Context: an optimization exercise on an open-source flow, tuned for small area and a short achievable clock period. The choices shown serve that exercise and are no tape-out recipe.
RTL that was checked went through simulation tests only; none was proved equivalent to the original.
The series may have gaps, and a smaller design here may also do less where the tests do not look.
Function not checked in runs 2 to 4 and 13: the RTL went through the layout flow alone.
Power and IR drop assume default switching activity.

--- flow/design.v: outline only ---
// module FP32Mul_fa: 4 lines
// module FP32Mul_ha: 4 lines
// module FP32Mul_bsel: 3 lines
// module FP32Mul_add48: 261 lines
// module FP32Mul_shr: 150 lines
// module FP32Mul_lzc: 60 lines
// module FP32Multi: 1394 lines
module FP32Multi
(
    input         clk,
    input         input_valid,
    input [31:0]  x1,
    input [31:0]  x2,
    output [31:0] y,
    output reg    out_valid
);
  // ...
==> flow/flow/run.sh <==
#!/bin/bash
# Layout flow: the standard ORFS flow, with synthesis mapped by the ABC
# script in flow/abc.script (no ABC-side buffering/sizing; OpenROAD sizes
# the gates after placement) at a tighter ABC delay target.
set -euo pipefail
HERE=$(pwd)
ABC_D=${ABC_D:-$(cat flow/abc_d.txt 2>/dev/null || echo 3300)}
{
  cat <<'EOT'
proc abc {args} {
  set new {}
  set skip 0
  foreach a $args {
    if {$skip} { set skip 0; continue }
    if {$a eq "-script"} { lappend new -script $::env(MY_ABC_SCRIPT); set skip 1; continue }
    if {$a eq "-D"} { lappend new -D $::env(MY_ABC_D); set skip 1; continue }
    lappend new $a
  }
  puts "flow abc: $new"
  yosys abc {*}$new
}
EOT
  cat synth_recipe.tcl
} > my_synth.tcl
# optional extra ORFS settings
[ -f flow/env.sh ] && source flow/env.sh
export MY_ABC_SCRIPT=$HERE/flow/abc.script
export MY_ABC_D=$ABC_D
sed "s#SYNTH_SCRIPT=[^ ]*#SYNTH_SCRIPT=$HERE/my_synth.tcl#" standard.sh > my_standard.sh
bash my_standard.sh > flow_make.log 2>&1
==> flow/flow/abc.script <==
&get -n
&st
&dch
&nf -R 1000
&put
topo
stime -c
==> flow/flow/env.sh <==
export BUFFER_PORTS_ARGS="-buffer_cell sky130_fd_sc_hd__buf_1"
==> flow/standard.sh <==
#!/bin/bash
# synth_recipe.tcl (not shown) runs the flow's synth.tcl, then flattens the netlist and writes it again
# the make line also repeats each setting of config.mk as NAME=value (left out here)
make -C /OpenROAD-flow-scripts/flow DESIGN_CONFIG=/design/flow/config.mk WORK_HOME=/design/flow/orfs CLKGATE_MAP_FILE= SYNTH_SCRIPT=/design/flow/synth_recipe.tcl "${@:-finish}"
==> flow/config.mk <==
export PLATFORM = sky130hd
export DESIGN_NAME = FP32Multi
export DESIGN_NICKNAME = FP32Multi
export VERILOG_FILES = /design/flow/design.v
export SDC_FILE = /design/flow/constraint.sdc
export NUM_CORES = 4
export LEC_CHECK = 0
export CAP_MARGIN = 10
export CORE_MARGIN = 2
export CORE_UTILIZATION = 70
export PLACE_DENSITY = 0.8
export SETUP_SLACK_MARGIN = 5
export SLEW_MARGIN = 10
export SYNTH_HIERARCHICAL = 1
export TNS_END_PERCENT = 0
==> flow/constraint.sdc <==
create_clock -name core_clock -period 8.5 [get_ports {clk}]
set_input_delay 1.7000 -clock core_clock [delete_from_list [all_inputs] [get_ports {clk}]]
set_output_delay 1.7000 -clock core_clock [all_outputs]
set_load 0.01 [all_outputs]
Run 1, the metal 1 layer:
The bar under the picture is 50 um long. Cells faint in the background.
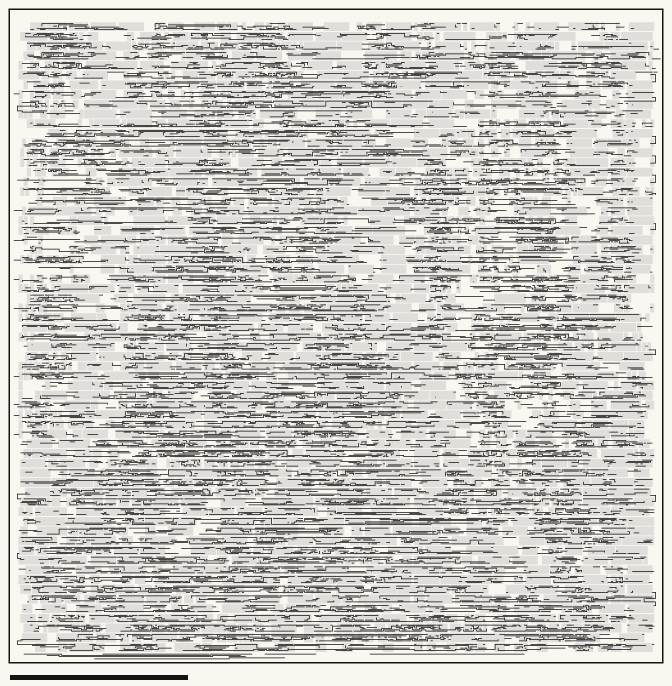
The layer carries 24.9 mm of wire. 2588 nets have wire on it. The wires run mostly horizontal. The layer holds 37% of the routed length.
via count: 19000
final WL: 68.1 mm
met1 Usage GRT: 50.8%

Run 1, the metal 2 layer:
Cells faint in the background.
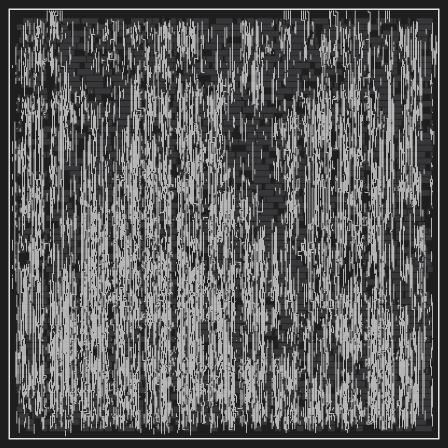
2417 nets have wire on it. The layer carries 30.2 mm of wire. The layer holds 44% of the routed length.
GR Util met2: 64.3%

Run 1, met3 routing:
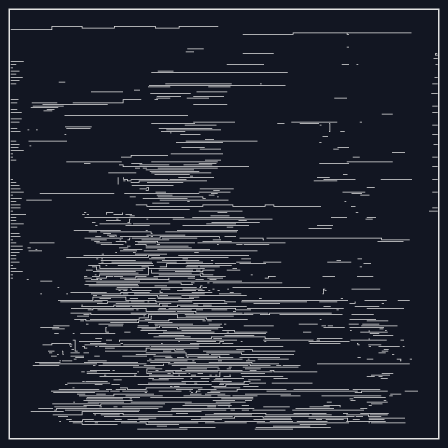
The layer carries 8950 um of wire. The layer holds 13% of the routed length. 341 nets have wire on it. The wires run mostly horizontal. The longest straight run is 58.0 um.
GR Util met3: 12.5%

Run 1, the metal 4 layer:
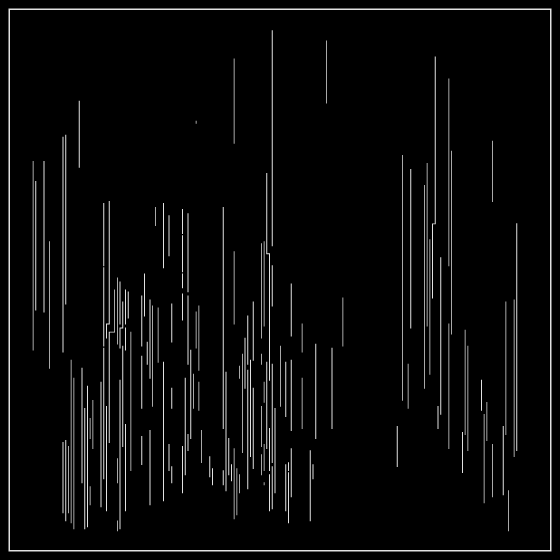
97 nets have wire on it. The layer holds 5.7% of the routed length. The layer carries 3880 um of wire.

==> flow_summary.toml, run 1 <==
[cells_and_area]
synthToLayoutAreaGrowth_pct = 13.3
fin_cells = 2817
multi_input_area_sq_um = 17100
clk_share_pct = 3.73
drive_above_1_share_pct = 8.07
nNonClkInverters = 95
seq_share_pct = 21.4
final_common_cell = "xnor2_1"
dominant_cells = "multi-input gates"
multi_input_gates = 1826
nFlopsAndLatches = 269
finish.utilization_pct = 80.3
largest_reg_flops = 48
multi_input_area_share_pct = 67.6
num_antenna_cells = 0
buffers = 173
seqCellArea_sq_um = 5420
finalInstanceArea_sq_um = 25400
final_net_count = 2846
layout_common_cells = "339 x xnor2_1, 300 x a22oi_1, 264 x fa_1"

[drt]
ant_nets = 0
drt-wirelength-per-cell_um = 24.2
top_layer_used = "met5"
first_pass_iters = 9
met3_length_mm = 8.95
drc = 0
wl_met2_mm = 30.2

[timing]
min_period_ns = 3.68
holdWs_ns = 0.325
final_hold_viol_count = 0
fmax_mhz = 272
timing.final.crit_share_pct = 43.3
skew_ns = 0.0164
setup_slack_ns = 4.82

[floorplanning]
taps = 402
die_area_sq_um = 33400
dieHeight_um = 183
die_width_um = 183
start_util_pct = 70.9
coreArea_sq_um = 31600
fp-row-count = 65
num_io_pins = 99

[clock_tree]
tritoncts = "built"
post_cts_resized = 88
path_clk_slew_ns = 0.06
cts-root-buf = "clkbuf_16"
worstSkewPairLatency_ns = 0.59
cts-htree-levels = 1
post_cts_buffers = 17

[yosys]
yosys-top-cells-area = "dfxtp_1 24%, fa_1 24%, xnor2_1 13%"
yosysUniqueCellTypes = 50
synth-adder-area-share_pct = 30.5
syn_inst = 2166
yosys.area_share.xor_xnor_pct = 14.4
synth_top_area_share_pct = 24.1
yosys-top-cells-count = "341 x xnor2_1, 300 x a22oi_1, 269 x dfxtp_1"
synth_top_family_by_area = "adder cells"
yosys.area_share.simple_pct = 8.70
synthMuxAreaShare_pct = 3.06
yosysWarnings = 7
synth_area_sq_um = 22400
synth_ff_type = "dfxtp_1"
yosysMostFrequentCell = "xnor2_1"
async_flop_share_pct = 0
ys_seq_area_share_pct = 24.1

[status]
status = "no timing/DRC/antenna violations"

[global_routing]
busiest_layer = "met2"
grt_pass1_vias = 20000
grt_pass1_wl_mm = 106
antenna_found_initial = 4
track_usage_pct = 40.7
grt.overflow.total = 0

[power_and_ir_drop]
switching_power_w = 0.00517
power_w = 0.0110
internal_power_w = 0.00579
p_comb_w = 0.00763
swShare_pct = 47.2
maxPowerGroup = "combinational logic"
pg_seq_w = 0.00209
peakVddDrop_uv = 261
clkPwrFrac_pct = 11.4

[critical_path]
crit_cells = 8
cp_max_fo = 25
reg2reg_setup_slack_ns = 4.82
crit_chain = "buf_4 -> a22oi_1 -> xnor2_1 -> fa_1 -> fa_1 -> fa_1 -> fa_1 -> fa_1"
critical_path.most_common_cell = "fa_1"
cp.required_ns = 8.96
cp.arrival_ns = 4.14

[placement]
hpwlAfterDp_mm = 44.4
portBuffers = 98
postPlaceCellArea_sq_um = 23800
gp_congestion = 0.987
pre_cts_slack_ns = 4.12

[worst_hold_path]
min_path_type = "reg -> reg"

[flow_run]
drv_cap = 0
Run 1, the clock tree on the layout:
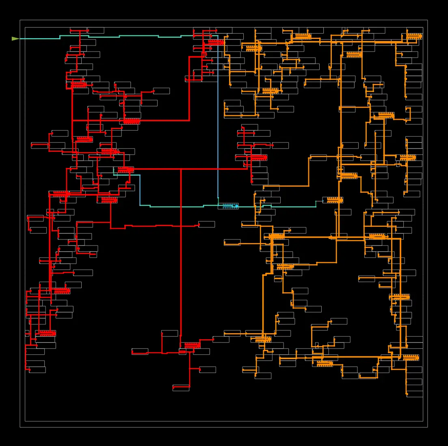

## Run 2: what changed since run 1
--- a/flow/design.v
+++ b/flow/design.v
@@ -496,7 +496,7 @@
 wire        nz2 = |e2;
 wire        inf_0  = (&e1) | (&e2);
 wire        zero_0 = ~(|x1[30:0]) | ~(|x2[30:0]);
-wire [8:0]  esum_0 = {1'b0, e1[7:1], e1[0] | ~nz1} + {1'b0, e2[7:1], e2[0] | ~nz2};
+wire [8:0]  esum_0 = {1'b0, e1} + {1'b0, e2};
 wire [4:0]  lzf1, lzf2;
 FP32Mul_lzc u_lzc1 (.f(x1[22:0]), .lz(lzf1));
 FP32Mul_lzc u_lzc2 (.f(x2[22:0]), .lz(lzf2));
@@ -532,8 +532,7 @@
     wire one0 = one_1[0];
     wire two0 = two_1[0];
     wire neg0 = neg_1[0];
-    wire p1;
-    FP32Mul_bsel u_p1 (.one(one0), .two(two0), .neg(neg0), .a1(m1_1[0]), .a0(1'b0), .p(p1));
+    wire p1 = (one0 & m1_1[0]) ^ neg0;
     wire p2;
     FP32Mul_bsel u_p2 (.one(one0), .two(two0), .neg(neg0), .a1(m1_1[1]), .a0(m1_1[0]), .p(p2));
     wire p3;
@@ -580,8 +579,7 @@
     FP32Mul_bsel u_p23 (.one(one0), .two(two0), .neg(neg0), .a1(m1_1[22]), .a0(m1_1[21]), .p(p23));
     wire p24;
     FP32Mul_bsel u_p24 (.one(one0), .two(two0), .neg(neg0), .a1(m1_1[23]), .a0(m1_1[22]), .p(p24));
-    wire p25;
-    FP32Mul_bsel u_p25 (.one(one0), .two(two0), .neg(neg0), .a1(1'b0), .a0(m1_1[23]), .p(p25));
+    wire p25 = (two0 & m1_1[23]) ^ neg0;
     wire p26 = neg0;
     wire p27 = neg0;
     wire p28 = neg0;
@@ -589,8 +587,7 @@
     wire one1 = one_1[1];
     wire two1 = two_1[1];
     wire neg1 = neg_1[1];
-    wire p30;
-    FP32Mul_bsel u_p30 (.one(one1), .two(two1), .neg(neg1), .a1(m1_1[0]), .a0(1'b0), .p(p30));
+    wire p30 = (one1 & m1_1[0]) ^ neg1;
     wire p31;
     FP32Mul_bsel u_p31 (.one(one1), .two(two1), .neg(neg1), .a1(m1_1[1]), .a0(m1_1[0]), .p(p31));
     wire p32;
@@ -637,15 +634,13 @@
     FP32Mul_bsel u_p52 (.one(one1), .two(two1), .neg(neg1), .a1(m1_1[22]), .a0(m1_1[21]), .p(p52));
     wire p53;
     FP32Mul_bsel u_p53 (.one(one1), .two(two1), .neg(neg1), .a1(m1_1[23]), .a0(m1_1[22]), .p(p53));
-    wire p54;
-    FP32Mul_bsel u_p54 (.one(one1), .two(two1), .neg(neg1), .a1(1'b0), .a0(m1_1[23]), .p(p54));
+    wire p54 = (two1 & m1_1[23]) ^ neg1;
     wire p55 = neg1;
     wire p56 = ~neg1;
     wire one2 = one_1[2];
     wire two2 = two_1[2];
     wire neg2 = neg_1[2];
-    wire p57;
-    FP32Mul_bsel u_p57 (.one(one2), .two(two2), .neg(neg2), .a1(m1_1[0]), .a0(1'b0), .p(p57));
+    wire p57 = (one2 & m1_1[0]) ^ neg2;
     wire p58;
     FP32Mul_bsel u_p58 (.one(one2), .two(two2), .neg(neg2), .a1(m1_1[1]), .a0(m1_1[0]), .p(p58));
     wire p59;
@@ -692,15 +687,13 @@
     FP32Mul_bsel u_p79 (.one(one2), .two(two2), .neg(neg2), .a1(m1_1[22]), .a0(m1_1[21]), .p(p79));
     wire p80;
     FP32Mul_bsel u_p80 (.one(one2), .two(two2), .neg(neg2), .a1(m1_1[23]), .a0(m1_1[22]), .p(p80));
-    wire p81;
-    FP32Mul_bsel u_p81 (.one(one2), .two(two2), .neg(neg2), .a1(1'b0), .a0(m1_1[23]), .p(p81));
+    wire p81 = (two2 & m1_1[23]) ^ neg2;
     wire p82 = neg2;
     wire p83 = ~neg2;
     wire one3 = one_1[3];
     wire two3 = two_1[3];
     wire neg3 = neg_1[3];
-    wire p84;
-    FP32Mul_bsel u_p84 (.one(one3), .two(two3), .neg(neg3), .a1(m1_1[0]), .a0(1'b0), .p(p84));
+    wire p84 = (one3 & m1_1[0]) ^ neg3;
     wire p85;
     FP32Mul_bsel u_p85 (.one(one3), .two(two3), .neg(neg3), .a1(m1_1[1]), .a0(m1_1[0]), .p(p85));
     wire p86;
@@ -747,15 +740,13 @@
     FP32Mul_bsel u_p106 (.one(one3), .two(two3), .neg(neg3), .a1(m1_1[22]), .a0(m1_1[21]), .p(p106));
     wire p107;
     FP32Mul_bsel u_p107 (.one(one3), .two(two3), .neg(neg3), .a1(m1_1[23]), .a0(m1_1[22]), .p(p107));
-    wire p108;
-    FP32Mul_bsel u_p108 (.one(one3), .two(two3), .neg(neg3), .a1(1'b0), .a0(m1_1[23]), .p(p108));
+    wire p108 = (two3 & m1_1[23]) ^ neg3;
     wire p109 = neg3;
     wire p110 = ~neg3;
     wire one4 = one_1[4];
     wire two4 = two_1[4];
     wire neg4 = neg_1[4];
-    wire p111;
-    FP32Mul_bsel u_p111 (.one(one4), .two(two4), .neg(neg4), .a1(m1_1[0]), .a0(1'b0), .p(p111));
+    wire p111 = (one4 & m1_1[0]) ^ neg4;
     wire p112;
     FP32Mul_bsel u_p112 (.one(one4), .two(two4), .neg(neg4), .a1(m1_1[1]), .a0(m1_1[0]), .p(p112));
     wire p113;
@@ -802,15 +793,13 @@
     FP32Mul_bsel u_p133 (.one(one4), .two(two4), .neg(neg4), .a1(m1_1[22]), .a0(m1_1[21]), .p(p133));
     wire p134;
     FP32Mul_bsel u_p134 (.one(one4), .two(two4), .neg(neg4), .a1(m1_1[23]), .a0(m1_1[22]), .p(p134));
-    wire p135;
-    FP32Mul_bsel u_p135 (.one(one4), .two(two4), .neg(neg4), .a1(1'b0), .a0(m1_1[23]), .p(p135));
+    wire p135 = (two4 & m1_1[23]) ^ neg4;
     wire p136 = neg4;
     wire p137 = ~neg4;
     wire one5 = one_1[5];
     wire two5 = two_1[5];
     wire neg5 = neg_1[5];
-    wire p138;
-    FP32Mul_bsel u_p138 (.one(one5), .two(two5), .neg(neg5), .a1(m1_1[0]), .a0(1'b0), .p(p138));
+    wire p138 = (one5 & m1_1[0]) ^ neg5;
     wire p139;
     FP32Mul_bsel u_p139 (.one(one5), .two(two5), .neg(neg5), .a1(m1_1[1]), .a0(m1_1[0]), .p(p139));
     wire p140;
@@ -857,15 +846,13 @@
     FP32Mul_bsel u_p160 (.one(one5), .two(two5), .neg(neg5), .a1(m1_1[22]), .a0(m1_1[21]), .p(p160));
     wire p161;
     FP32Mul_bsel u_p161 (.one(one5), .two(two5), .neg(neg5), .a1(m1_1[23]), .a0(m1_1[22]), .p(p161));
-    wire p162;
-    FP32Mul_bsel u_p162 (.one(one5), .two(two5), .neg(neg5), .a1(1'b0), .a0(m1_1[23]), .p(p162));
+    wire p162 = (two5 & m1_1[23]) ^ neg5;
     wire p163 = neg5;
     wire p164 = ~neg5;
     wire one6 = one_1[6];
     wire two6 = two_1[6];
     wire neg6 = neg_1[6];
-    wire p165;
-    FP32Mul_bsel u_p165 (.one(one6), .two(two6), .neg(neg6), .a1(m1_1[0]), .a0(1'b0), .p(p165));
+    wire p165 = (one6 & m1_1[0]) ^ neg6;
     wire p166;
     FP32Mul_bsel u_p166 (.one(one6), .two(two6), .neg(neg6), .a1(m1_1[1]), .a0(m1_1[0]), .p(p166));
     wire p167;
@@ -912,15 +899,13 @@
     FP32Mul_bsel u_p187 (.one(one6), .two(two6), .neg(neg6), .a1(m1_1[22]), .a0(m1_1[21]), .p(p187));
     wire p188;
     FP32Mul_bsel u_p188 (.one(one6), .two(two6), .neg(neg6), .a1(m1_1[23]), .a0(m1_1[22]), .p(p188));
-    wire p189;
-    FP32Mul_bsel u_p189 (.one(one6), .two(two6), .neg(neg6), .a1(1'b0), .a0(m1_1[23]), .p(p189));
+    wire p189 = (two6 & m1_1[23]) ^ neg6;
     wire p190 = neg6;
     wire p191 = ~neg6;
     wire one7 = one_1[7];
     wire two7 = two_1[7];
     wire neg7 = neg_1[7];
-    wire p192;
-    FP32Mul_bsel u_p192 (.one(one7), .two(two7), .neg(neg7), .a1(m1_1[0]), .a0(1'b0), .p(p192));
+    wire p192 = (one7 & m1_1[0]) ^ neg7;
     wire p193;
     FP32Mul_bsel u_p193 (.one(one7), .two(two7), .neg(neg7), .a1(m1_1[1]), .a0(m1_1[0]), .p(p193));
     wire p194;
@@ -967,15 +952,13 @@
     FP32Mul_bsel u_p214 (.one(one7), .two(two7), .neg(neg7), .a1(m1_1[22]), .a0(m1_1[21]), .p(p214));
     wire p215;
     FP32Mul_bsel u_p215 (.one(one7), .two(two7), .neg(neg7), .a1(m1_1[23]), .a0(m1_1[22]), .p(p215));
-    wire p216;
-    FP32Mul_bsel u_p216 (.one(one7), .two(two7), .neg(neg7), .a1(1'b0), .a0(m1_1[23]), .p(p216));
+    wire p216 = (two7 & m1_1[23]) ^ neg7;
     wire p217 = neg7;
     wire p218 = ~neg7;
     wire one8 = one_1[8];
     wire two8 = two_1[8];
     wire neg8 = neg_1[8];
-    wire p219;
-    FP32Mul_bsel u_p219 (.one(one8), .two(two8), .neg(neg8), .a1(m1_1[0]), .a0(1'b0), .p(p219));
+    wire p219 = (one8 & m1_1[0]) ^ neg8;
     wire p220;
     FP32Mul_bsel u_p220 (.one(one8), .two(two8), .neg(neg8), .a1(m1_1[1]), .a0(m1_1[0]), .p(p220));
     wire p221;
@@ -1022,15 +1005,13 @@
     FP32Mul_bsel u_p241 (.one(one8), .two(two8), .neg(neg8), .a1(m1_1[22]), .a0(m1_1[21]), .p(p241));
     wire p242;
     FP32Mul_bsel u_p242 (.one(one8), .two(two8), .neg(neg8), .a1(m1_1[23]), .a0(m1_1[22]), .p(p242));
-    wire p243;
-    FP32Mul_bsel u_p243 (.one(one8), .two(two8), .neg(neg8), .a1(1'b0), .a0(m1_1[23]), .p(p243));
+    wire p243 = (two8 & m1_1[23]) ^ neg8;
     wire p244 = neg8;
     wire p245 = ~neg8;
     wire one9 = one_1[9];
     wire two9 = two_1[9];
     wire neg9 = neg_1[9];
-    wire p246;
-    FP32Mul_bsel u_p246 (.one(one9), .two(two9), .neg(neg9), .a1(m1_1[0]), .a0(1'b0), .p(p246));
+    wire p246 = (one9 & m1_1[0]) ^ neg9;
     wire p247;
     FP32Mul_bsel u_p247 (.one(one9), .two(two9), .neg(neg9), .a1(m1_1[1]), .a0(m1_1[0]), .p(p247));
     wire p248;
@@ -1077,15 +1058,13 @@
     FP32Mul_bsel u_p268 (.one(one9), .two(two9), .neg(neg9), .a1(m1_1[22]), .a0(m1_1[21]), .p(p268));
     wire p269;
     FP32Mul_bsel u_p269 (.one(one9), .two(two9), .neg(neg9), .a1(m1_1[23]), .a0(m1_1[22]), .p(p269));
-    wire p270;
-    FP32Mul_bsel u_p270 (.one(one9), .two(two9), .neg(neg9), .a1(1'b0), .a0(m1_1[23]), .p(p270));
+    wire p270 = (two9 & m1_1[23]) ^ neg9;
     wire p271 = neg9;
     wire p272 = ~neg9;
     wire one10 = one_1[10];
     wire two10 = two_1[10];
     wire neg10 = neg_1[10];
-    wire p273;
-    FP32Mul_bsel u_p273 (.one(one10), .two(two10), .neg(neg10), .a1(m1_1[0]), .a0(1'b0), .p(p273));
+    wire p273 = (one10 & m1_1[0]) ^ neg10;
     wire p274;
     FP32Mul_bsel u_p274 (.one(one10), .two(two10), .neg(neg10), .a1(m1_1[1]), .a0(m1_1[0]), .p(p274));
     wire p275;
@@ -1132,15 +1111,13 @@
     FP32Mul_bsel u_p295 (.one(one10), .two(two10), .neg(neg10), .a1(m1_1[22]), .a0(m1_1[21]), .p(p295));
     wire p296;
     FP32Mul_bsel u_p296 (.one(one10), .two(two10), .neg(neg10), .a1(m1_1[23]), .a0(m1_1[22]), .p(p296));
-    wire p297;
-    FP32Mul_bsel u_p297 (.one(one10), .two(two10), .neg(neg10), .a1(1'b0), .a0(m1_1[23]), .p(p297));
+    wire p297 = (two10 & m1_1[23]) ^ neg10;
     wire p298 = neg10;
     wire p299 = ~neg10;
     wire one11 = one_1[11];
     wire two11 = two_1[11];
     wire neg11 = neg_1[11];
-    wire p300;
-    FP32Mul_bsel u_p300 (.one(one11), .two(two11), .neg(neg11), .a1(m1_1[0]), .a0(1'b0), .p(p300));
+    wire p300 = (one11 & m1_1[0]) ^ neg11;
     wire p301;
     FP32Mul_bsel u_p301 (.one(one11), .two(two11), .neg(neg11), .a1(m1_1[1]), .a0(m1_1[0]), .p(p301));
     wire p302;
@@ -1187,8 +1164,7 @@
     FP32Mul_bsel u_p322 (.one(one11), .two(two11), .neg(neg11), .a1(m1_1[22]), .a0(m1_1[21]), .p(p322));
     wire p323;
     FP32Mul_bsel u_p323 (.one(one11), .two(two11), .neg(neg11), .a1(m1_1[23]), .a0(m1_1[22]), .p(p323));
-    wire p324;
-    FP32Mul_bsel u_p324 (.one(one11), .two(two11), .neg(neg11), .a1(1'b0), .a0(m1_1[23]), .p(p324));
+    wire p324 = (two11 & m1_1[23]) ^ neg11;
     wire p325 = neg11;
     wire p326 = ~neg11;
     wire p327 = m1_1[0] & top_1;
@@ -1809,13 +1785,13 @@
     FP32Mul_fa u_s941 (.a(p326), .b(p350), .c(c850), .s(s941), .co(c942));
     wire [47:0] sa_1 = {c940, c938, c936, c934, c932, c930, c928, c926, c924, c922, c920, c918, c916, c914, c912, c910, c908, c906, c904, c902, c900, c898, c896, c894, c892, c890, c888, c886, c884, c882, c880, c878, c876, c874, c872, c870, c868, c866, c864, c862, c860, c858, c856, c854, c852, p30, p2, p26};
     wire [47:0] sb_1 = {s941, s939, s937, s935, s933, s931, s929, s927, s925, s923, s921, s919, s917, s915, s913, s911, s909, s907, s905, s903, s901, s899, s897, s895, s893, s891, s889, s887, s885, s883, s881, s879, s877, s875, s873, s871, s869, s867, s865, s863, s861, s859, s857, s855, s853, s851, 1'b0, p1};
-wire [8:0]  es_f   = inf_1 ? 9'h1ff : (zero_1 ? 9'h000 : es_1);
+wire [8:0]  es_f   = es_1 + {8'd0, ~m1_1[23] | ~top_1};
 wire [9:0]  d      = {1'b0, es_f} + 10'd64 - {5'b0, lz_1};
-wire        sub_sel = (d <= 10'd191);
+wire        sub_sel = ~inf_1 & (zero_1 | (d <= 10'd191));
 wire [9:0]  shs    = 10'd150 - {1'b0, es_f};
 wire [5:0]  sh     = sub_sel ? ((|shs[9:6]) ? 6'd63 : shs[5:0]) : (6'd23 - {1'b0, lz_1});
-wire        ovf0   = ~sub_sel & (d >= 10'd445);
-wire        ovf1   = ~sub_sel & (d >= 10'd446);
+wire        ovf0   = inf_1 | (~sub_sel & (d >= 10'd445));
+wire        ovf1   = inf_1 | (~sub_sel & (d >= 10'd446));
 wire [7:0]  dm     = d[7:0] - 8'd190;
 wire [7:0]  ex     = sub_sel ? {7'd0, d == 10'd191} : dm;
 reg [47:0] sa_2, sb_2;
==> flow/config.mk (replaced) <==
export PLATFORM = sky130hd
export DESIGN_NAME = FP32Multi
export DESIGN_NICKNAME = FP32Multi
export VERILOG_FILES = /design/flow/design.v
export SDC_FILE = /design/flow/constraint.sdc
export NUM_CORES = 4
export LEC_CHECK = 0
export CAP_MARGIN = 20
export CORE_MARGIN = 2
export CORE_UTILIZATION = 60
export PLACE_DENSITY = 0.72
export SETUP_SLACK_MARGIN = 5
export SLEW_MARGIN = 20
export SYNTH_HIERARCHICAL = 1
export TNS_END_PERCENT = 0
Run 2, the clock tree on the layout:
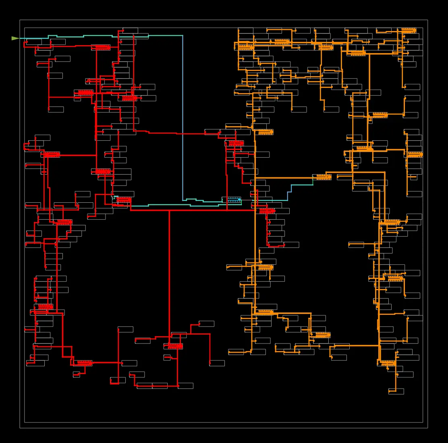
total CTS buffers: 29
clk root buf: clkbuf_16
H-tree Lvls: 1
number of clock sinks: 269
sequential cell count: 269

==> run 2 against run 1 <==
Against the previous run:
- still clean on timing, DRC and antenna
- flip-flop and latch count did not move
- die area rose by 16%
- sequential power rose by 3%
- non-clock buffer count rose by 9
- via count fell by 1.4%
- global-route usage fell by 4.6 points
- critical endpoint is now sb_2[29]
- largest power group unchanged
==> flow_summary.toml, run 2 <==
[status]
status = "no timing/DRC/antenna violations"

[floorplanning]
fp-row-count = 70
num_io_pins = 99
die_area_sq_um = 38800
start_util_pct = 61.0
coreArea_sq_um = 36600
taps = 468
dieHeight_um = 197

[global_routing]
busiest_layer = "met2"
grt_pass1_wl_mm = 108
grt_pass1_vias = 19700
track_usage_pct = 36.1
antenna_found_initial = 0

[cells_and_area]
seqCellArea_sq_um = 5460
layout_common_cells = "337 x xnor2_1, 276 x a22oi_1, 263 x fa_1"
synthToLayoutAreaGrowth_pct = 16.4
multi_input_gates = 1813
num_antenna_cells = 0
nNonClkInverters = 87
final_net_count = 2836
fin_cells = 2873
multi_input_area_share_pct = 66.7
finish.utilization_pct = 71.0
drive_above_1_share_pct = 11.2
multi_input_area_sq_um = 17300
final_common_cell = "xnor2_1"
seq_share_pct = 21.0
clk_share_pct = 4.12

[timing]
fmax_mhz = 276
skew_ns = 0.0180
timing.final.crit_share_pct = 42.7
final_hold_viol_count = 0
setup_slack_ns = 4.87
min_period_ns = 3.63

[power_and_ir_drop]
peakVddDrop_uv = 248
p_comb_w = 0.00789
clkPwrFrac_pct = 12.2
swShare_pct = 46.6
switching_power_w = 0.00533
maxPowerGroup = "combinational logic"
power_w = 0.0114
internal_power_w = 0.00610

[drt]
drt-wirelength-per-cell_um = 24.4
top_layer_used = "met4"
wl_met2_mm = 32.3
ant_nets = 0
drc = 0
met3_length_mm = 8.59
first_pass_iters = 9

[yosys]
yosysWarnings = 7
yosys.area_share.simple_pct = 9.20
synth_area_sq_um = 22300
ys_seq_area_share_pct = 24.1
syn_inst = 2166
synth_top_family_by_area = "adder cells"
synth-adder-area-share_pct = 30.7
yosysUniqueCellTypes = 49
synth_ff_type = "dfxtp_1"
yosys.area_share.xor_xnor_pct = 14.7
synth_top_area_share_pct = 24.1
yosys-top-cells-area = "dfxtp_1 24%, fa_1 24%, xnor2_1 13%"

[flow_run]
drv_cap = 0

[placement]
portBuffers = 98
postPlaceCellArea_sq_um = 23800
pre_cts_slack_ns = 4.22
gp_congestion = 0.950

[critical_path]
cp.required_ns = 8.94
crit_cells = 8
crit_chain = "buf_6 -> a22oi_1 -> xnor2_1 -> fa_1 -> fa_1 -> fa_1 -> fa_1 -> fa_1"
cp_max_fo = 24
critical_path.most_common_cell = "fa_1"

[clock_tree]
tritoncts = "built"
post_cts_buffers = 24
worstSkewPairLatency_ns = 0.59
Run 2, met3 routing:
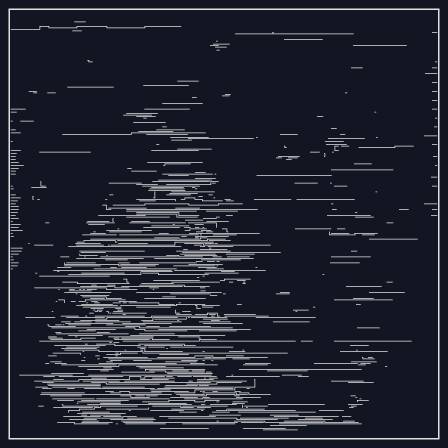
The longest straight run is 66.5 um. The wires run mostly horizontal. The layer carries 8590 um of wire. 296 nets have wire on it.
GR Util met3: 11.2%
final WL: 70.0 mm
via count: 18800

## Run 3: what changed since run 2
--- a/flow/config.mk
+++ b/flow/config.mk
@@ -8,6 +8,7 @@
 export CAP_MARGIN = 20
 export CORE_MARGIN = 2
 export CORE_UTILIZATION = 60
+export CTS_BUF_LIST = sky130_fd_sc_hd__clkbuf_4 sky130_fd_sc_hd__clkbuf_8
 export PLACE_DENSITY = 0.72
 export SETUP_SLACK_MARGIN = 5
 export SLEW_MARGIN = 20
Run 3, the metal 2 layer:
Cells faint in the background.
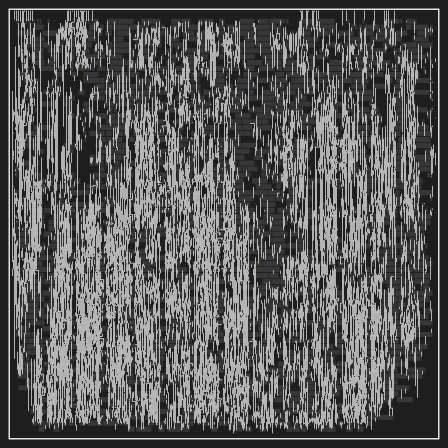
final WL: 69.8 mm
GR Util met2: 58.4%
via count: 18900

Run 3, the metal 1 layer:
The bar under the picture is 50 um long. Cells faint in the background.
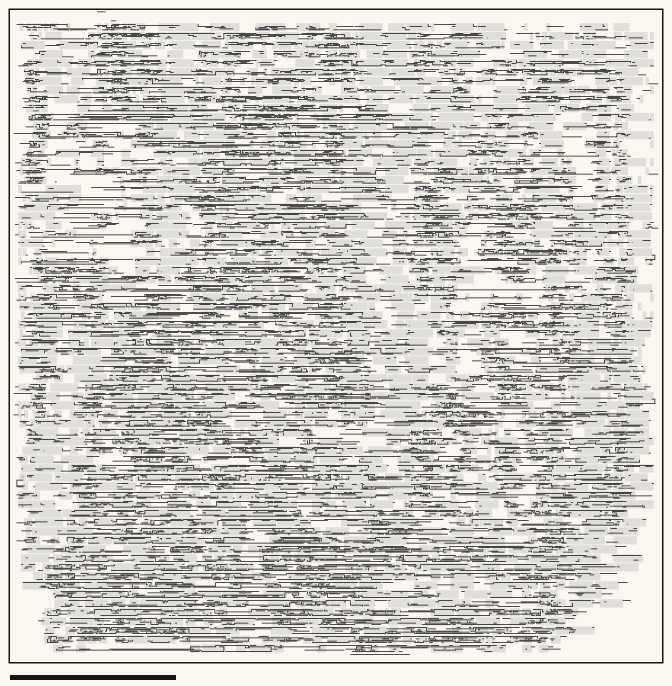
The layer holds 37% of the routed length. The longest straight run is 43.7 um.
met1 Usage GRT: 43.6%

==> run 3 against run 2 <==
Against the previous run:
- worst hold slack got worse by 0.0021 ns
- critical endpoint unchanged
- clock power rose by 4%
- largest cell class unchanged
- flip-flop and latch count did not move
==> flow_summary.toml, run 3 <==
[drt]
drc = 0
ant_nets = 0
met3_length_mm = 8.18
drt-wirelength-per-cell_um = 24.0
wl_met2_mm = 32.2
top_layer_used = "met5"

[placement]
portBuffers = 98
gp_congestion = 0.950
hpwlAfterDp_mm = 45.7

[timing]
timing.final.crit_share_pct = 42.5
skew_ns = 0.0349
fmax_mhz = 277
final_hold_viol_count = 0
holdWs_ns = 0.321

[yosys]
ys_seq_area_share_pct = 24.1
synth_ff_type = "dfxtp_1"
synthMuxAreaShare_pct = 3.07
yosysMostFrequentCell = "xnor2_1"
synth_top_family_by_area = "adder cells"
yosys.area_share.simple_pct = 9.20
synth_area_sq_um = 22300
async_flop_share_pct = 0
synth-adder-area-share_pct = 30.7
yosysWarnings = 7
yosys.area_share.xor_xnor_pct = 14.7
yosysUniqueCellTypes = 49

[power_and_ir_drop]
internal_power_w = 0.00612
swShare_pct = 46.4
power_w = 0.0114
p_comb_w = 0.00782
peakVddDrop_uv = 214
clkPwrFrac_pct = 12.7
switching_power_w = 0.00530
pg_seq_w = 0.00215

[cells_and_area]
finalInstanceArea_sq_um = 26000
fin_cells = 2903
num_antenna_cells = 0
nFlopsAndLatches = 269
synthToLayoutAreaGrowth_pct = 16.6
dominant_cells = "multi-input gates"
final_common_cell = "xnor2_1"
buffers = 180
finish.utilization_pct = 71.1
multi_input_area_sq_um = 17300
multi_input_gates = 1813
seq_share_pct = 21.0
nNonClkInverters = 87

[floorplanning]
fp-row-count = 70
taps = 468
coreArea_sq_um = 36600

[critical_path]
reg2reg_setup_slack_ns = 4.89
crit_cells = 8
critical_path.most_common_cell = "fa_1"
cp_max_fo = 24
cp.arrival_ns = 4.07
crit_chain = "buf_8 -> a22oi_1 -> xnor2_1 -> fa_1 -> fa_1 -> fa_1 -> fa_1 -> fa_1"
cp.required_ns = 8.96

[clock_tree]
path_clk_slew_ns = 0.06
cts_made_buffers = 46
worstSkewPairLatency_ns = 0.61
post_cts_resized = 113

[global_routing]
track_usage_pct = 35.9
grt.overflow.total = 0
busiest_layer = "met2"
met3_usage_pct = 11.1
grt_pass1_wl_mm = 107
antenna_found_initial = 1

[flow_run]
drv_cap = 0

[status]
status = "no timing/DRC/antenna violations"

[worst_hold_path]
min_path_type = "reg -> reg"
Run 3, the clock tree on the layout:
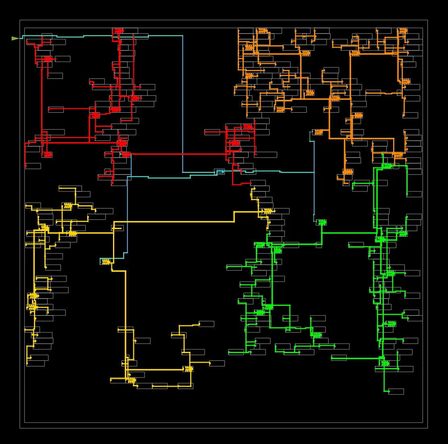

## Run 4: what changed since run 3
--- a/flow/design.v
+++ b/flow/design.v
@@ -271,155 +271,95 @@
     assign s[46] = p0[46] ^ G126;
     assign s[47] = p0[47] ^ G127;
 endmodule
-module FP32Mul_shr (input [47:0] p, input [3:0] sh, output [27:0] w);
-    wire l0_0 = sh[3] ? p[32] : p[0];
-    wire l0_1 = sh[3] ? p[33] : p[1];
-    wire l0_2 = sh[3] ? p[34] : p[2];
-    wire l0_3 = sh[3] ? p[35] : p[3];
-    wire l0_4 = sh[3] ? p[36] : p[4];
-    wire l0_5 = sh[3] ? p[37] : p[5];
-    wire l0_6 = sh[3] ? p[38] : p[6];
-    wire l0_7 = sh[3] ? p[39] : p[7];
-    wire l0_8 = sh[3] ? p[40] : p[8];
-    wire l0_9 = sh[3] ? p[41] : p[9];
-    wire l0_10 = sh[3] ? p[42] : p[10];
-    wire l0_11 = sh[3] ? p[43] : p[11];
-    wire l0_12 = sh[3] ? p[44] : p[12];
-    wire l0_13 = sh[3] ? p[45] : p[13];
-    wire l0_14 = sh[3] ? p[46] : p[14];
-    wire l0_15 = sh[3] ? p[47] : p[15];
-    wire l0_16 = ~sh[3] & p[16];
-    wire l0_17 = ~sh[3] & p[17];
-    wire l0_18 = ~sh[3] & p[18];
-    wire l0_19 = ~sh[3] & p[19];
-    wire l0_20 = ~sh[3] & p[20];
-    wire l0_21 = ~sh[3] & p[21];
-    wire l0_22 = ~sh[3] & p[22];
-    wire l0_23 = ~sh[3] & p[23];
-    wire l0_24 = ~sh[3] & p[24];
-    wire l0_25 = ~sh[3] & p[25];
-    wire l0_26 = ~sh[3] & p[26];
-    wire l0_27 = ~sh[3] & p[27];
-    wire l0_28 = ~sh[3] & p[28];
-    wire l0_29 = ~sh[3] & p[29];
-    wire l0_30 = ~sh[3] & p[30];
-    wire l0_31 = ~sh[3] & p[31];
-    wire l0_32 = ~sh[3] & p[32];
-    wire l0_33 = ~sh[3] & p[33];
-    wire l0_34 = ~sh[3] & p[34];
-    wire l0_35 = ~sh[3] & p[35];
-    wire l0_36 = ~sh[3] & p[36];
-    wire l0_37 = ~sh[3] & p[37];
-    wire l0_38 = ~sh[3] & p[38];
-    wire l0_39 = ~sh[3] & p[39];
-    wire l0_40 = ~sh[3] & p[40];
-    wire l0_41 = ~sh[3] & p[41];
-    wire l0_42 = ~sh[3] & p[42];
-    wire l0_43 = ~sh[3] & p[43];
-    wire l0_44 = ~sh[3] & p[44];
-    wire l0_45 = ~sh[3] & p[45];
-    wire l0_46 = ~sh[3] & p[46];
-    wire l0_47 = ~sh[3] & p[47];
-    wire l1_0 = sh[2] ? l0_16 : l0_0;
-    wire l1_1 = sh[2] ? l0_17 : l0_1;
-    wire l1_2 = sh[2] ? l0_18 : l0_2;
-    wire l1_3 = sh[2] ? l0_19 : l0_3;
-    wire l1_4 = sh[2] ? l0_20 : l0_4;
-    wire l1_5 = sh[2] ? l0_21 : l0_5;
-    wire l1_6 = sh[2] ? l0_22 : l0_6;
-    wire l1_7 = sh[2] ? l0_23 : l0_7;
-    wire l1_8 = sh[2] ? l0_24 : l0_8;
-    wire l1_9 = sh[2] ? l0_25 : l0_9;
-    wire l1_10 = sh[2] ? l0_26 : l0_10;
-    wire l1_11 = sh[2] ? l0_27 : l0_11;
-    wire l1_12 = sh[2] ? l0_28 : l0_12;
-    wire l1_13 = sh[2] ? l0_29 : l0_13;
-    wire l1_14 = sh[2] ? l0_30 : l0_14;
-    wire l1_15 = sh[2] ? l0_31 : l0_15;
-    wire l1_16 = sh[2] ? l0_32 : l0_16;
-    wire l1_17 = sh[2] ? l0_33 : l0_17;
-    wire l1_18 = sh[2] ? l0_34 : l0_18;
-    wire l1_19 = sh[2] ? l0_35 : l0_19;
-    wire l1_20 = sh[2] ? l0_36 : l0_20;
-    wire l1_21 = sh[2] ? l0_37 : l0_21;
-    wire l1_22 = sh[2] ? l0_38 : l0_22;
-    wire l1_23 = sh[2] ? l0_39 : l0_23;
-    wire l1_24 = sh[2] ? l0_40 : l0_24;
-    wire l1_25 = sh[2] ? l0_41 : l0_25;
-    wire l1_26 = sh[2] ? l0_42 : l0_26;
-    wire l1_27 = sh[2] ? l0_43 : l0_27;
-    wire l1_28 = sh[2] ? l0_44 : l0_28;
-    wire l1_29 = sh[2] ? l0_45 : l0_29;
-    wire l1_30 = sh[2] ? l0_46 : l0_30;
-    wire l1_31 = sh[2] ? l0_47 : l0_31;
-    wire l1_32 = ~sh[2] & l0_32;
-    wire l1_33 = ~sh[2] & l0_33;
-    wire l1_34 = ~sh[2] & l0_34;
-    wire l1_35 = ~sh[2] & l0_35;
-    wire l1_36 = ~sh[2] & l0_36;
-    wire l1_37 = ~sh[2] & l0_37;
-    wire l1_38 = ~sh[2] & l0_38;
-    wire l1_39 = ~sh[2] & l0_39;
-    wire l2_0 = sh[1] ? l1_8 : l1_0;
-    wire l2_1 = sh[1] ? l1_9 : l1_1;
-    wire l2_2 = sh[1] ? l1_10 : l1_2;
-    wire l2_3 = sh[1] ? l1_11 : l1_3;
-    wire l2_4 = sh[1] ? l1_12 : l1_4;
-    wire l2_5 = sh[1] ? l1_13 : l1_5;
-    wire l2_6 = sh[1] ? l1_14 : l1_6;
-    wire l2_7 = sh[1] ? l1_15 : l1_7;
-    wire l2_8 = sh[1] ? l1_16 : l1_8;
-    wire l2_9 = sh[1] ? l1_17 : l1_9;
-    wire l2_10 = sh[1] ? l1_18 : l1_10;
-    wire l2_11 = sh[1] ? l1_19 : l1_11;
-    wire l2_12 = sh[1] ? l1_20 : l1_12;
-    wire l2_13 = sh[1] ? l1_21 : l1_13;
-    wire l2_14 = sh[1] ? l1_22 : l1_14;
-    wire l2_15 = sh[1] ? l1_23 : l1_15;
-    wire l2_16 = sh[1] ? l1_24 : l1_16;
-    wire l2_17 = sh[1] ? l1_25 : l1_17;
-    wire l2_18 = sh[1] ? l1_26 : l1_18;
-    wire l2_19 = sh[1] ? l1_27 : l1_19;
-    wire l2_20 = sh[1] ? l1_28 : l1_20;
-    wire l2_21 = sh[1] ? l1_29 : l1_21;
-    wire l2_22 = sh[1] ? l1_30 : l1_22;
-    wire l2_23 = sh[1] ? l1_31 : l1_23;
-    wire l2_24 = sh[1] ? l1_32 : l1_24;
-    wire l2_25 = sh[1] ? l1_33 : l1_25;
-    wire l2_26 = sh[1] ? l1_34 : l1_26;
-    wire l2_27 = sh[1] ? l1_35 : l1_27;
-    wire l2_28 = sh[1] ? l1_36 : l1_28;
-    wire l2_29 = sh[1] ? l1_37 : l1_29;
-    wire l2_30 = sh[1] ? l1_38 : l1_30;
-    wire l2_31 = sh[1] ? l1_39 : l1_31;
-    assign w[0] = sh[0] ? l2_4 : l2_0;
-    assign w[1] = sh[0] ? l2_5 : l2_1;
-    assign w[2] = sh[0] ? l2_6 : l2_2;
-    assign w[3] = sh[0] ? l2_7 : l2_3;
-    assign w[4] = sh[0] ? l2_8 : l2_4;
-    assign w[5] = sh[0] ? l2_9 : l2_5;
-    assign w[6] = sh[0] ? l2_10 : l2_6;
-    assign w[7] = sh[0] ? l2_11 : l2_7;
-    assign w[8] = sh[0] ? l2_12 : l2_8;
-    assign w[9] = sh[0] ? l2_13 : l2_9;
-    assign w[10] = sh[0] ? l2_14 : l2_10;
-    assign w[11] = sh[0] ? l2_15 : l2_11;
-    assign w[12] = sh[0] ? l2_16 : l2_12;
-    assign w[13] = sh[0] ? l2_17 : l2_13;
-    assign w[14] = sh[0] ? l2_18 : l2_14;
-    assign w[15] = sh[0] ? l2_19 : l2_15;
-    assign w[16] = sh[0] ? l2_20 : l2_16;
-    assign w[17] = sh[0] ? l2_21 : l2_17;
-    assign w[18] = sh[0] ? l2_22 : l2_18;
-    assign w[19] = sh[0] ? l2_23 : l2_19;
-    assign w[20] = sh[0] ? l2_24 : l2_20;
-    assign w[21] = sh[0] ? l2_25 : l2_21;
-    assign w[22] = sh[0] ? l2_26 : l2_22;
-    assign w[23] = sh[0] ? l2_27 : l2_23;
-    assign w[24] = sh[0] ? l2_28 : l2_24;
-    assign w[25] = sh[0] ? l2_29 : l2_25;
-    assign w[26] = sh[0] ? l2_30 : l2_26;
-    assign w[27] = sh[0] ? l2_31 : l2_27;
+module FP32Mul_shr (input [47:0] p, input [1:0] sh, output [39:0] w);
+    wire l0_0 = sh[1] ? p[32] : p[0];
+    wire l0_1 = sh[1] ? p[33] : p[1];
+    wire l0_2 = sh[1] ? p[34] : p[2];
+    wire l0_3 = sh[1] ? p[35] : p[3];
+    wire l0_4 = sh[1] ? p[36] : p[4];
+    wire l0_5 = sh[1] ? p[37] : p[5];
+    wire l0_6 = sh[1] ? p[38] : p[6];
+    wire l0_7 = sh[1] ? p[39] : p[7];
+    wire l0_8 = sh[1] ? p[40] : p[8];
+    wire l0_9 = sh[1] ? p[41] : p[9];
+    wire l0_10 = sh[1] ? p[42] : p[10];
+    wire l0_11 = sh[1] ? p[43] : p[11];
+    wire l0_12 = sh[1] ? p[44] : p[12];
+    wire l0_13 = sh[1] ? p[45] : p[13];
+    wire l0_14 = sh[1] ? p[46] : p[14];
+    wire l0_15 = sh[1] ? p[47] : p[15];
+    wire l0_16 = ~sh[1] & p[16];
+    wire l0_17 = ~sh[1] & p[17];
+    wire l0_18 = ~sh[1] & p[18];
+    wire l0_19 = ~sh[1] & p[19];
+    wire l0_20 = ~sh[1] & p[20];
+    wire l0_21 = ~sh[1] & p[21];
+    wire l0_22 = ~sh[1] & p[22];
+    wire l0_23 = ~sh[1] & p[23];
+    wire l0_24 = ~sh[1] & p[24];
+    wire l0_25 = ~sh[1] & p[25];
+    wire l0_26 = ~sh[1] & p[26];
+    wire l0_27 = ~sh[1] & p[27];
+    wire l0_28 = ~sh[1] & p[28];
+    wire l0_29 = ~sh[1] & p[29];
+    wire l0_30 = ~sh[1] & p[30];
+    wire l0_31 = ~sh[1] & p[31];
+    wire l0_32 = ~sh[1] & p[32];
+    wire l0_33 = ~sh[1] & p[33];
+    wire l0_34 = ~sh[1] & p[34];
+    wire l0_35 = ~sh[1] & p[35];
+    wire l0_36 = ~sh[1] & p[36];
+    wire l0_37 = ~sh[1] & p[37];
+    wire l0_38 = ~sh[1] & p[38];
+    wire l0_39 = ~sh[1] & p[39];
+    wire l0_40 = ~sh[1] & p[40];
+    wire l0_41 = ~sh[1] & p[41];
+    wire l0_42 = ~sh[1] & p[42];
+    wire l0_43 = ~sh[1] & p[43];
+    wire l0_44 = ~sh[1] & p[44];
+    wire l0_45 = ~sh[1] & p[45];
+    wire l0_46 = ~sh[1] & p[46];
+    wire l0_47 = ~sh[1] & p[47];
+    assign w[0] = sh[0] ? l0_16 : l0_0;
+    assign w[1] = sh[0] ? l0_17 : l0_1;
+    assign w[2] = sh[0] ? l0_18 : l0_2;
+    assign w[3] = sh[0] ? l0_19 : l0_3;
+    assign w[4] = sh[0] ? l0_20 : l0_4;
+    assign w[5] = sh[0] ? l0_21 : l0_5;
+    assign w[6] = sh[0] ? l0_22 : l0_6;
+    assign w[7] = sh[0] ? l0_23 : l0_7;
+    assign w[8] = sh[0] ? l0_24 : l0_8;
+    assign w[9] = sh[0] ? l0_25 : l0_9;
+    assign w[10] = sh[0] ? l0_26 : l0_10;
+    assign w[11] = sh[0] ? l0_27 : l0_11;
+    assign w[12] = sh[0] ? l0_28 : l0_12;
+    assign w[13] = sh[0] ? l0_29 : l0_13;
+    assign w[14] = sh[0] ? l0_30 : l0_14;
+    assign w[15] = sh[0] ? l0_31 : l0_15;
+    assign w[16] = sh[0] ? l0_32 : l0_16;
+    assign w[17] = sh[0] ? l0_33 : l0_17;
+    assign w[18] = sh[0] ? l0_34 : l0_18;
+    assign w[19] = sh[0] ? l0_35 : l0_19;
+    assign w[20] = sh[0] ? l0_36 : l0_20;
+    assign w[21] = sh[0] ? l0_37 : l0_21;
+    assign w[22] = sh[0] ? l0_38 : l0_22;
+    assign w[23] = sh[0] ? l0_39 : l0_23;
+    assign w[24] = sh[0] ? l0_40 : l0_24;
+    assign w[25] = sh[0] ? l0_41 : l0_25;
+    assign w[26] = sh[0] ? l0_42 : l0_26;
+    assign w[27] = sh[0] ? l0_43 : l0_27;
+    assign w[28] = sh[0] ? l0_44 : l0_28;
+    assign w[29] = sh[0] ? l0_45 : l0_29;
+    assign w[30] = sh[0] ? l0_46 : l0_30;
+    assign w[31] = sh[0] ? l0_47 : l0_31;
+    assign w[32] = ~sh[0] & l0_32;
+    assign w[33] = ~sh[0] & l0_33;
+    assign w[34] = ~sh[0] & l0_34;
+    assign w[35] = ~sh[0] & l0_35;
+    assign w[36] = ~sh[0] & l0_36;
+    assign w[37] = ~sh[0] & l0_37;
+    assign w[38] = ~sh[0] & l0_38;
+    assign w[39] = ~sh[0] & l0_39;
 endmodule
 module FP32Mul_lzc (input [22:0] f, output [4:0] lz);
     wire v0_0 = 1'b0 | f[22];
@@ -1810,16 +1750,16 @@
     v_2    <= v_1;
 end
 wire [47:0] p;
-wire [27:0] w4;
+wire [39:0] w16;
 FP32Mul_add48 u_add (.a(sa_2), .b(sb_2), .s(p));
-FP32Mul_shr   u_shr (.p(p), .sh(sh_2[5:2]), .w(w4));
-reg [27:0] w4_3;
-reg [1:0]  shl_3;
+FP32Mul_shr   u_shr (.p(p), .sh(sh_2[5:4]), .w(w16));
+reg [39:0] w16_3;
+reg [3:0]  shl_3;
 reg [7:0]  ex_3;
 reg        sub_3, ovf0_3, ovf1_3, s_3, v_3;
 always @(posedge clk) begin
-    w4_3   <= w4;
-    shl_3  <= sh_2[1:0];
+    w16_3  <= w16;
+    shl_3  <= sh_2[3:0];
     ex_3   <= ex_2;
     sub_3  <= sub_2;
     ovf0_3 <= ovf0_2;
@@ -1827,8 +1767,10 @@
     s_3    <= s_2;
     v_3    <= v_2;
 end
-wire [25:0] w2_3 = shl_3[1] ? w4_3[27:2] : w4_3[25:0];
-wire [24:0] w_3  = shl_3[0] ? w2_3[25:1] : w2_3[24:0];
+wire [31:0] w8_3 = shl_3[3] ? w16_3[39:8] : w16_3[31:0];
+wire [27:0] w4_3 = shl_3[2] ? w8_3[31:4]  : w8_3[27:0];
+wire [25:0] w2_3 = shl_3[1] ? w4_3[27:2]  : w4_3[25:0];
+wire [24:0] w_3  = shl_3[0] ? w2_3[25:1]  : w2_3[24:0];
 wire        n = ~w_3[24];
 reg  [7:0]  ey;
 reg  [22:0] fy;
--- a/flow/config.mk
+++ b/flow/config.mk
@@ -8,7 +8,6 @@
 export CAP_MARGIN = 20
 export CORE_MARGIN = 2
 export CORE_UTILIZATION = 60
-export CTS_BUF_LIST = sky130_fd_sc_hd__clkbuf_4 sky130_fd_sc_hd__clkbuf_8
 export PLACE_DENSITY = 0.72
 export SETUP_SLACK_MARGIN = 5
 export SLEW_MARGIN = 20
Run 4, the clock tree on the layout:
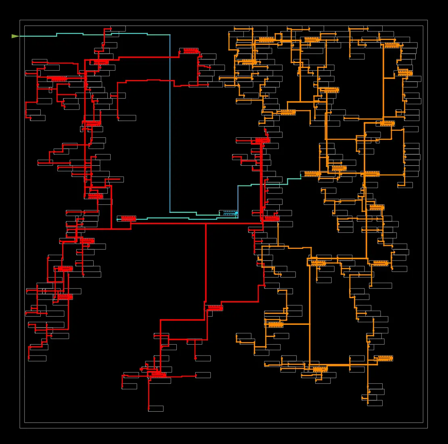
total CTS buffers: 31
sequential cell count: 283
number of clock sinks: 283

==> run 4 against run 3 <==
Against the previous run:
- wire length down 2.9%
- global-route usage decreased by 1.1 points
- design area down 1.1%
- power decreased by 5.8%
==> flow_summary.toml, run 4 <==
[timing]
fmax_mhz = 273
holdWs_ns = 0.325
min_period_ns = 3.66
timing.final.crit_share_pct = 43.1
skew_ns = 0.0211

[cells_and_area]
seqCellArea_sq_um = 5750
finish.utilization_pct = 68.7
fin_cells = 2916
num_antenna_cells = 0
finalInstanceArea_sq_um = 25800
dominant_cells = "multi-input gates"
clk_share_pct = 4.14
largest_reg_flops = 48
nNonClkInverters = 82
multi_input_area_sq_um = 17100
seq_share_pct = 22.3
final_common_cell = "xnor2_1"
layout_common_cells = "341 x xnor2_1, 293 x a22oi_1, 264 x fa_1"
drive_above_1_share_pct = 7.57
multi_input_area_share_pct = 66.4

[yosys]
async_flop_share_pct = 0
yosysUniqueCellTypes = 48
yosysWarnings = 7
ys_seq_area_share_pct = 24.9
yosys.area_share.xor_xnor_pct = 14.6
synth_top_area_share_pct = 24.9
synth_ff_type = "dfxtp_1"
synth_top_family_by_area = "adder cells"
yosysMostFrequentCell = "xnor2_1"
synth_area_sq_um = 22700
syn_inst = 2184
synth-adder-area-share_pct = 30.1
yosys.area_share.simple_pct = 9.79

[global_routing]
grt_pass1_wl_mm = 105
track_usage_pct = 34.8
grt.overflow.total = 0
antenna_found_initial = 0
grt_pass1_vias = 19200
busiest_layer = "met2"
grtUsageMet2_pct = 55.1

[power_and_ir_drop]
swShare_pct = 45.5
peakVddDrop_uv = 210
maxPowerGroup = "combinational logic"
power_w = 0.0108
switching_power_w = 0.00490
p_comb_w = 0.00709
clkPwrFrac_pct = 13.0

[placement]
pre_cts_slack_ns = 4.20
gp_congestion = 0.934
postPlaceCellArea_sq_um = 24100
hpwlAfterDp_mm = 44.8

[critical_path]
crit_chain = "buf_6 -> a22oi_1 -> xnor2_1 -> ha_1 -> fa_1 -> fa_1 -> fa_1 -> fa_1"
crit_cells = 8
cp.arrival_ns = 4.13
critical_path.most_common_cell = "fa_1"
cp_max_fo = 20
cp.required_ns = 8.96

[flow_run]
drv_cap = 0

[drt]
first_pass_iters = 7
wl_met2_mm = 30.5
drt-wirelength-per-cell_um = 23.2
routed-via-count = 18700
top_layer_used = "met4"
met3_length_mm = 7.77
drc = 0
ant_nets = 0

[floorplanning]
die_width_um = 199
coreArea_sq_um = 37500
num_io_pins = 99
fp-row-count = 71
dieHeight_um = 199

[status]
status = "no timing/DRC/antenna violations"

[clock_tree]
post_cts_buffers = 16
post_cts_resized = 67
path_clk_slew_ns = 0.06

[worst_hold_path]
min_path_type = "reg -> reg"
Run 4, the metal 1 layer:
The bar under the picture is 50 um long. Cells faint in the background.
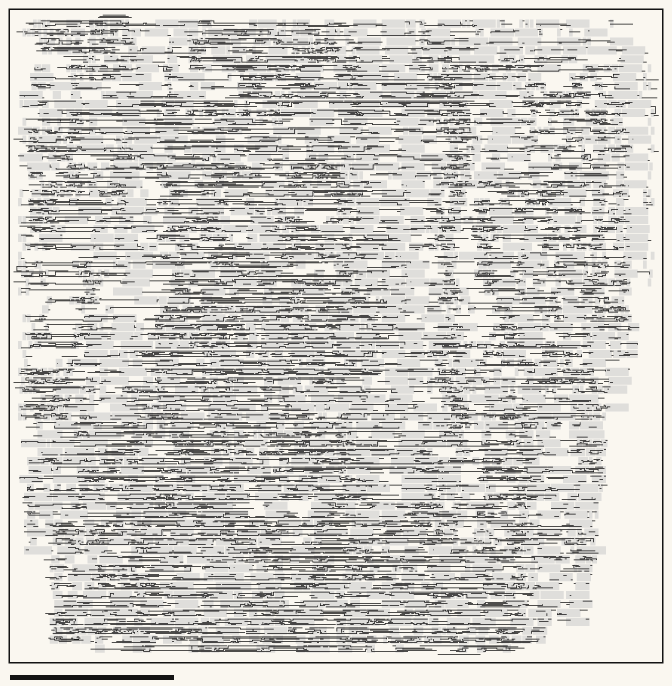
The layer holds 39% of the routed length. The longest straight run is 46.6 um. The wires run mostly horizontal. The layer carries 26.6 mm of wire. 2550 nets have wire on it.
met1 Usage GRT: 44.8%
final WL: 67.8 mm

Run 4, met3 routing:
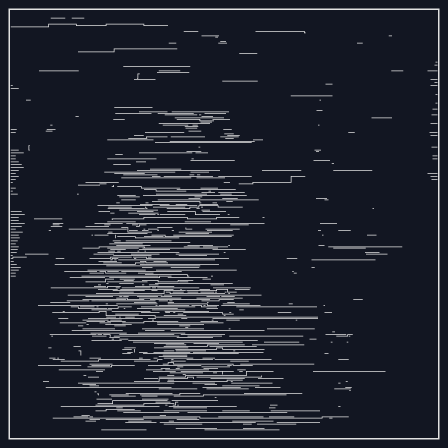

--- run 5: outline of the changes from run 4 ---
flow/design.v: 1795 -> 1827 lines; modules unchanged: 4
  FP32Mul_add: new, 221 lines
  FP32Mul_shr: edited, 90 -> 150 lines
  FP32Multi: edited, 1372 -> 1384 lines
  removed: FP32Mul_add48
==> module FP32Mul_shr as of run 5 <==
module FP32Mul_shr (input [47:0] p, input [3:0] sh, output [27:0] w);
    wire l0_0 = sh[3] ? p[32] : p[0];
    wire l0_1 = sh[3] ? p[33] : p[1];
    wire l0_2 = sh[3] ? p[34] : p[2];
    wire l0_3 = sh[3] ? p[35] : p[3];
    wire l0_4 = sh[3] ? p[36] : p[4];
    wire l0_5 = sh[3] ? p[37] : p[5];
    wire l0_6 = sh[3] ? p[38] : p[6];
    wire l0_7 = sh[3] ? p[39] : p[7];
    wire l0_8 = sh[3] ? p[40] : p[8];
    wire l0_9 = sh[3] ? p[41] : p[9];
    wire l0_10 = sh[3] ? p[42] : p[10];
    wire l0_11 = sh[3] ? p[43] : p[11];
    wire l0_12 = sh[3] ? p[44] : p[12];
    wire l0_13 = sh[3] ? p[45] : p[13];
    wire l0_14 = sh[3] ? p[46] : p[14];
    wire l0_15 = sh[3] ? p[47] : p[15];
    wire l0_16 = ~sh[3] & p[16];
    wire l0_17 = ~sh[3] & p[17];
    wire l0_18 = ~sh[3] & p[18];
    wire l0_19 = ~sh[3] & p[19];
    wire l0_20 = ~sh[3] & p[20];
    wire l0_21 = ~sh[3] & p[21];
    wire l0_22 = ~sh[3] & p[22];
    wire l0_23 = ~sh[3] & p[23];
    wire l0_24 = ~sh[3] & p[24];
    wire l0_25 = ~sh[3] & p[25];
    wire l0_26 = ~sh[3] & p[26];
    wire l0_27 = ~sh[3] & p[27];
    wire l0_28 = ~sh[3] & p[28];
    wire l0_29 = ~sh[3] & p[29];
    wire l0_30 = ~sh[3] & p[30];
    wire l0_31 = ~sh[3] & p[31];
    wire l0_32 = ~sh[3] & p[32];
    wire l0_33 = ~sh[3] & p[33];
    wire l0_34 = ~sh[3] & p[34];
    wire l0_35 = ~sh[3] & p[35];
    wire l0_36 = ~sh[3] & p[36];
    wire l0_37 = ~sh[3] & p[37];
    wire l0_38 = ~sh[3] & p[38];
    wire l0_39 = ~sh[3] & p[39];
    wire l0_40 = ~sh[3] & p[40];
    wire l0_41 = ~sh[3] & p[41];
    wire l0_42 = ~sh[3] & p[42];
    wire l0_43 = ~sh[3] & p[43];
    wire l0_44 = ~sh[3] & p[44];
    wire l0_45 = ~sh[3] & p[45];
    wire l0_46 = ~sh[3] & p[46];
    wire l0_47 = ~sh[3] & p[47];
    wire l1_0 = sh[2] ? l0_16 : l0_0;
    wire l1_1 = sh[2] ? l0_17 : l0_1;
    wire l1_2 = sh[2] ? l0_18 : l0_2;
    wire l1_3 = sh[2] ? l0_19 : l0_3;
    wire l1_4 = sh[2] ? l0_20 : l0_4;
    wire l1_5 = sh[2] ? l0_21 : l0_5;
    wire l1_6 = sh[2] ? l0_22 : l0_6;
    wire l1_7 = sh[2] ? l0_23 : l0_7;
    wire l1_8 = sh[2] ? l0_24 : l0_8;
    wire l1_9 = sh[2] ? l0_25 : l0_9;
    wire l1_10 = sh[2] ? l0_26 : l0_10;
    wire l1_11 = sh[2] ? l0_27 : l0_11;
    wire l1_12 = sh[2] ? l0_28 : l0_12;
    wire l1_13 = sh[2] ? l0_29 : l0_13;
    wire l1_14 = sh[2] ? l0_30 : l0_14;
    wire l1_15 = sh[2] ? l0_31 : l0_15;
    wire l1_16 = sh[2] ? l0_32 : l0_16;
    wire l1_17 = sh[2] ? l0_33 : l0_17;
    wire l1_18 = sh[2] ? l0_34 : l0_18;
    wire l1_19 = sh[2] ? l0_35 : l0_19;
    wire l1_20 = sh[2] ? l0_36 : l0_20;
    wire l1_21 = sh[2] ? l0_37 : l0_21;
    wire l1_22 = sh[2] ? l0_38 : l0_22;
    wire l1_23 = sh[2] ? l0_39 : l0_23;
    wire l1_24 = sh[2] ? l0_40 : l0_24;
    wire l1_25 = sh[2] ? l0_41 : l0_25;
    wire l1_26 = sh[2] ? l0_42 : l0_26;
    wire l1_27 = sh[2] ? l0_43 : l0_27;
    wire l1_28 = sh[2] ? l0_44 : l0_28;
    wire l1_29 = sh[2] ? l0_45 : l0_29;
    wire l1_30 = sh[2] ? l0_46 : l0_30;
    wire l1_31 = sh[2] ? l0_47 : l0_31;
    wire l1_32 = ~sh[2] & l0_32;
    wire l1_33 = ~sh[2] & l0_33;
    wire l1_34 = ~sh[2] & l0_34;
    wire l1_35 = ~sh[2] & l0_35;
    wire l1_36 = ~sh[2] & l0_36;
    wire l1_37 = ~sh[2] & l0_37;
    wire l1_38 = ~sh[2] & l0_38;
    wire l1_39 = ~sh[2] & l0_39;
    wire l2_0 = sh[1] ? l1_8 : l1_0;
    wire l2_1 = sh[1] ? l1_9 : l1_1;
    wire l2_2 = sh[1] ? l1_10 : l1_2;
    wire l2_3 = sh[1] ? l1_11 : l1_3;
    wire l2_4 = sh[1] ? l1_12 : l1_4;
    wire l2_5 = sh[1] ? l1_13 : l1_5;
    wire l2_6 = sh[1] ? l1_14 : l1_6;
    wire l2_7 = sh[1] ? l1_15 : l1_7;
    wire l2_8 = sh[1] ? l1_16 : l1_8;
    wire l2_9 = sh[1] ? l1_17 : l1_9;
    wire l2_10 = sh[1] ? l1_18 : l1_10;
    wire l2_11 = sh[1] ? l1_19 : l1_11;
    wire l2_12 = sh[1] ? l1_20 : l1_12;
    wire l2_13 = sh[1] ? l1_21 : l1_13;
    wire l2_14 = sh[1] ? l1_22 : l1_14;
    wire l2_15 = sh[1] ? l1_23 : l1_15;
    wire l2_16 = sh[1] ? l1_24 : l1_16;
    wire l2_17 = sh[1] ? l1_25 : l1_17;
    wire l2_18 = sh[1] ? l1_26 : l1_18;
    wire l2_19 = sh[1] ? l1_27 : l1_19;
    wire l2_20 = sh[1] ? l1_28 : l1_20;
    wire l2_21 = sh[1] ? l1_29 : l1_21;
    wire l2_22 = sh[1] ? l1_30 : l1_22;
    wire l2_23 = sh[1] ? l1_31 : l1_23;
    wire l2_24 = sh[1] ? l1_32 : l1_24;
    wire l2_25 = sh[1] ? l1_33 : l1_25;
    wire l2_26 = sh[1] ? l1_34 : l1_26;
    wire l2_27 = sh[1] ? l1_35 : l1_27;
    wire l2_28 = sh[1] ? l1_36 : l1_28;
    wire l2_29 = sh[1] ? l1_37 : l1_29;
    wire l2_30 = sh[1] ? l1_38 : l1_30;
    wire l2_31 = sh[1] ? l1_39 : l1_31;
    assign w[0] = sh[0] ? l2_4 : l2_0;
    assign w[1] = sh[0] ? l2_5 : l2_1;
    assign w[2] = sh[0] ? l2_6 : l2_2;
    assign w[3] = sh[0] ? l2_7 : l2_3;
    assign w[4] = sh[0] ? l2_8 : l2_4;
    assign w[5] = sh[0] ? l2_9 : l2_5;
    assign w[6] = sh[0] ? l2_10 : l2_6;
    assign w[7] = sh[0] ? l2_11 : l2_7;
    assign w[8] = sh[0] ? l2_12 : l2_8;
    assign w[9] = sh[0] ? l2_13 : l2_9;
    assign w[10] = sh[0] ? l2_14 : l2_10;
    assign w[11] = sh[0] ? l2_15 : l2_11;
    assign w[12] = sh[0] ? l2_16 : l2_12;
    assign w[13] = sh[0] ? l2_17 : l2_13;
    assign w[14] = sh[0] ? l2_18 : l2_14;
    assign w[15] = sh[0] ? l2_19 : l2_15;
    assign w[16] = sh[0] ? l2_20 : l2_16;
    assign w[17] = sh[0] ? l2_21 : l2_17;
    assign w[18] = sh[0] ? l2_22 : l2_18;
    assign w[19] = sh[0] ? l2_23 : l2_19;
    assign w[20] = sh[0] ? l2_24 : l2_20;
    assign w[21] = sh[0] ? l2_25 : l2_21;
    assign w[22] = sh[0] ? l2_26 : l2_22;
    assign w[23] = sh[0] ? l2_27 : l2_23;
    assign w[24] = sh[0] ? l2_28 : l2_24;
    assign w[25] = sh[0] ? l2_29 : l2_25;
    assign w[26] = sh[0] ? l2_30 : l2_26;
    assign w[27] = sh[0] ? l2_31 : l2_27;
endmodule
==> flow/flow/abc.script (replaced) <==
&get -n
&st
&dch
&nf
&st
&syn2
&if -g -K 6
&synch2
&nf
&st
&syn2
&if -g -K 6
&synch2
&nf
&st
&syn2
&if -g -K 6
&synch2
&nf
&put
topo
stime -c
Run 5, met3 routing:
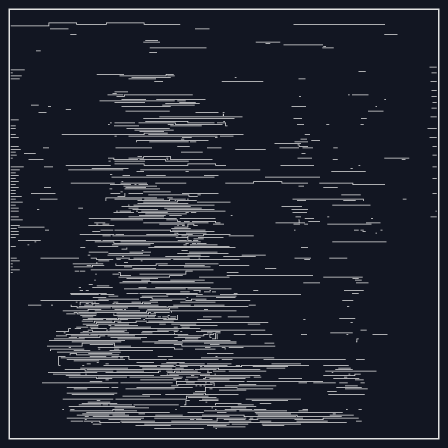
The layer carries 8810 um of wire. The longest straight run is 104 um. 314 nets have wire on it. The wires run mostly horizontal. The layer holds 13% of the routed length.
final WL: 70.2 mm
via count: 19200
GR Util met3: 11.4%

Run 5, the metal 4 layer:
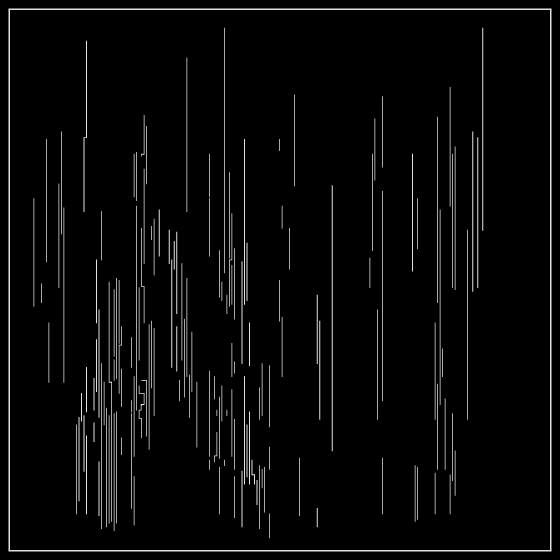
86 nets have wire on it. The wires run mostly vertical. The layer holds 5.8% of the routed length.

==> run 5 against run 4 <==
Against the previous run:
- synthesized cell count shrank 1.6%
- power grew 0.37%
- global-route usage grew 0.98 points
- wire length grew 3.6%
- worst setup slack lost 0.14 ns
- worst hold slack lost 0.014 ns
- clock power shrank 11%
- largest power group unchanged
==> flow_summary.toml, run 5 <==
[timing]
holdWs_ns = 0.311
min_period_ns = 3.81
fmax_mhz = 263
skew_ns = 0.0156
setup_slack_ns = 4.69
final_hold_viol_count = 0
timing.final.crit_share_pct = 44.8

[cells_and_area]
seqCellArea_sq_um = 5280
buffers = 173
finalInstanceArea_sq_um = 25400
multi_input_area_sq_um = 17200
synthToLayoutAreaGrowth_pct = 12.4
final_common_cell = "xnor2_1"
drive_above_1_share_pct = 8.60
nNonClkInverters = 95
layout_common_cells = "347 x xnor2_1, 278 x a22oi_1, 268 x fa_1"
nFlopsAndLatches = 261
dominant_cells = "multi-input gates"
buffer_area_share_pct = 3.69
num_antenna_cells = 2
multi_input_gates = 1793
seq_share_pct = 20.8
fin_cells = 2885
final_net_count = 2808
multi_input_area_share_pct = 67.8
finish.utilization_pct = 68.0
clk_share_pct = 3.76

[critical_path]
critical_path.most_common_cell = "fa_1"
crit_cells = 8
reg2reg_setup_slack_ns = 4.69
cp.arrival_ns = 4.24
cp_max_fo = 25
critPathBufInv = 1
crit_family = "adder cells"
cp.required_ns = 8.94
crit_chain = "buf_4 -> a22oi_1 -> xnor2_1 -> fa_1 -> fa_1 -> fa_1 -> fa_1 -> fa_1"

[floorplanning]
start_util_pct = 60.4
dieHeight_um = 198
coreArea_sq_um = 37400
taps = 511
die_width_um = 198
fp-row-count = 71
num_io_pins = 99
die_area_sq_um = 39200

[power_and_ir_drop]
internal_power_w = 0.00573
p_comb_w = 0.00751
power_w = 0.0108
swShare_pct = 46.9
clkPwrFrac_pct = 11.5
maxPowerGroup = "combinational logic"
switching_power_w = 0.00506
pg_seq_w = 0.00205
peakVddDrop_uv = 273

[drt]
drt-wirelength-per-cell_um = 24.3
wl_met2_mm = 31.2
met3_length_mm = 8.81
top_layer_used = "met4"
ant_nets = 0
first_pass_iters = 8
viasPerCell = 6.66
drc = 0

[clock_tree]
cts-htree-levels = 1
worstSkewPairLatency_ns = 0.58
post_cts_resized = 54
cts_made_buffers = 28
tritoncts = "built"
cts.sinks = 261
cts-root-buf = "clkbuf_16"
post_cts_buffers = 15
path_clk_slew_ns = 0.06

[placement]
portBuffers = 98
postPlaceCellArea_sq_um = 24100
gp_congestion = 0.916
pre_cts_slack_ns = 4.04
hpwlAfterDp_mm = 46.3

[yosys]
ys_seq_area_share_pct = 23.1
yosys-top-cells-count = "349 x xnor2_1, 278 x a22oi_1, 270 x fa_1"
async_flop_share_pct = 0
synth_top_area_share_pct = 23.9
yosys.area_share.xor_xnor_pct = 14.3
synth_top_family_by_area = "adder cells"
yosys-top-cells-area = "fa_1 24%, dfxtp_1 23%, xnor2_1 14%"
yosys.area_share.simple_pct = 8.99
synth_ff_type = "dfxtp_1"
synth_area_sq_um = 22600
synthMuxAreaShare_pct = 4.75
yosysUniqueCellTypes = 54
synth-adder-area-share_pct = 30.6
syn_inst = 2149
yosysWarnings = 7

[flow_run]
drv_cap = 0

[status]
status = "no timing/DRC/antenna violations"

[global_routing]
grt.overflow.total = 0
busiest_layer = "met2"
track_usage_pct = 35.8
antenna_found_initial = 2
grt_pass1_vias = 19700
grt_pass1_wl_mm = 108
use_met1_pct = 44.0

[worst_hold_path]
min_path_type = "reg -> reg"
## Run 6: what changed since run 5
==> flow/flow/abc.script (replaced) <==
&get -n
&st
&dch
&nf -R 1000
&put
topo
stime -c
==> run 6 against run 5 <==
Against the previous run:
- die area shrank 2.6%
- utilization grew 2.7 points
- first-iteration DRC count grew 10%
- highest routed layer is now met5
==> flow_summary.toml, run 6 <==
[timing]
min_period_ns = 3.54
skew_ns = 0.0283
timing.final.crit_share_pct = 41.7

[power_and_ir_drop]
internal_power_w = 0.00576
p_comb_w = 0.00748

[drt]
drt-wirelength-per-cell_um = 24.8
first_pass_iters = 7
met3_length_mm = 8.87
wl_met2_mm = 31.1

[global_routing]
use_met1_pct = 45.8
busiest_layer = "met2"
grt.overflow.total = 0

[clock_tree]
cts_made_buffers = 29
post_cts_buffers = 13
cts.sinks = 261
post_cts_resized = 65

[cells_and_area]
drive_above_1_share_pct = 10.4
seqCellArea_sq_um = 5310
multi_input_area_sq_um = 16900
fin_cells = 2842
buffers = 182
final_common_cell = "xnor2_1"
multi_input_gates = 1787
synthToLayoutAreaGrowth_pct = 16.8
buffer_area_share_pct = 5.85
clk_share_pct = 3.98

[yosys]
yosys.area_share.xor_xnor_pct = 14.6
synth_top_family_by_area = "adder cells"
yosysUniqueCellTypes = 45
async_flop_share_pct = 0
yosys-top-cells-count = "338 x xnor2_1, 276 x a22oi_1, 270 x fa_1"
yosysWarnings = 7
synth_top_area_share_pct = 24.6
yosys-top-cells-area = "fa_1 25%, dfxtp_1 24%, xnor2_1 13%"
synth_ff_type = "dfxtp_1"
synth-adder-area-share_pct = 31.4

[placement]
hpwlAfterDp_mm = 45.2
gp_congestion = 0.947

[critical_path]
crit_chain = "buf_6 -> a22oi_1 -> xnor2_1 -> fa_1 -> fa_1 -> fa_1 -> fa_1 -> fa_1"
cp_max_fo = 25

[status]
status = "no timing/DRC/antenna violations"

[floorplanning]
coreArea_sq_um = 36300
num_io_pins = 99
die_width_um = 195
Run 6, the metal 4 layer:
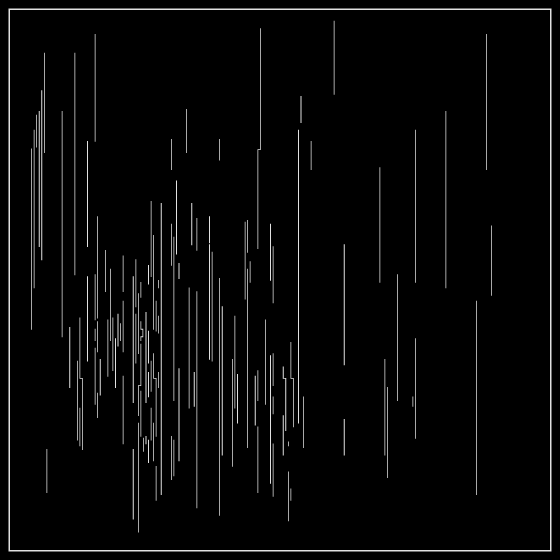
final WL: 70.4 mm
via count: 18700

Run 6, met3 routing:
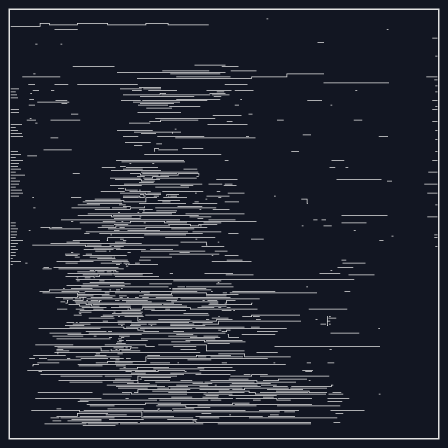
GR Util met3: 10.4%

## Run 7: what changed since run 6
--- a/flow/design.v
+++ b/flow/design.v
@@ -1759,14 +1759,18 @@
     wire [41:0] sb_1 = {s941, s939, s937, s935, s933, s931, s929, s927, s925, s923, s921, s919, s917, s915, s913, s911, s909, s907, s905, s903, s901, s899, s897, s895, s893, s891, s889, s887, s885, s883, s881, s879, s877, s875, s873, s871, s869, s867, s865, s863, s861, s859};
     wire [5:0] plo_1 = {s953, s951, s949, s947, s945, s943};
     wire cin_1 = c954;
-wire [8:0]  es_f   = es_1 + {8'd0, ~m1_1[23] | ~top_1};
-wire [9:0]  d      = {1'b0, es_f} + 10'd64 - {5'b0, lz_1};
-wire        sub_sel = ~inf_1 & (zero_1 | (d <= 10'd191));
-wire [9:0]  shs    = 10'd150 - {1'b0, es_f};
-wire [5:0]  sh     = sub_sel ? ((|shs[9:6]) ? 6'd63 : shs[5:0]) : (6'd23 - {1'b0, lz_1});
-wire        big    = inf_1 | (~sub_sel & (d >= 10'd446));
-wire [7:0]  dm     = d[7:0] - 8'd190;
-wire [7:0]  ex     = sub_sel ? {7'd0, d == 10'd191} : dm;
+wire        cin_e  = ~m1_1[23] | ~top_1;
+wire [9:0]  u      = {1'b0, es_1} + 10'd64 - {5'b0, lz_1};
+wire        sub_sel = ~inf_1 & (zero_1 | (cin_e ? (u <= 10'd190) : (u <= 10'd191)));
+wire [9:0]  shs0   = 10'd150 - {1'b0, es_1};
+wire [9:0]  shs1   = 10'd149 - {1'b0, es_1};
+wire [5:0]  shc0   = (|shs0[9:6]) ? 6'd63 : shs0[5:0];
+wire [5:0]  shc1   = (|shs1[9:6]) ? 6'd63 : shs1[5:0];
+wire [5:0]  sh     = sub_sel ? (cin_e ? shc1 : shc0) : (6'd23 - {1'b0, lz_1});
+wire        big    = inf_1 | (~sub_sel & (cin_e ? (u >= 10'd445) : (u >= 10'd446)));
+wire [7:0]  dm     = u[7:0] + (cin_e ? 8'd67 : 8'd66);
+wire        e0is1  = cin_e ? (u == 10'd190) : (u == 10'd191);
+wire [7:0]  ex     = sub_sel ? {7'd0, e0is1} : dm;
 reg [42-1:0] sa_2, sb_2;
 reg [6-1:0] plo_2;
 reg        cin_2;
==> flow/flow/abc.script (replaced) <==
&get -n
&st
&dch
&nf -R 50
&put
topo
stime -c
Run 7, the metal 2 layer:
Cells faint in the background.
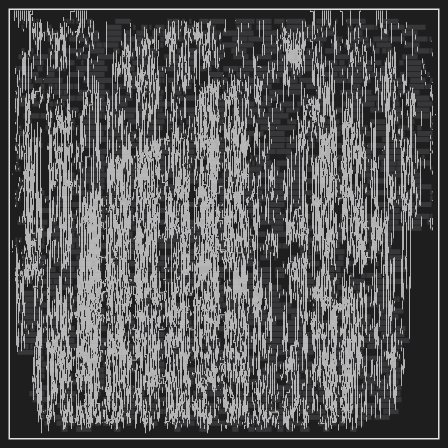
The longest straight run is 76.2 um. The wires run mostly vertical.
final WL: 68.3 mm
GR Util met2: 54.2%
via count: 18400

==> run 7 against run 6 <==
Against the previous run:
- still clean
- flip-flop and latch count did not move
- clock skew fell by 0.014 ns
- via count fell by 1.8%
- utilization fell by 0.43 points
- non-clock buffer count fell by 13
- sequential share of layout area barely moved
- power fell by 2.9%
- final cell count fell by 1.8%
- first-iteration DRC count fell by 1.5%
- worst setup slack improved by 0.0073 ns
==> flow_summary.toml, run 7 <==
[cells_and_area]
num_antenna_cells = 0
final_common_cell = "xnor2_1"
drive_above_1_share_pct = 8.48
multi_input_area_share_pct = 66.2
seq_share_pct = 20.6
final_net_count = 2758
multi_input_gates = 1752
buffers = 169
nFlopsAndLatches = 261
synthToLayoutAreaGrowth_pct = 15.2
dominant_cells = "multi-input gates"
multi_input_area_sq_um = 17000
fin_cells = 2791
clk_share_pct = 3.98
nNonClkInverters = 88
buffer_area_share_pct = 5.61
finalInstanceArea_sq_um = 25700
layout_common_cells = "341 x xnor2_1, 283 x a22oi_1, 267 x fa_1"
finish.utilization_pct = 70.3
seqCellArea_sq_um = 5300

[global_routing]
grt_pass1_wl_mm = 104
met3_usage_pct = 10.2
track_usage_pct = 34.5
antenna_found_initial = 0
grt.overflow.total = 0
busiest_layer = "met2"

[floorplanning]
die_width_um = 197
die_area_sq_um = 38800
coreArea_sq_um = 36600
dieHeight_um = 197
taps = 468
start_util_pct = 61.0

[power_and_ir_drop]
clkPwrFrac_pct = 12.5
pg_seq_w = 0.00206
clk-power_w = 0.00132
switching_power_w = 0.00482
internal_power_w = 0.00573
power_w = 0.0105
maxPowerGroup = "combinational logic"
p_comb_w = 0.00717
swShare_pct = 45.7
peakVddDrop_uv = 214

[yosys]
yosys.area_share.simple_pct = 8.38
yosysMostFrequentCell = "xnor2_1"
synth_ff_type = "dfxtp_1"
synth_top_area_cell = "fa_1"
synth_top_family_by_area = "adder cells"
synth_area_sq_um = 22300
synthMuxAreaShare_pct = 5.55
yosysUniqueCellTypes = 46
yosys.area_share.xor_xnor_pct = 14.5
async_flop_share_pct = 0
synth_top_area_share_pct = 24.2
syn_inst = 2100

[critical_path]
reg2reg_setup_slack_ns = 4.96
critPathBufInv = 1
critical_path.most_common_cell = "fa_1"
crit_cells = 8
cp_max_fo = 25
crit_family = "adder cells"
cp.arrival_ns = 4.00
cp.required_ns = 8.96
crit_chain = "buf_8 -> a22oi_1 -> xnor2_1 -> fa_1 -> fa_1 -> fa_1 -> fa_2 -> fa_1"

[drt]
viasPerCell = 6.59
ant_nets = 0
drc = 0
wl_met2_mm = 30.4
met3_length_mm = 9.08
top_layer_used = "met4"
drt-wirelength-per-cell_um = 24.5

[clock_tree]
cts-htree-levels = 1
tritoncts = "built"
path_clk_slew_ns = 0.06
post_cts_resized = 46
post_cts_buffers = 5
worstSkewPairLatency_ns = 0.59
cts-root-buf = "clkbuf_16"
cts.sinks = 261
cts_made_buffers = 29

[worst_hold_path]
min_path_type = "reg -> reg"

[placement]
postPlaceCellArea_sq_um = 23700
hpwlAfterDp_mm = 44.1
gp_congestion = 0.963
pre_cts_slack_ns = 4.30
portBuffers = 98

[status]
status = "no timing/DRC/antenna violations"

[timing]
skew_ns = 0.0144
fmax_mhz = 283
final_hold_viol_count = 0
finalSetupViolations = 0
min_period_ns = 3.54
setup_slack_ns = 4.96

[flow_run]
drv_cap = 0
Run 7, the metal 1 layer:
The bar under the picture is 50 um long. Cells faint in the background.
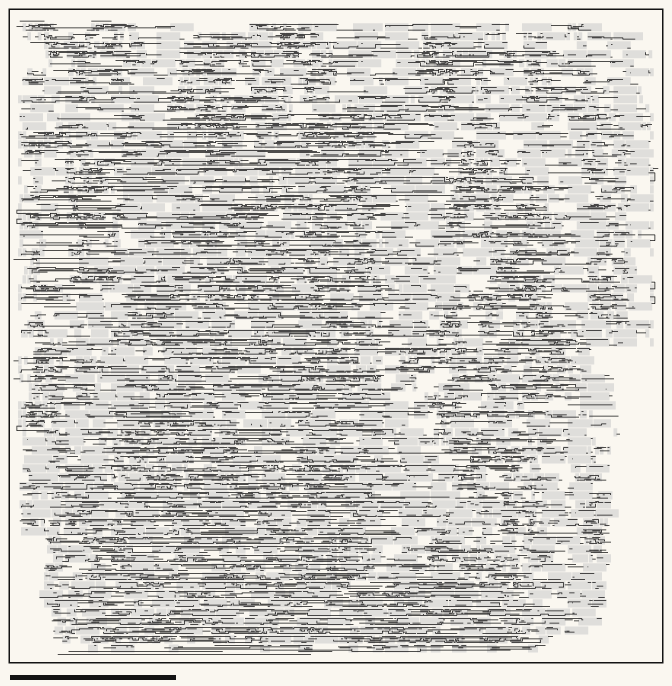
met1 Usage GRT: 45.3%

## Run 8: what changed since run 7
==> flow/flow/abc.script (replaced) <==
&get -n
&st
&dch
&nf -R 1000
&put
topo
stime -c
Run 8, the metal 2 layer:
Cells faint in the background.
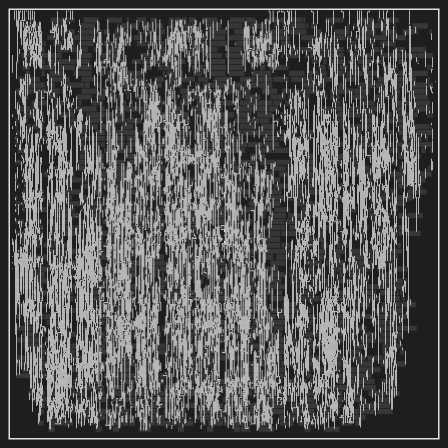
GR Util met2: 56.6%
via count: 18600
final WL: 68.5 mm

==> run 8 against run 7 <==
Against the previous run:
- first-iteration DRC count down 12%
- fmax up 0.60%
- critical path type unchanged
- largest power group unchanged
- clock skew up 0.0093 ns
- register-to-register slack better by 0.02 ns
- power up 1.1%
- wire length up 0.30%
- worst setup slack better by 0.021 ns
- via count up 1.4%
- die area down 0.65%
- utilization down 1.1 points
- still clean
- global-route usage up 0.68 points
==> flow_summary.toml, run 8 <==
[status]
status = "no timing/DRC/antenna violations"

[clock_tree]
cts-htree-levels = 1
cts-root-buf = "clkbuf_16"
cts.sinks = 261
tritoncts = "built"
path_clk_slew_ns = 0.07
post_cts_resized = 32
post_cts_buffers = 4

[critical_path]
cp_max_fo = 25
critPathBufInv = 1
crit_cells = 8
critical_path.most_common_cell = "fa_1"
cp.required_ns = 8.96
reg2reg_setup_slack_ns = 4.98

[cells_and_area]
fin_cells = 2846
multi_input_area_share_pct = 66.7
clk_share_pct = 4.24
final_net_count = 2812
finalInstanceArea_sq_um = 25300
num_antenna_cells = 0
multi_input_gates = 1804
seqCellArea_sq_um = 5300
drive_above_1_share_pct = 7.95
dominant_cells = "multi-input gates"
layout_common_cells = "340 x xnor2_1, 276 x a22oi_1, 269 x fa_1"
seq_share_pct = 21.0
nNonClkInverters = 90
multi_input_area_sq_um = 16900
nFlopsAndLatches = 261
buffers = 167
synthToLayoutAreaGrowth_pct = 13.9

[power_and_ir_drop]
swShare_pct = 46.5
internal_power_w = 0.00570
power_w = 0.0107
maxPowerGroup = "combinational logic"
p_comb_w = 0.00720
clk-power_w = 0.00138
clkPwrFrac_pct = 13.0
peakVddDrop_uv = 205
pg_seq_w = 0.00208

[yosys]
yosys.area_share.xor_xnor_pct = 14.6
synth_top_family_by_area = "adder cells"
synth_area_sq_um = 22200
synth_ff_type = "dfxtp_1"
async_flop_share_pct = 0
yosys.area_share.simple_pct = 8.89
yosys-top-cells-count = "344 x xnor2_1, 276 x a22oi_1, 270 x fa_1"
synth-adder-area-share_pct = 31.2
ys_seq_area_share_pct = 23.5
synthMuxAreaShare_pct = 3.97
yosysUniqueCellTypes = 48
yosysWarnings = 7
syn_inst = 2154
yosysMostFrequentCell = "xnor2_1"
synth_top_area_share_pct = 24.4

[timing]
min_period_ns = 3.52
final_hold_viol_count = 0
timing.final.crit_share_pct = 41.4
holdWs_ns = 0.313
fmax_mhz = 284

[floorplanning]
start_util_pct = 60.8
coreArea_sq_um = 36500
fp-row-count = 70
die_width_um = 196
taps = 468
dieHeight_um = 196
num_io_pins = 99

[global_routing]
met3_usage_pct = 9.35
antenna_found_initial = 0
track_usage_pct = 35.1
busiest_layer = "met2"
grt.overflow.total = 0
grt_pass1_vias = 19200

[drt]
drt-wirelength-per-cell_um = 24.1
wl_met2_mm = 31.1
viasPerCell = 6.55
ant_nets = 0
top_layer_used = "met4"
met3_length_mm = 7.93
drc = 0
first_pass_iters = 7

[flow_run]
drv_cap = 0

[placement]
pre_cts_slack_ns = 4.29
gp_congestion = 0.991
Run 8, the metal 1 layer:
The bar under the picture is 50 um long. Cells faint in the background.
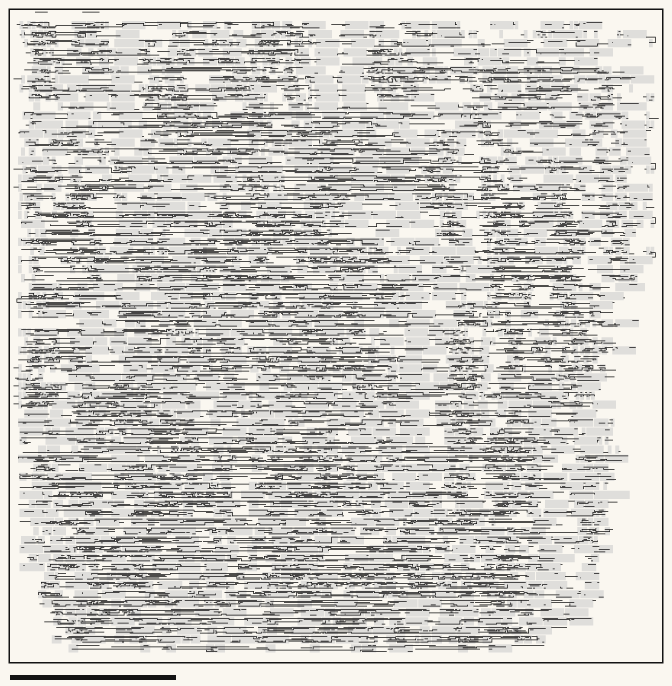
2513 nets have wire on it. The longest straight run is 43.2 um. The layer holds 39% of the routed length.
met1 Usage GRT: 45.3%

Run 8, the metal 4 layer:
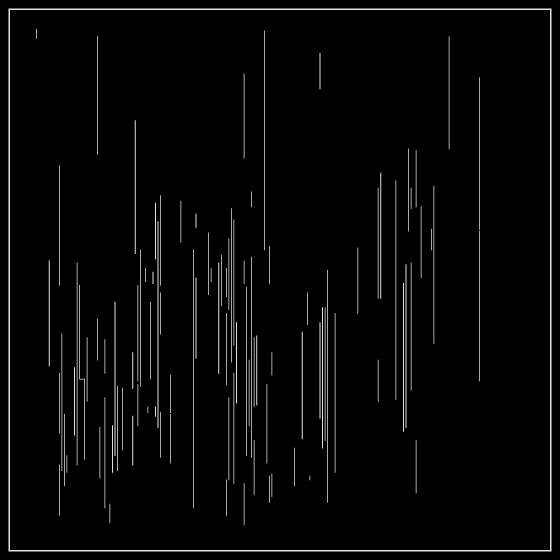

## Run 9: what changed since run 8
--- a/flow/flow/run.sh
+++ b/flow/flow/run.sh
@@ -1,7 +1,10 @@
 #!/bin/bash
-# Layout flow: the standard ORFS flow, with synthesis mapped by the ABC
-# script in flow/abc.script (no ABC-side buffering/sizing; OpenROAD sizes
-# the gates after placement) at a tighter ABC delay target.
+# Layout flow: the standard ORFS flow (standard.sh) unchanged except for
+#  - synthesis: the same script, but ABC maps with flow/abc.script (area
+#    oriented, no ABC-side buffering or sizing; OpenROAD sizes the gates
+#    after placement);
+#  - flow/env.sh: extra ORFS settings (port buffers are buf_1 cells).
+# All tool output goes to flow_make.log and ORFS's own logs under orfs/logs.
 set -euo pipefail
 HERE=$(pwd)
 ABC_D=${ABC_D:-$(cat flow/abc_d.txt 2>/dev/null || echo 3300)}
--- a/flow/config.mk
+++ b/flow/config.mk
@@ -8,6 +8,8 @@
 export CAP_MARGIN = 20
 export CORE_MARGIN = 2
 export CORE_UTILIZATION = 60
+export CTS_CLUSTER_DIAMETER = 70
+export CTS_CLUSTER_SIZE = 25
 export PLACE_DENSITY = 0.72
 export SETUP_SLACK_MARGIN = 5
 export SLEW_MARGIN = 20
Run 9, the metal 4 layer:
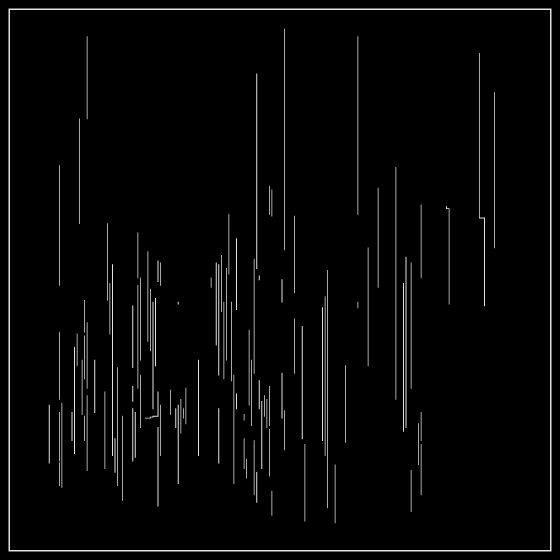
The longest straight run is 86.4 um. 68 nets have wire on it. The layer carries 2860 um of wire.
via count: 18600
final WL: 68.5 mm

Run 9, the metal 1 layer:
The bar under the picture is 50 um long. Cells faint in the background.
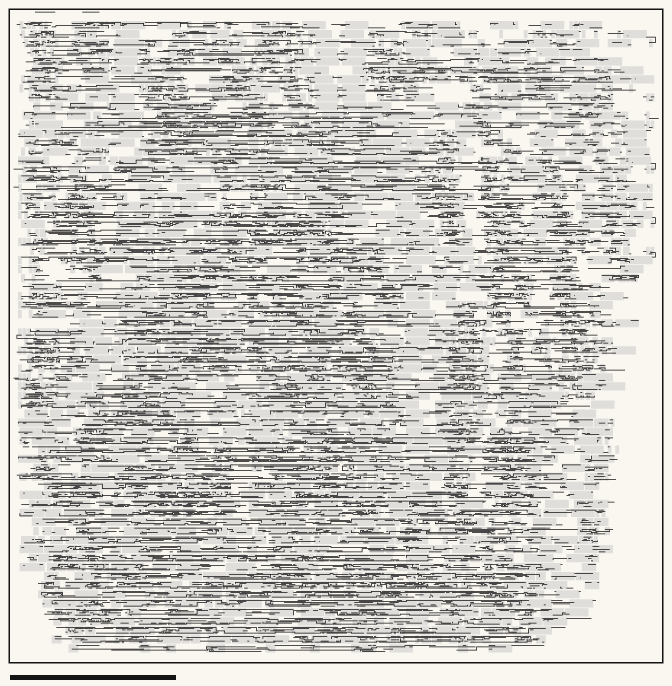
The layer holds 38% of the routed length. 2494 nets have wire on it. The longest straight run is 56.1 um.
met1 Usage GRT: 45.3%

==> run 9 against run 8 <==
Against the previous run:
- still clean
- sequential share of layout area rose by 0.10 points
- power fell by 1.3%
- area after synthesis did not move
- global-route usage barely moved
- clock skew fell by 0.0020 ns
- highest routed layer is now met5
==> flow_summary.toml, run 9 <==
[status]
status = "no timing/DRC/antenna violations"

[placement]
pre_cts_slack_ns = 4.29
postPlaceCellArea_sq_um = 23600
hpwlAfterDp_mm = 45.1

[global_routing]
antenna_found_initial = 1
grtUsageMet2_pct = 56.9
grt.overflow.total = 0
grt_pass1_wl_mm = 105
track_usage_pct = 35.1
grt_pass1_vias = 19200
busiest_layer = "met2"
met3_usage_pct = 8.54

[cells_and_area]
layout_common_cells = "340 x xnor2_1, 276 x a22oi_1, 268 x fa_1"
seqCellArea_sq_um = 5300
num_antenna_cells = 0
clk_share_pct = 3.70
finalInstanceArea_sq_um = 25200
drive_above_1_share_pct = 7.32
multi_input_gates = 1804
multi_input_area_sq_um = 16900
finish.utilization_pct = 68.9
buffer_area_share_pct = 4.58
multi_input_area_share_pct = 67.0
final_net_count = 2803
fin_cells = 2832
nFlopsAndLatches = 261
synthToLayoutAreaGrowth_pct = 13.4
final_common_cell = "xnor2_1"
nNonClkInverters = 90
buffers = 165

[yosys]
synth_top_family_by_area = "adder cells"
yosys.area_share.xor_xnor_pct = 14.6
yosys-top-cells-area = "fa_1 24%, dfxtp_1 24%, xnor2_1 14%"
yosys-top-cells-count = "344 x xnor2_1, 276 x a22oi_1, 270 x fa_1"
synth_area_sq_um = 22200
yosysUniqueCellTypes = 48
ys_seq_area_share_pct = 23.5
synth_top_area_share_pct = 24.4
synth_top_area_cell = "fa_1"

[critical_path]
reg2reg_setup_slack_ns = 4.96
cp_max_fo = 25
crit_cells = 8
crit_chain = "buf_6 -> a22oi_1 -> xnor2_1 -> fa_1 -> fa_1 -> fa_1 -> fa_1 -> fa_1"
critical_path.most_common_cell = "fa_1"
cp.required_ns = 8.93
crit_family = "adder cells"

[drt]
wl_met2_mm = 31.4
drc = 0
ant_nets = 0
viasPerCell = 6.58
met3_length_mm = 7.94

[power_and_ir_drop]
internal_power_w = 0.00550
switching_power_w = 0.00502
swShare_pct = 47.7
clkPwrFrac_pct = 12.1
peakVddDrop_uv = 207
clk-power_w = 0.00127
power_w = 0.0105

[floorplanning]
die_width_um = 196
taps = 468
dieHeight_um = 196
die_area_sq_um = 38500
start_util_pct = 60.8
num_io_pins = 99

[clock_tree]
cts-root-buf = "clkbuf_16"
cts_made_buffers = 24
post_cts_buffers = 4
tritoncts = "built"
worstSkewPairLatency_ns = 0.56
path_clk_slew_ns = 0.09

[worst_hold_path]
min_path_type = "reg -> reg"

[timing]
finalSetupViolations = 0
fmax_mhz = 282
holdWs_ns = 0.323
setup_slack_ns = 4.96
final_hold_viol_count = 0
## Run 10: what changed since run 9
--- a/flow/config.mk
+++ b/flow/config.mk
@@ -8,8 +8,8 @@
 export CAP_MARGIN = 20
 export CORE_MARGIN = 2
 export CORE_UTILIZATION = 60
-export CTS_CLUSTER_DIAMETER = 70
-export CTS_CLUSTER_SIZE = 25
+export CTS_CLUSTER_DIAMETER = 100
+export CTS_CLUSTER_SIZE = 30
 export PLACE_DENSITY = 0.72
 export SETUP_SLACK_MARGIN = 5
 export SLEW_MARGIN = 20
==> run 10 against run 9 <==
Against the previous run:
- clock power is 37% lower
- global-route usage is 0.40 points lower
- clock skew hardly changed
- sequential power hardly changed
- flip-flop and latch count stayed put
- design area is 2.1% lower
- combinational power hardly changed
- first-iteration DRC count is 0.13% lower
- sequential share of layout area is 0.45 points higher
- worst hold slack better by 0.014 ns
- die area stayed put
==> flow_summary.toml, run 10 <==
[clock_tree]
post_cts_buffers = 4
cts.sinks = 261
worstSkewPairLatency_ns = 0.53
cts-root-buf = "clkbuf_16"
cts_made_buffers = 14
cts-htree-levels = 1
path_clk_slew_ns = 0.11
tritoncts = "built"

[status]
status = "no timing/DRC/antenna violations"

[yosys]
yosysMostFrequentCell = "xnor2_1"
synth-adder-area-share_pct = 31.2
synth_ff_type = "dfxtp_1"
yosys-top-cells-count = "344 x xnor2_1, 276 x a22oi_1, 270 x fa_1"
synth_area_sq_um = 22200
syn_inst = 2154
ys_seq_area_share_pct = 23.5
async_flop_share_pct = 0
synth_top_family_by_area = "adder cells"
yosysWarnings = 7
yosys.area_share.xor_xnor_pct = 14.6
synth_top_area_share_pct = 24.4
yosysUniqueCellTypes = 48
synth_top_area_cell = "fa_1"
synthMuxAreaShare_pct = 3.97

[global_routing]
track_usage_pct = 34.7
grt.overflow.total = 0
grt_pass1_vias = 19000
grt_pass1_wl_mm = 104
use_met1_pct = 45.2
grtUsageMet2_pct = 56.4
busiest_layer = "met2"

[cells_and_area]
nNonClkInverters = 90
dominant_cells = "multi-input gates"
fin_cells = 2807
multi_input_gates = 1804
drive_above_1_share_pct = 6.24
finalInstanceArea_sq_um = 24600
seqCellArea_sq_um = 5300
layout_common_cells = "339 x xnor2_1, 276 x a22oi_1, 269 x fa_1"
clk_share_pct = 1.88
seq_share_pct = 21.5
multi_input_area_sq_um = 16900
num_antenna_cells = 0
final_common_cell = "xnor2_1"
buffers = 162
finish.utilization_pct = 67.4
final_net_count = 2790

[critical_path]
cp.required_ns = 8.89
cp_max_fo = 24
crit_cells = 8
crit_chain = "buf_8 -> a22oi_1 -> xnor2_1 -> fa_1 -> fa_1 -> fa_1 -> fa_1 -> fa_1"
crit_family = "adder cells"
critical_path.most_common_cell = "fa_1"
reg2reg_setup_slack_ns = 4.94

[drt]
wl_met2_mm = 30.9
ant_nets = 0
drt-wirelength-per-cell_um = 24.0
drc = 0
met3_length_mm = 7.77
first_pass_iters = 6
viasPerCell = 6.60

[placement]
pre_cts_slack_ns = 4.29
portBuffers = 98
postPlaceCellArea_sq_um = 23600
hpwlAfterDp_mm = 45.1
gp_congestion = 0.991

[power_and_ir_drop]
p_comb_w = 0.00715
internal_power_w = 0.00518
swShare_pct = 48.3
clkPwrFrac_pct = 8.0
switching_power_w = 0.00484
clk-power_w = 0.000803
peakVddDrop_uv = 174
power_w = 0.0100

[floorplanning]
coreArea_sq_um = 36500
num_io_pins = 99
dieHeight_um = 196
taps = 468
start_util_pct = 60.8
die_width_um = 196

[timing]
holdWs_ns = 0.337
timing.final.crit_share_pct = 41.8
min_period_ns = 3.56
fmax_mhz = 281

[worst_hold_path]
min_path_type = "reg -> reg"

[flow_run]
drv_cap = 0
Run 10, the metal 1 layer:
The bar under the picture is 50 um long. Cells faint in the background.
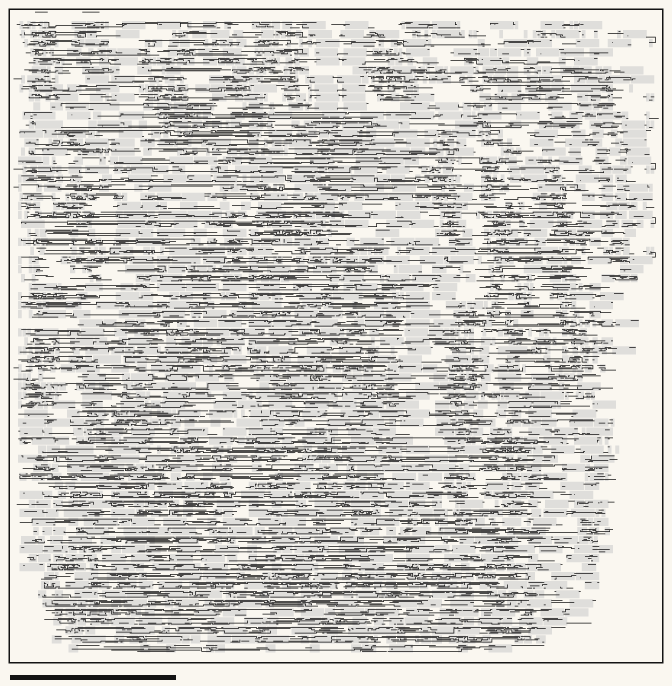
via count: 18500
final WL: 67.4 mm

Run 10, met3 routing:
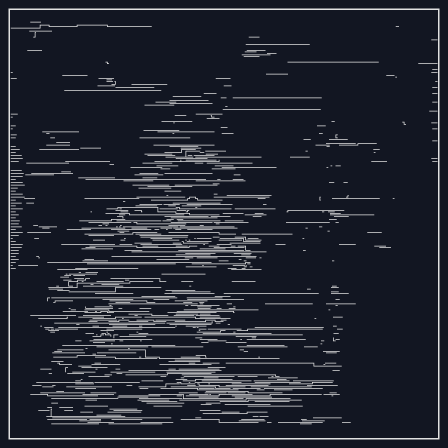
320 nets have wire on it. The wires run mostly horizontal.
GR Util met3: 7.98%

## Run 11: what changed since run 10
--- a/flow/config.mk
+++ b/flow/config.mk
@@ -7,10 +7,10 @@
 export LEC_CHECK = 0
 export CAP_MARGIN = 20
 export CORE_MARGIN = 2
-export CORE_UTILIZATION = 60
+export CORE_UTILIZATION = 65
 export CTS_CLUSTER_DIAMETER = 100
 export CTS_CLUSTER_SIZE = 30
-export PLACE_DENSITY = 0.72
+export PLACE_DENSITY = 0.78
 export SETUP_SLACK_MARGIN = 5
 export SLEW_MARGIN = 20
 export SYNTH_HIERARCHICAL = 1
Run 11, the metal 1 layer:
The bar under the picture is 50 um long. Cells faint in the background.
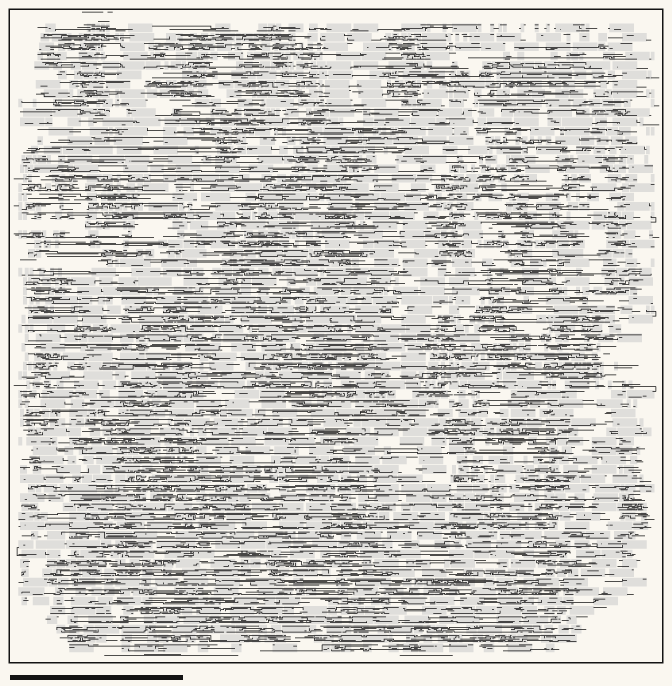
The wires run mostly horizontal. 2571 nets have wire on it. The layer holds 37% of the routed length. The layer carries 24.9 mm of wire. The longest straight run is 51.5 um.
final WL: 68.0 mm
met1 Usage GRT: 47.8%

Run 11, met3 routing:
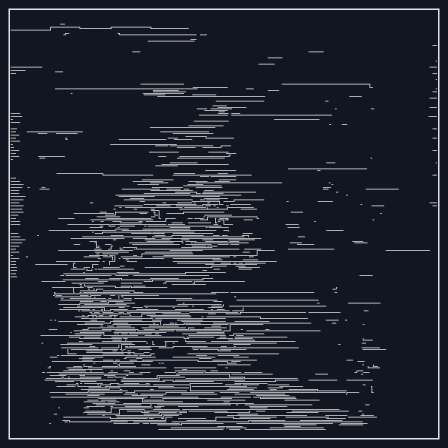
The wires run mostly horizontal. 348 nets have wire on it. The longest straight run is 71.1 um. The layer holds 14% of the routed length. The layer carries 9300 um of wire.
via count: 18900
GR Util met3: 11.2%

==> run 11 against run 10 <==
Against the previous run:
- still clean on timing, DRC and antenna
- power is 2.0% higher
- via count is 2.0% higher
- first-iteration DRC count is 11% higher
- die area is 7.5% lower
- register-to-register slack worse by 0.02 ns
- utilization is 6.6 points higher
- critical path depth stayed put
- clock skew is 0.0048 ns higher
- sequential power hardly changed
- fmax is 0.57% lower
- worst setup slack worse by 0.020 ns
- critical path type unchanged
- largest power group unchanged
- highest routed layer is now met4
==> flow_summary.toml, run 11 <==
[drt]
ant_nets = 0
drt-wirelength-per-cell_um = 24.3
met3_length_mm = 9.30
top_layer_used = "met4"
first_pass_iters = 7
viasPerCell = 6.75

[yosys]
synth_area_sq_um = 22200
yosysMostFrequentCell = "xnor2_1"
synth_top_family_by_area = "adder cells"
syn_inst = 2154
ys_seq_area_share_pct = 23.5
yosys-top-cells-area = "fa_1 24%, dfxtp_1 24%, xnor2_1 14%"
synth_top_area_share_pct = 24.4
synth_ff_type = "dfxtp_1"
synthMuxAreaShare_pct = 3.97
yosys.area_share.xor_xnor_pct = 14.6
yosysWarnings = 7
synth_top_area_cell = "fa_1"
synth-adder-area-share_pct = 31.2
yosysUniqueCellTypes = 48
async_flop_share_pct = 0

[power_and_ir_drop]
power_w = 0.0102
swShare_pct = 48.4
switching_power_w = 0.00494
pg_seq_w = 0.00206
peakVddDrop_uv = 194
maxPowerGroup = "combinational logic"
p_comb_w = 0.00742
internal_power_w = 0.00527
clkPwrFrac_pct = 7.2

[critical_path]
critical_path.most_common_cell = "fa_1"
critPathBufInv = 1
crit_cells = 8
cp.required_ns = 8.89
cp.arrival_ns = 3.96
cp_max_fo = 25
crit_family = "adder cells"
reg2reg_setup_slack_ns = 4.92

[global_routing]
grt_pass1_vias = 19600
busiest_layer = "met2"
antenna_found_initial = 1
grtUsageMet2_pct = 60.1
track_usage_pct = 37.8
grt_pass1_wl_mm = 105
grt.overflow.total = 0

[cells_and_area]
seqCellArea_sq_um = 5280
multi_input_area_sq_um = 17000
clk_share_pct = 1.59
layout_common_cells = "337 x xnor2_1, 276 x a22oi_1, 267 x fa_1"
final_net_count = 2803
multi_input_area_share_pct = 68.1
num_antenna_cells = 0
multi_input_gates = 1804
finalInstanceArea_sq_um = 24900
fin_cells = 2798
final_common_cell = "xnor2_1"
drive_above_1_share_pct = 7.79
nFlopsAndLatches = 261
buffer_area_share_pct = 5.45
finish.utilization_pct = 74.0
synthToLayoutAreaGrowth_pct = 12.1
dominant_cells = "multi-input gates"

[placement]
portBuffers = 98
hpwlAfterDp_mm = 44.4
pre_cts_slack_ns = 4.33
gp_congestion = 0.920

[floorplanning]
dieHeight_um = 189
start_util_pct = 66.0
coreArea_sq_um = 33600
die_width_um = 189
die_area_sq_um = 35600
num_io_pins = 99

[timing]
skew_ns = 0.0261
final_hold_viol_count = 0
finalSetupViolations = 0
holdWs_ns = 0.334
min_period_ns = 3.58
fmax_mhz = 280

[clock_tree]
tritoncts = "built"
cts-root-buf = "clkbuf_16"
post_cts_buffers = 3
worstSkewPairLatency_ns = 0.52
post_cts_resized = 27
cts-htree-levels = 1
cts_made_buffers = 13
path_clk_slew_ns = 0.12
cts.sinks = 261

[status]
status = "no timing/DRC/antenna violations"

[worst_hold_path]
min_path_type = "reg -> reg"
--- run 12: outline of the changes from run 11 ---
flow/design.v: 1831 -> 1847 lines; modules unchanged: 5
  FP32Mul_x3: new, 3 lines
  FP32Mul_mj: new, 3 lines
  FP32Mul_shr: edited, 150 -> 122 lines
  FP32Multi: edited, 1388 -> 1426 lines
==> module FP32Mul_x3 as of run 12 <==
module FP32Mul_x3 (input a, input b, input c, output s);
    assign s = (a ^ b) ^ c;
endmodule
==> module FP32Mul_mj as of run 12 <==
module FP32Mul_mj (input a, input b, input c, output co);
    assign co = (a & b) | (a & c) | (b & c);
endmodule
--- a/flow/config.mk
+++ b/flow/config.mk
@@ -8,8 +8,8 @@
 export CAP_MARGIN = 20
 export CORE_MARGIN = 2
-export CORE_UTILIZATION = 65
+export CORE_UTILIZATION = 60
 export CTS_CLUSTER_DIAMETER = 100
 export CTS_CLUSTER_SIZE = 30
-export PLACE_DENSITY = 0.78
+export PLACE_DENSITY = 0.72
 export SETUP_SLACK_MARGIN = 5
 export SLEW_MARGIN = 20
Run 12, the clock tree on the layout:
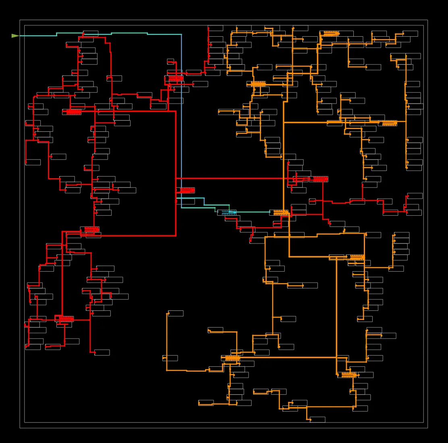
number of clock sinks: 266
sequential cell count: 266

Run 12, the metal 2 layer:
Cells faint in the background.
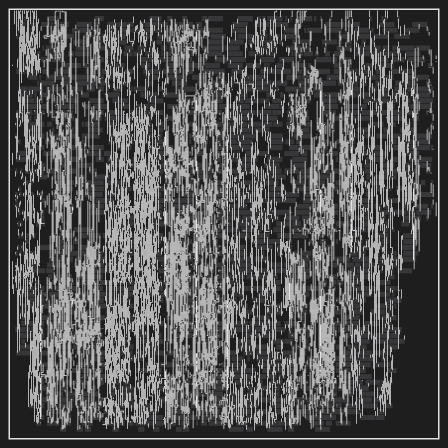
via count: 18400
final WL: 66.2 mm
GR Util met2: 52.6%

==> run 12 against run 11 <==
Against the previous run:
- clock-buffer cell count up 1
- synthesized cell count rose by 2.3%
- utilization down 7.3 points
- flip-flop and latch count up 5
- die area rose by 11%
- largest power group unchanged
==> flow_summary.toml, run 12 <==
[yosys]
yosys-top-cells-area = "dfxtp_1 23%, fa_1 21%, xnor2_1 16%"
yosys-top-cells-count = "418 x xnor2_1, 276 x a22oi_1, 266 x dfxtp_1"
synth_top_family_by_area = "adder cells"
yosysWarnings = 7
synth-adder-area-share_pct = 28.9
synth_top_area_cell = "dfxtp_1"
yosys.area_share.xor_xnor_pct = 17.1
synth_area_sq_um = 22700
synthMuxAreaShare_pct = 5.29
yosysMostFrequentCell = "xnor2_1"
synth_top_area_share_pct = 23.5
async_flop_share_pct = 0

[clock_tree]
tritoncts = "built"
worstSkewPairLatency_ns = 0.52
cts_made_buffers = 14
post_cts_resized = 34
cts-root-buf = "clkbuf_16"
post_cts_buffers = 5

[critical_path]
cp_max_fo = 25
crit_cells = 9
crit_family = "adder cells"
cp.required_ns = 8.91
reg2reg_setup_slack_ns = 4.99
cp.arrival_ns = 3.92

[drt]
met3_length_mm = 7.75
viasPerCell = 6.38
ant_nets = 0
wl_met2_mm = 29.3
first_pass_iters = 7

[cells_and_area]
finalInstanceArea_sq_um = 25000
final_common_cell = "xnor2_1"
layout_common_cells = "410 x xnor2_1, 276 x a22oi_1, 235 x dfxtp_1"
buffer_area_share_pct = 3.80
seq_share_pct = 21.6
finish.utilization_pct = 66.7
fin_cells = 2889
clk_share_pct = 1.82
multi_input_area_share_pct = 68.9
num_antenna_cells = 0
final_net_count = 2793
multi_input_area_sq_um = 17200
synthToLayoutAreaGrowth_pct = 10.2
nNonClkInverters = 85

[power_and_ir_drop]
clkPwrFrac_pct = 8.3
p_comb_w = 0.00673
swShare_pct = 47.0
peakVddDrop_uv = 200
internal_power_w = 0.00512

[floorplanning]
taps = 511
die_width_um = 198
fp-row-count = 71
die_area_sq_um = 39400

[global_routing]
track_usage_pct = 33.7
grt_pass1_vias = 18600

[placement]
gp_congestion = 0.915
hpwlAfterDp_mm = 45.6
pre_cts_slack_ns = 4.33

[timing]
skew_ns = 0.0134
finalSetupViolations = 0
holdWs_ns = 0.335
min_period_ns = 3.51
timing.final.crit_share_pct = 41.3
final_hold_viol_count = 0

[flow_run]
drv_cap = 0

[status]
status = "no timing/DRC/antenna violations"

[worst_hold_path]
min_path_type = "reg -> reg"
==> run 13: too many edits to list; what changed since run 12 <==
flow/design.v: 1847 -> 1917 lines; modules unchanged: 8
  FP32Multi: edited, 1426 -> 1496 lines
Run 13, the metal 4 layer:
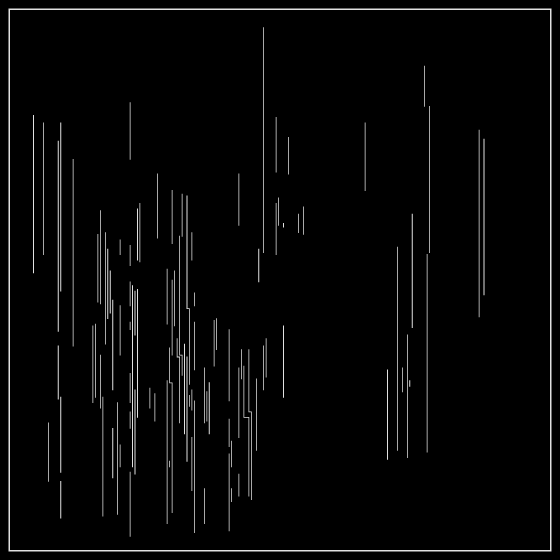
The layer holds 4.0% of the routed length. The wires run mostly vertical. The layer carries 2770 um of wire. The longest straight run is 83.6 um.
via count: 19600
final WL: 69.4 mm

Run 13, the metal 1 layer:
The bar under the picture is 50 um long. Cells faint in the background.
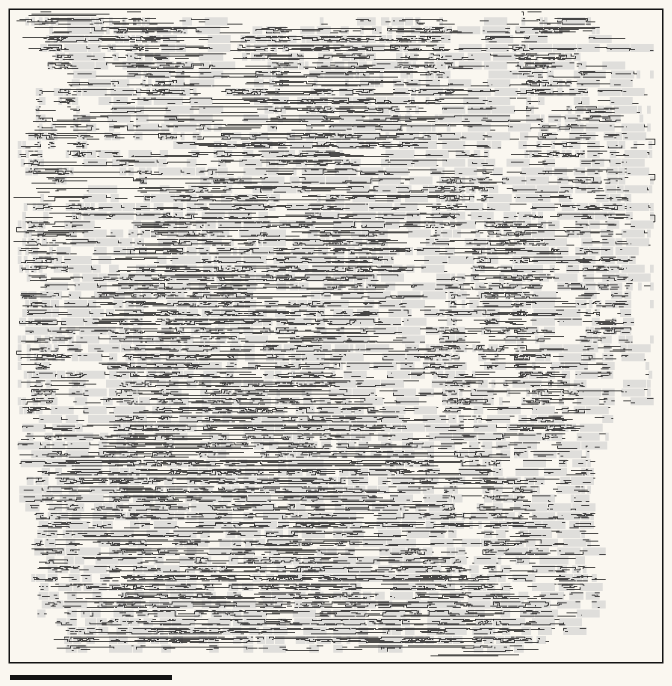
The longest straight run is 56.1 um. The layer carries 27.9 mm of wire. The wires run mostly horizontal. 2624 nets have wire on it. The layer holds 40% of the routed length.
met1 Usage GRT: 43.4%

==> run 13 against run 12 <==
Against the previous run:
- area after synthesis is 2.3% higher
- clock power is 3.1% higher
- design area is 2.5% higher
- highest routed layer unchanged
- flip-flop and latch count stayed put
- wire length is 4.9% higher
- first-iteration DRC count is 0.75% lower
- power is 5.3% higher
==> flow_summary.toml, run 13 <==
[status]
status = "no timing/DRC/antenna violations"

[yosys]
yosys.area_share.xor_xnor_pct = 22.0
synth_top_area_share_pct = 22.9
synth_area_sq_um = 23200
yosys.area_share.simple_pct = 8.28
yosysWarnings = 7
yosys-top-cells-area = "dfxtp_1 23%, xnor2_1 21%, fa_1 14%"
synth_top_family_by_area = "adder cells"
yosysUniqueCellTypes = 47
yosys-top-cells-count = "558 x xnor2_1, 276 x a22oi_1, 266 x dfxtp_1"
synth-adder-area-share_pct = 25.2
synth_top_area_cell = "dfxtp_1"
ys_seq_area_share_pct = 22.9
async_flop_share_pct = 0
synth_ff_type = "dfxtp_1"
yosysMostFrequentCell = "xnor2_1"

[global_routing]
grt.overflow.total = 0
track_usage_pct = 33.4
grt_pass1_wl_mm = 106
antenna_found_initial = 5
met3_usage_pct = 7.81
busiest_layer = "met2"
grt_pass1_vias = 19400
grtUsageMet2_pct = 54.2

[critical_path]
crit_cells = 9
cp.required_ns = 8.90
crit_chain = "buf_4 -> a22oi_1 -> xnor2_1 -> xnor2_1 -> xnor2_1 -> maj3_1 -> fa_1 -> fa_1 -> fa_1"
crit_family = "adder cells"
reg2reg_setup_slack_ns = 5.00
cp_max_fo = 24
cp.arrival_ns = 3.90

[power_and_ir_drop]
switching_power_w = 0.00478
clkPwrFrac_pct = 8.1
peakVddDrop_uv = 196
swShare_pct = 47.0
power_w = 0.0102
p_comb_w = 0.00727

[clock_tree]
post_cts_resized = 14
cts-htree-levels = 1
worstSkewPairLatency_ns = 0.53
cts-root-buf = "clkbuf_16"
cts_made_buffers = 14
tritoncts = "built"
post_cts_buffers = 0
path_clk_slew_ns = 0.11

[placement]
postPlaceCellArea_sq_um = 24700
pre_cts_slack_ns = 4.63
hpwlAfterDp_mm = 46.6
portBuffers = 98
gp_congestion = 0.929

[cells_and_area]
multi_input_gates = 1992
buffers = 168
fin_cells = 3054
seq_share_pct = 21.0
clk_share_pct = 1.93
multi_input_area_sq_um = 17700
finalInstanceArea_sq_um = 25600
nFlopsAndLatches = 266
buffer_area_share_pct = 4.11
finish.utilization_pct = 66.8
synthToLayoutAreaGrowth_pct = 10.4
dominant_cells = "multi-input gates"
final_common_cell = "xnor2_1"
multi_input_area_share_pct = 69.2
seqCellArea_sq_um = 5380
layout_common_cells = "554 x xnor2_1, 276 x a22oi_1, 241 x dfxtp_1"

[floorplanning]
start_util_pct = 60.5
coreArea_sq_um = 38400
die_area_sq_um = 40300
dieHeight_um = 201
taps = 518

[timing]
final_hold_viol_count = 0
fmax_mhz = 286
skew_ns = 0.0332
holdWs_ns = 0.336
finalSetupViolations = 0
timing.final.crit_share_pct = 41.2
setup_slack_ns = 5.00
min_period_ns = 3.50

[drt]
drt-wirelength-per-cell_um = 22.7
top_layer_used = "met5"
first_pass_iters = 6
wl_met2_mm = 31.4
ant_nets = 0
viasPerCell = 6.42

[worst_hold_path]
min_path_type = "reg -> reg"

[flow_run]
drv_cap = 0

==> screenshots <==
Met3 routing.
shot_01.png
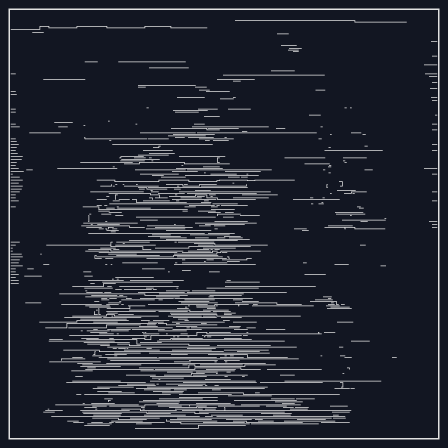
shot_02.png
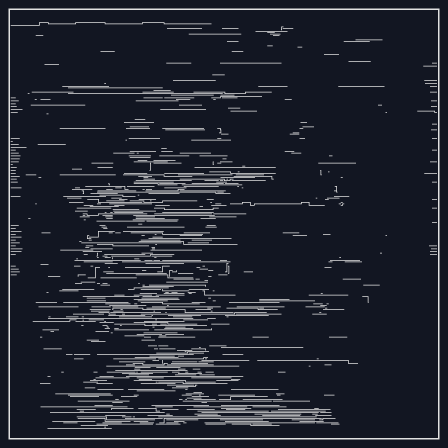
shot_01.png -> run 7
shot_02.png -> run 13

Key to shot_02.png:
The layer holds 10% of the routed length. The layer carries 7260 um of wire. 308 nets have wire on it. The wires run mostly horizontal.

-- afterwards: timing with drivers on the ports --
In the flow no input, the clock included, has a driving cell. The finished layouts below were timed again as built, in two steps.
Step 1 sets driving cells, clkbuf_16 on the clock port and buf_2 on the other inputs (assumed; they add their load-dependent delay and slew).
Step 2 moves the port delays by t, midway between the first and last clock arrival at a register: inputs arrive t later, outputs are due t later. That takes back most of the time a late clock gives input paths.
Slacks: ideal ports / drivers / drivers and shift; pairs: ideal ports / drivers.
| run | t, ns | setup slack, ns | worst hold slack (ns) | worst setup path after step 2 | worst slew at a driven data input, ns |
|---|---|---|---|---|---|
| run 1 | 0.635 | 4.822 / 4.822 / 4.365 | 0.325 / 0.325 / 0.325 | input to register | 0.03 |
| run 2 | 0.637 | 4.872 / 4.872 / 4.761 | 0.323 / 0.323 / 0.323 | input to register | 0.04 |
| run 3 | 0.642 | 4.891 / 4.891 / 4.753 | 0.321 / 0.321 / 0.321 | input to register | 0.04 |
| run 4 | 0.645 | 4.835 / 4.835 / 4.835 | 0.325 / 0.325 / 0.325 | register to register | 0.04 |
| run 5 | 0.633 | 4.694 / 4.694 / 4.694 | 0.311 / 0.311 / 0.311 | register to register | 0.05 |
| run 6 | 0.640 | 4.955 / 4.955 / 4.762 | 0.327 / 0.327 / 0.327 | input to register | 0.04 |
| run 7 | 0.631 | 4.963 / 4.963 / 4.963 | 0.325 / 0.325 / 0.325 | register to register | 0.04 |
| run 8 | 0.646 | 4.984 / 4.984 / 4.913 | 0.313 / 0.313 / 0.313 | input to register | 0.04 |
| run 9 | 0.608 | 4.959 / 4.959 / 4.911 | 0.323 / 0.323 / 0.323 | input to register | 0.04 |
| run 10 | 0.573 | 4.945 / 4.945 / 4.885 | 0.337 / 0.337 / 0.337 | input to register | 0.04 |
| run 11 | 0.567 | 4.925 / 4.925 / 4.925 | 0.334 / 0.334 / 0.334 | register to register | 0.03 |
| run 12 | 0.571 | 4.989 / 4.989 / 4.877 | 0.335 / 0.335 / 0.335 | input to register | 0.06 |
| run 13 | 0.573 | 5.002 / 5.002 / 4.859 | 0.336 / 0.336 / 0.336 | input to register | 0.05 |
After both steps setup and hold are still met in every run listed. For run 1, which loses most, drivers alone change the setup slack by 0.000 ns; drivers and shift together by -0.457 ns.
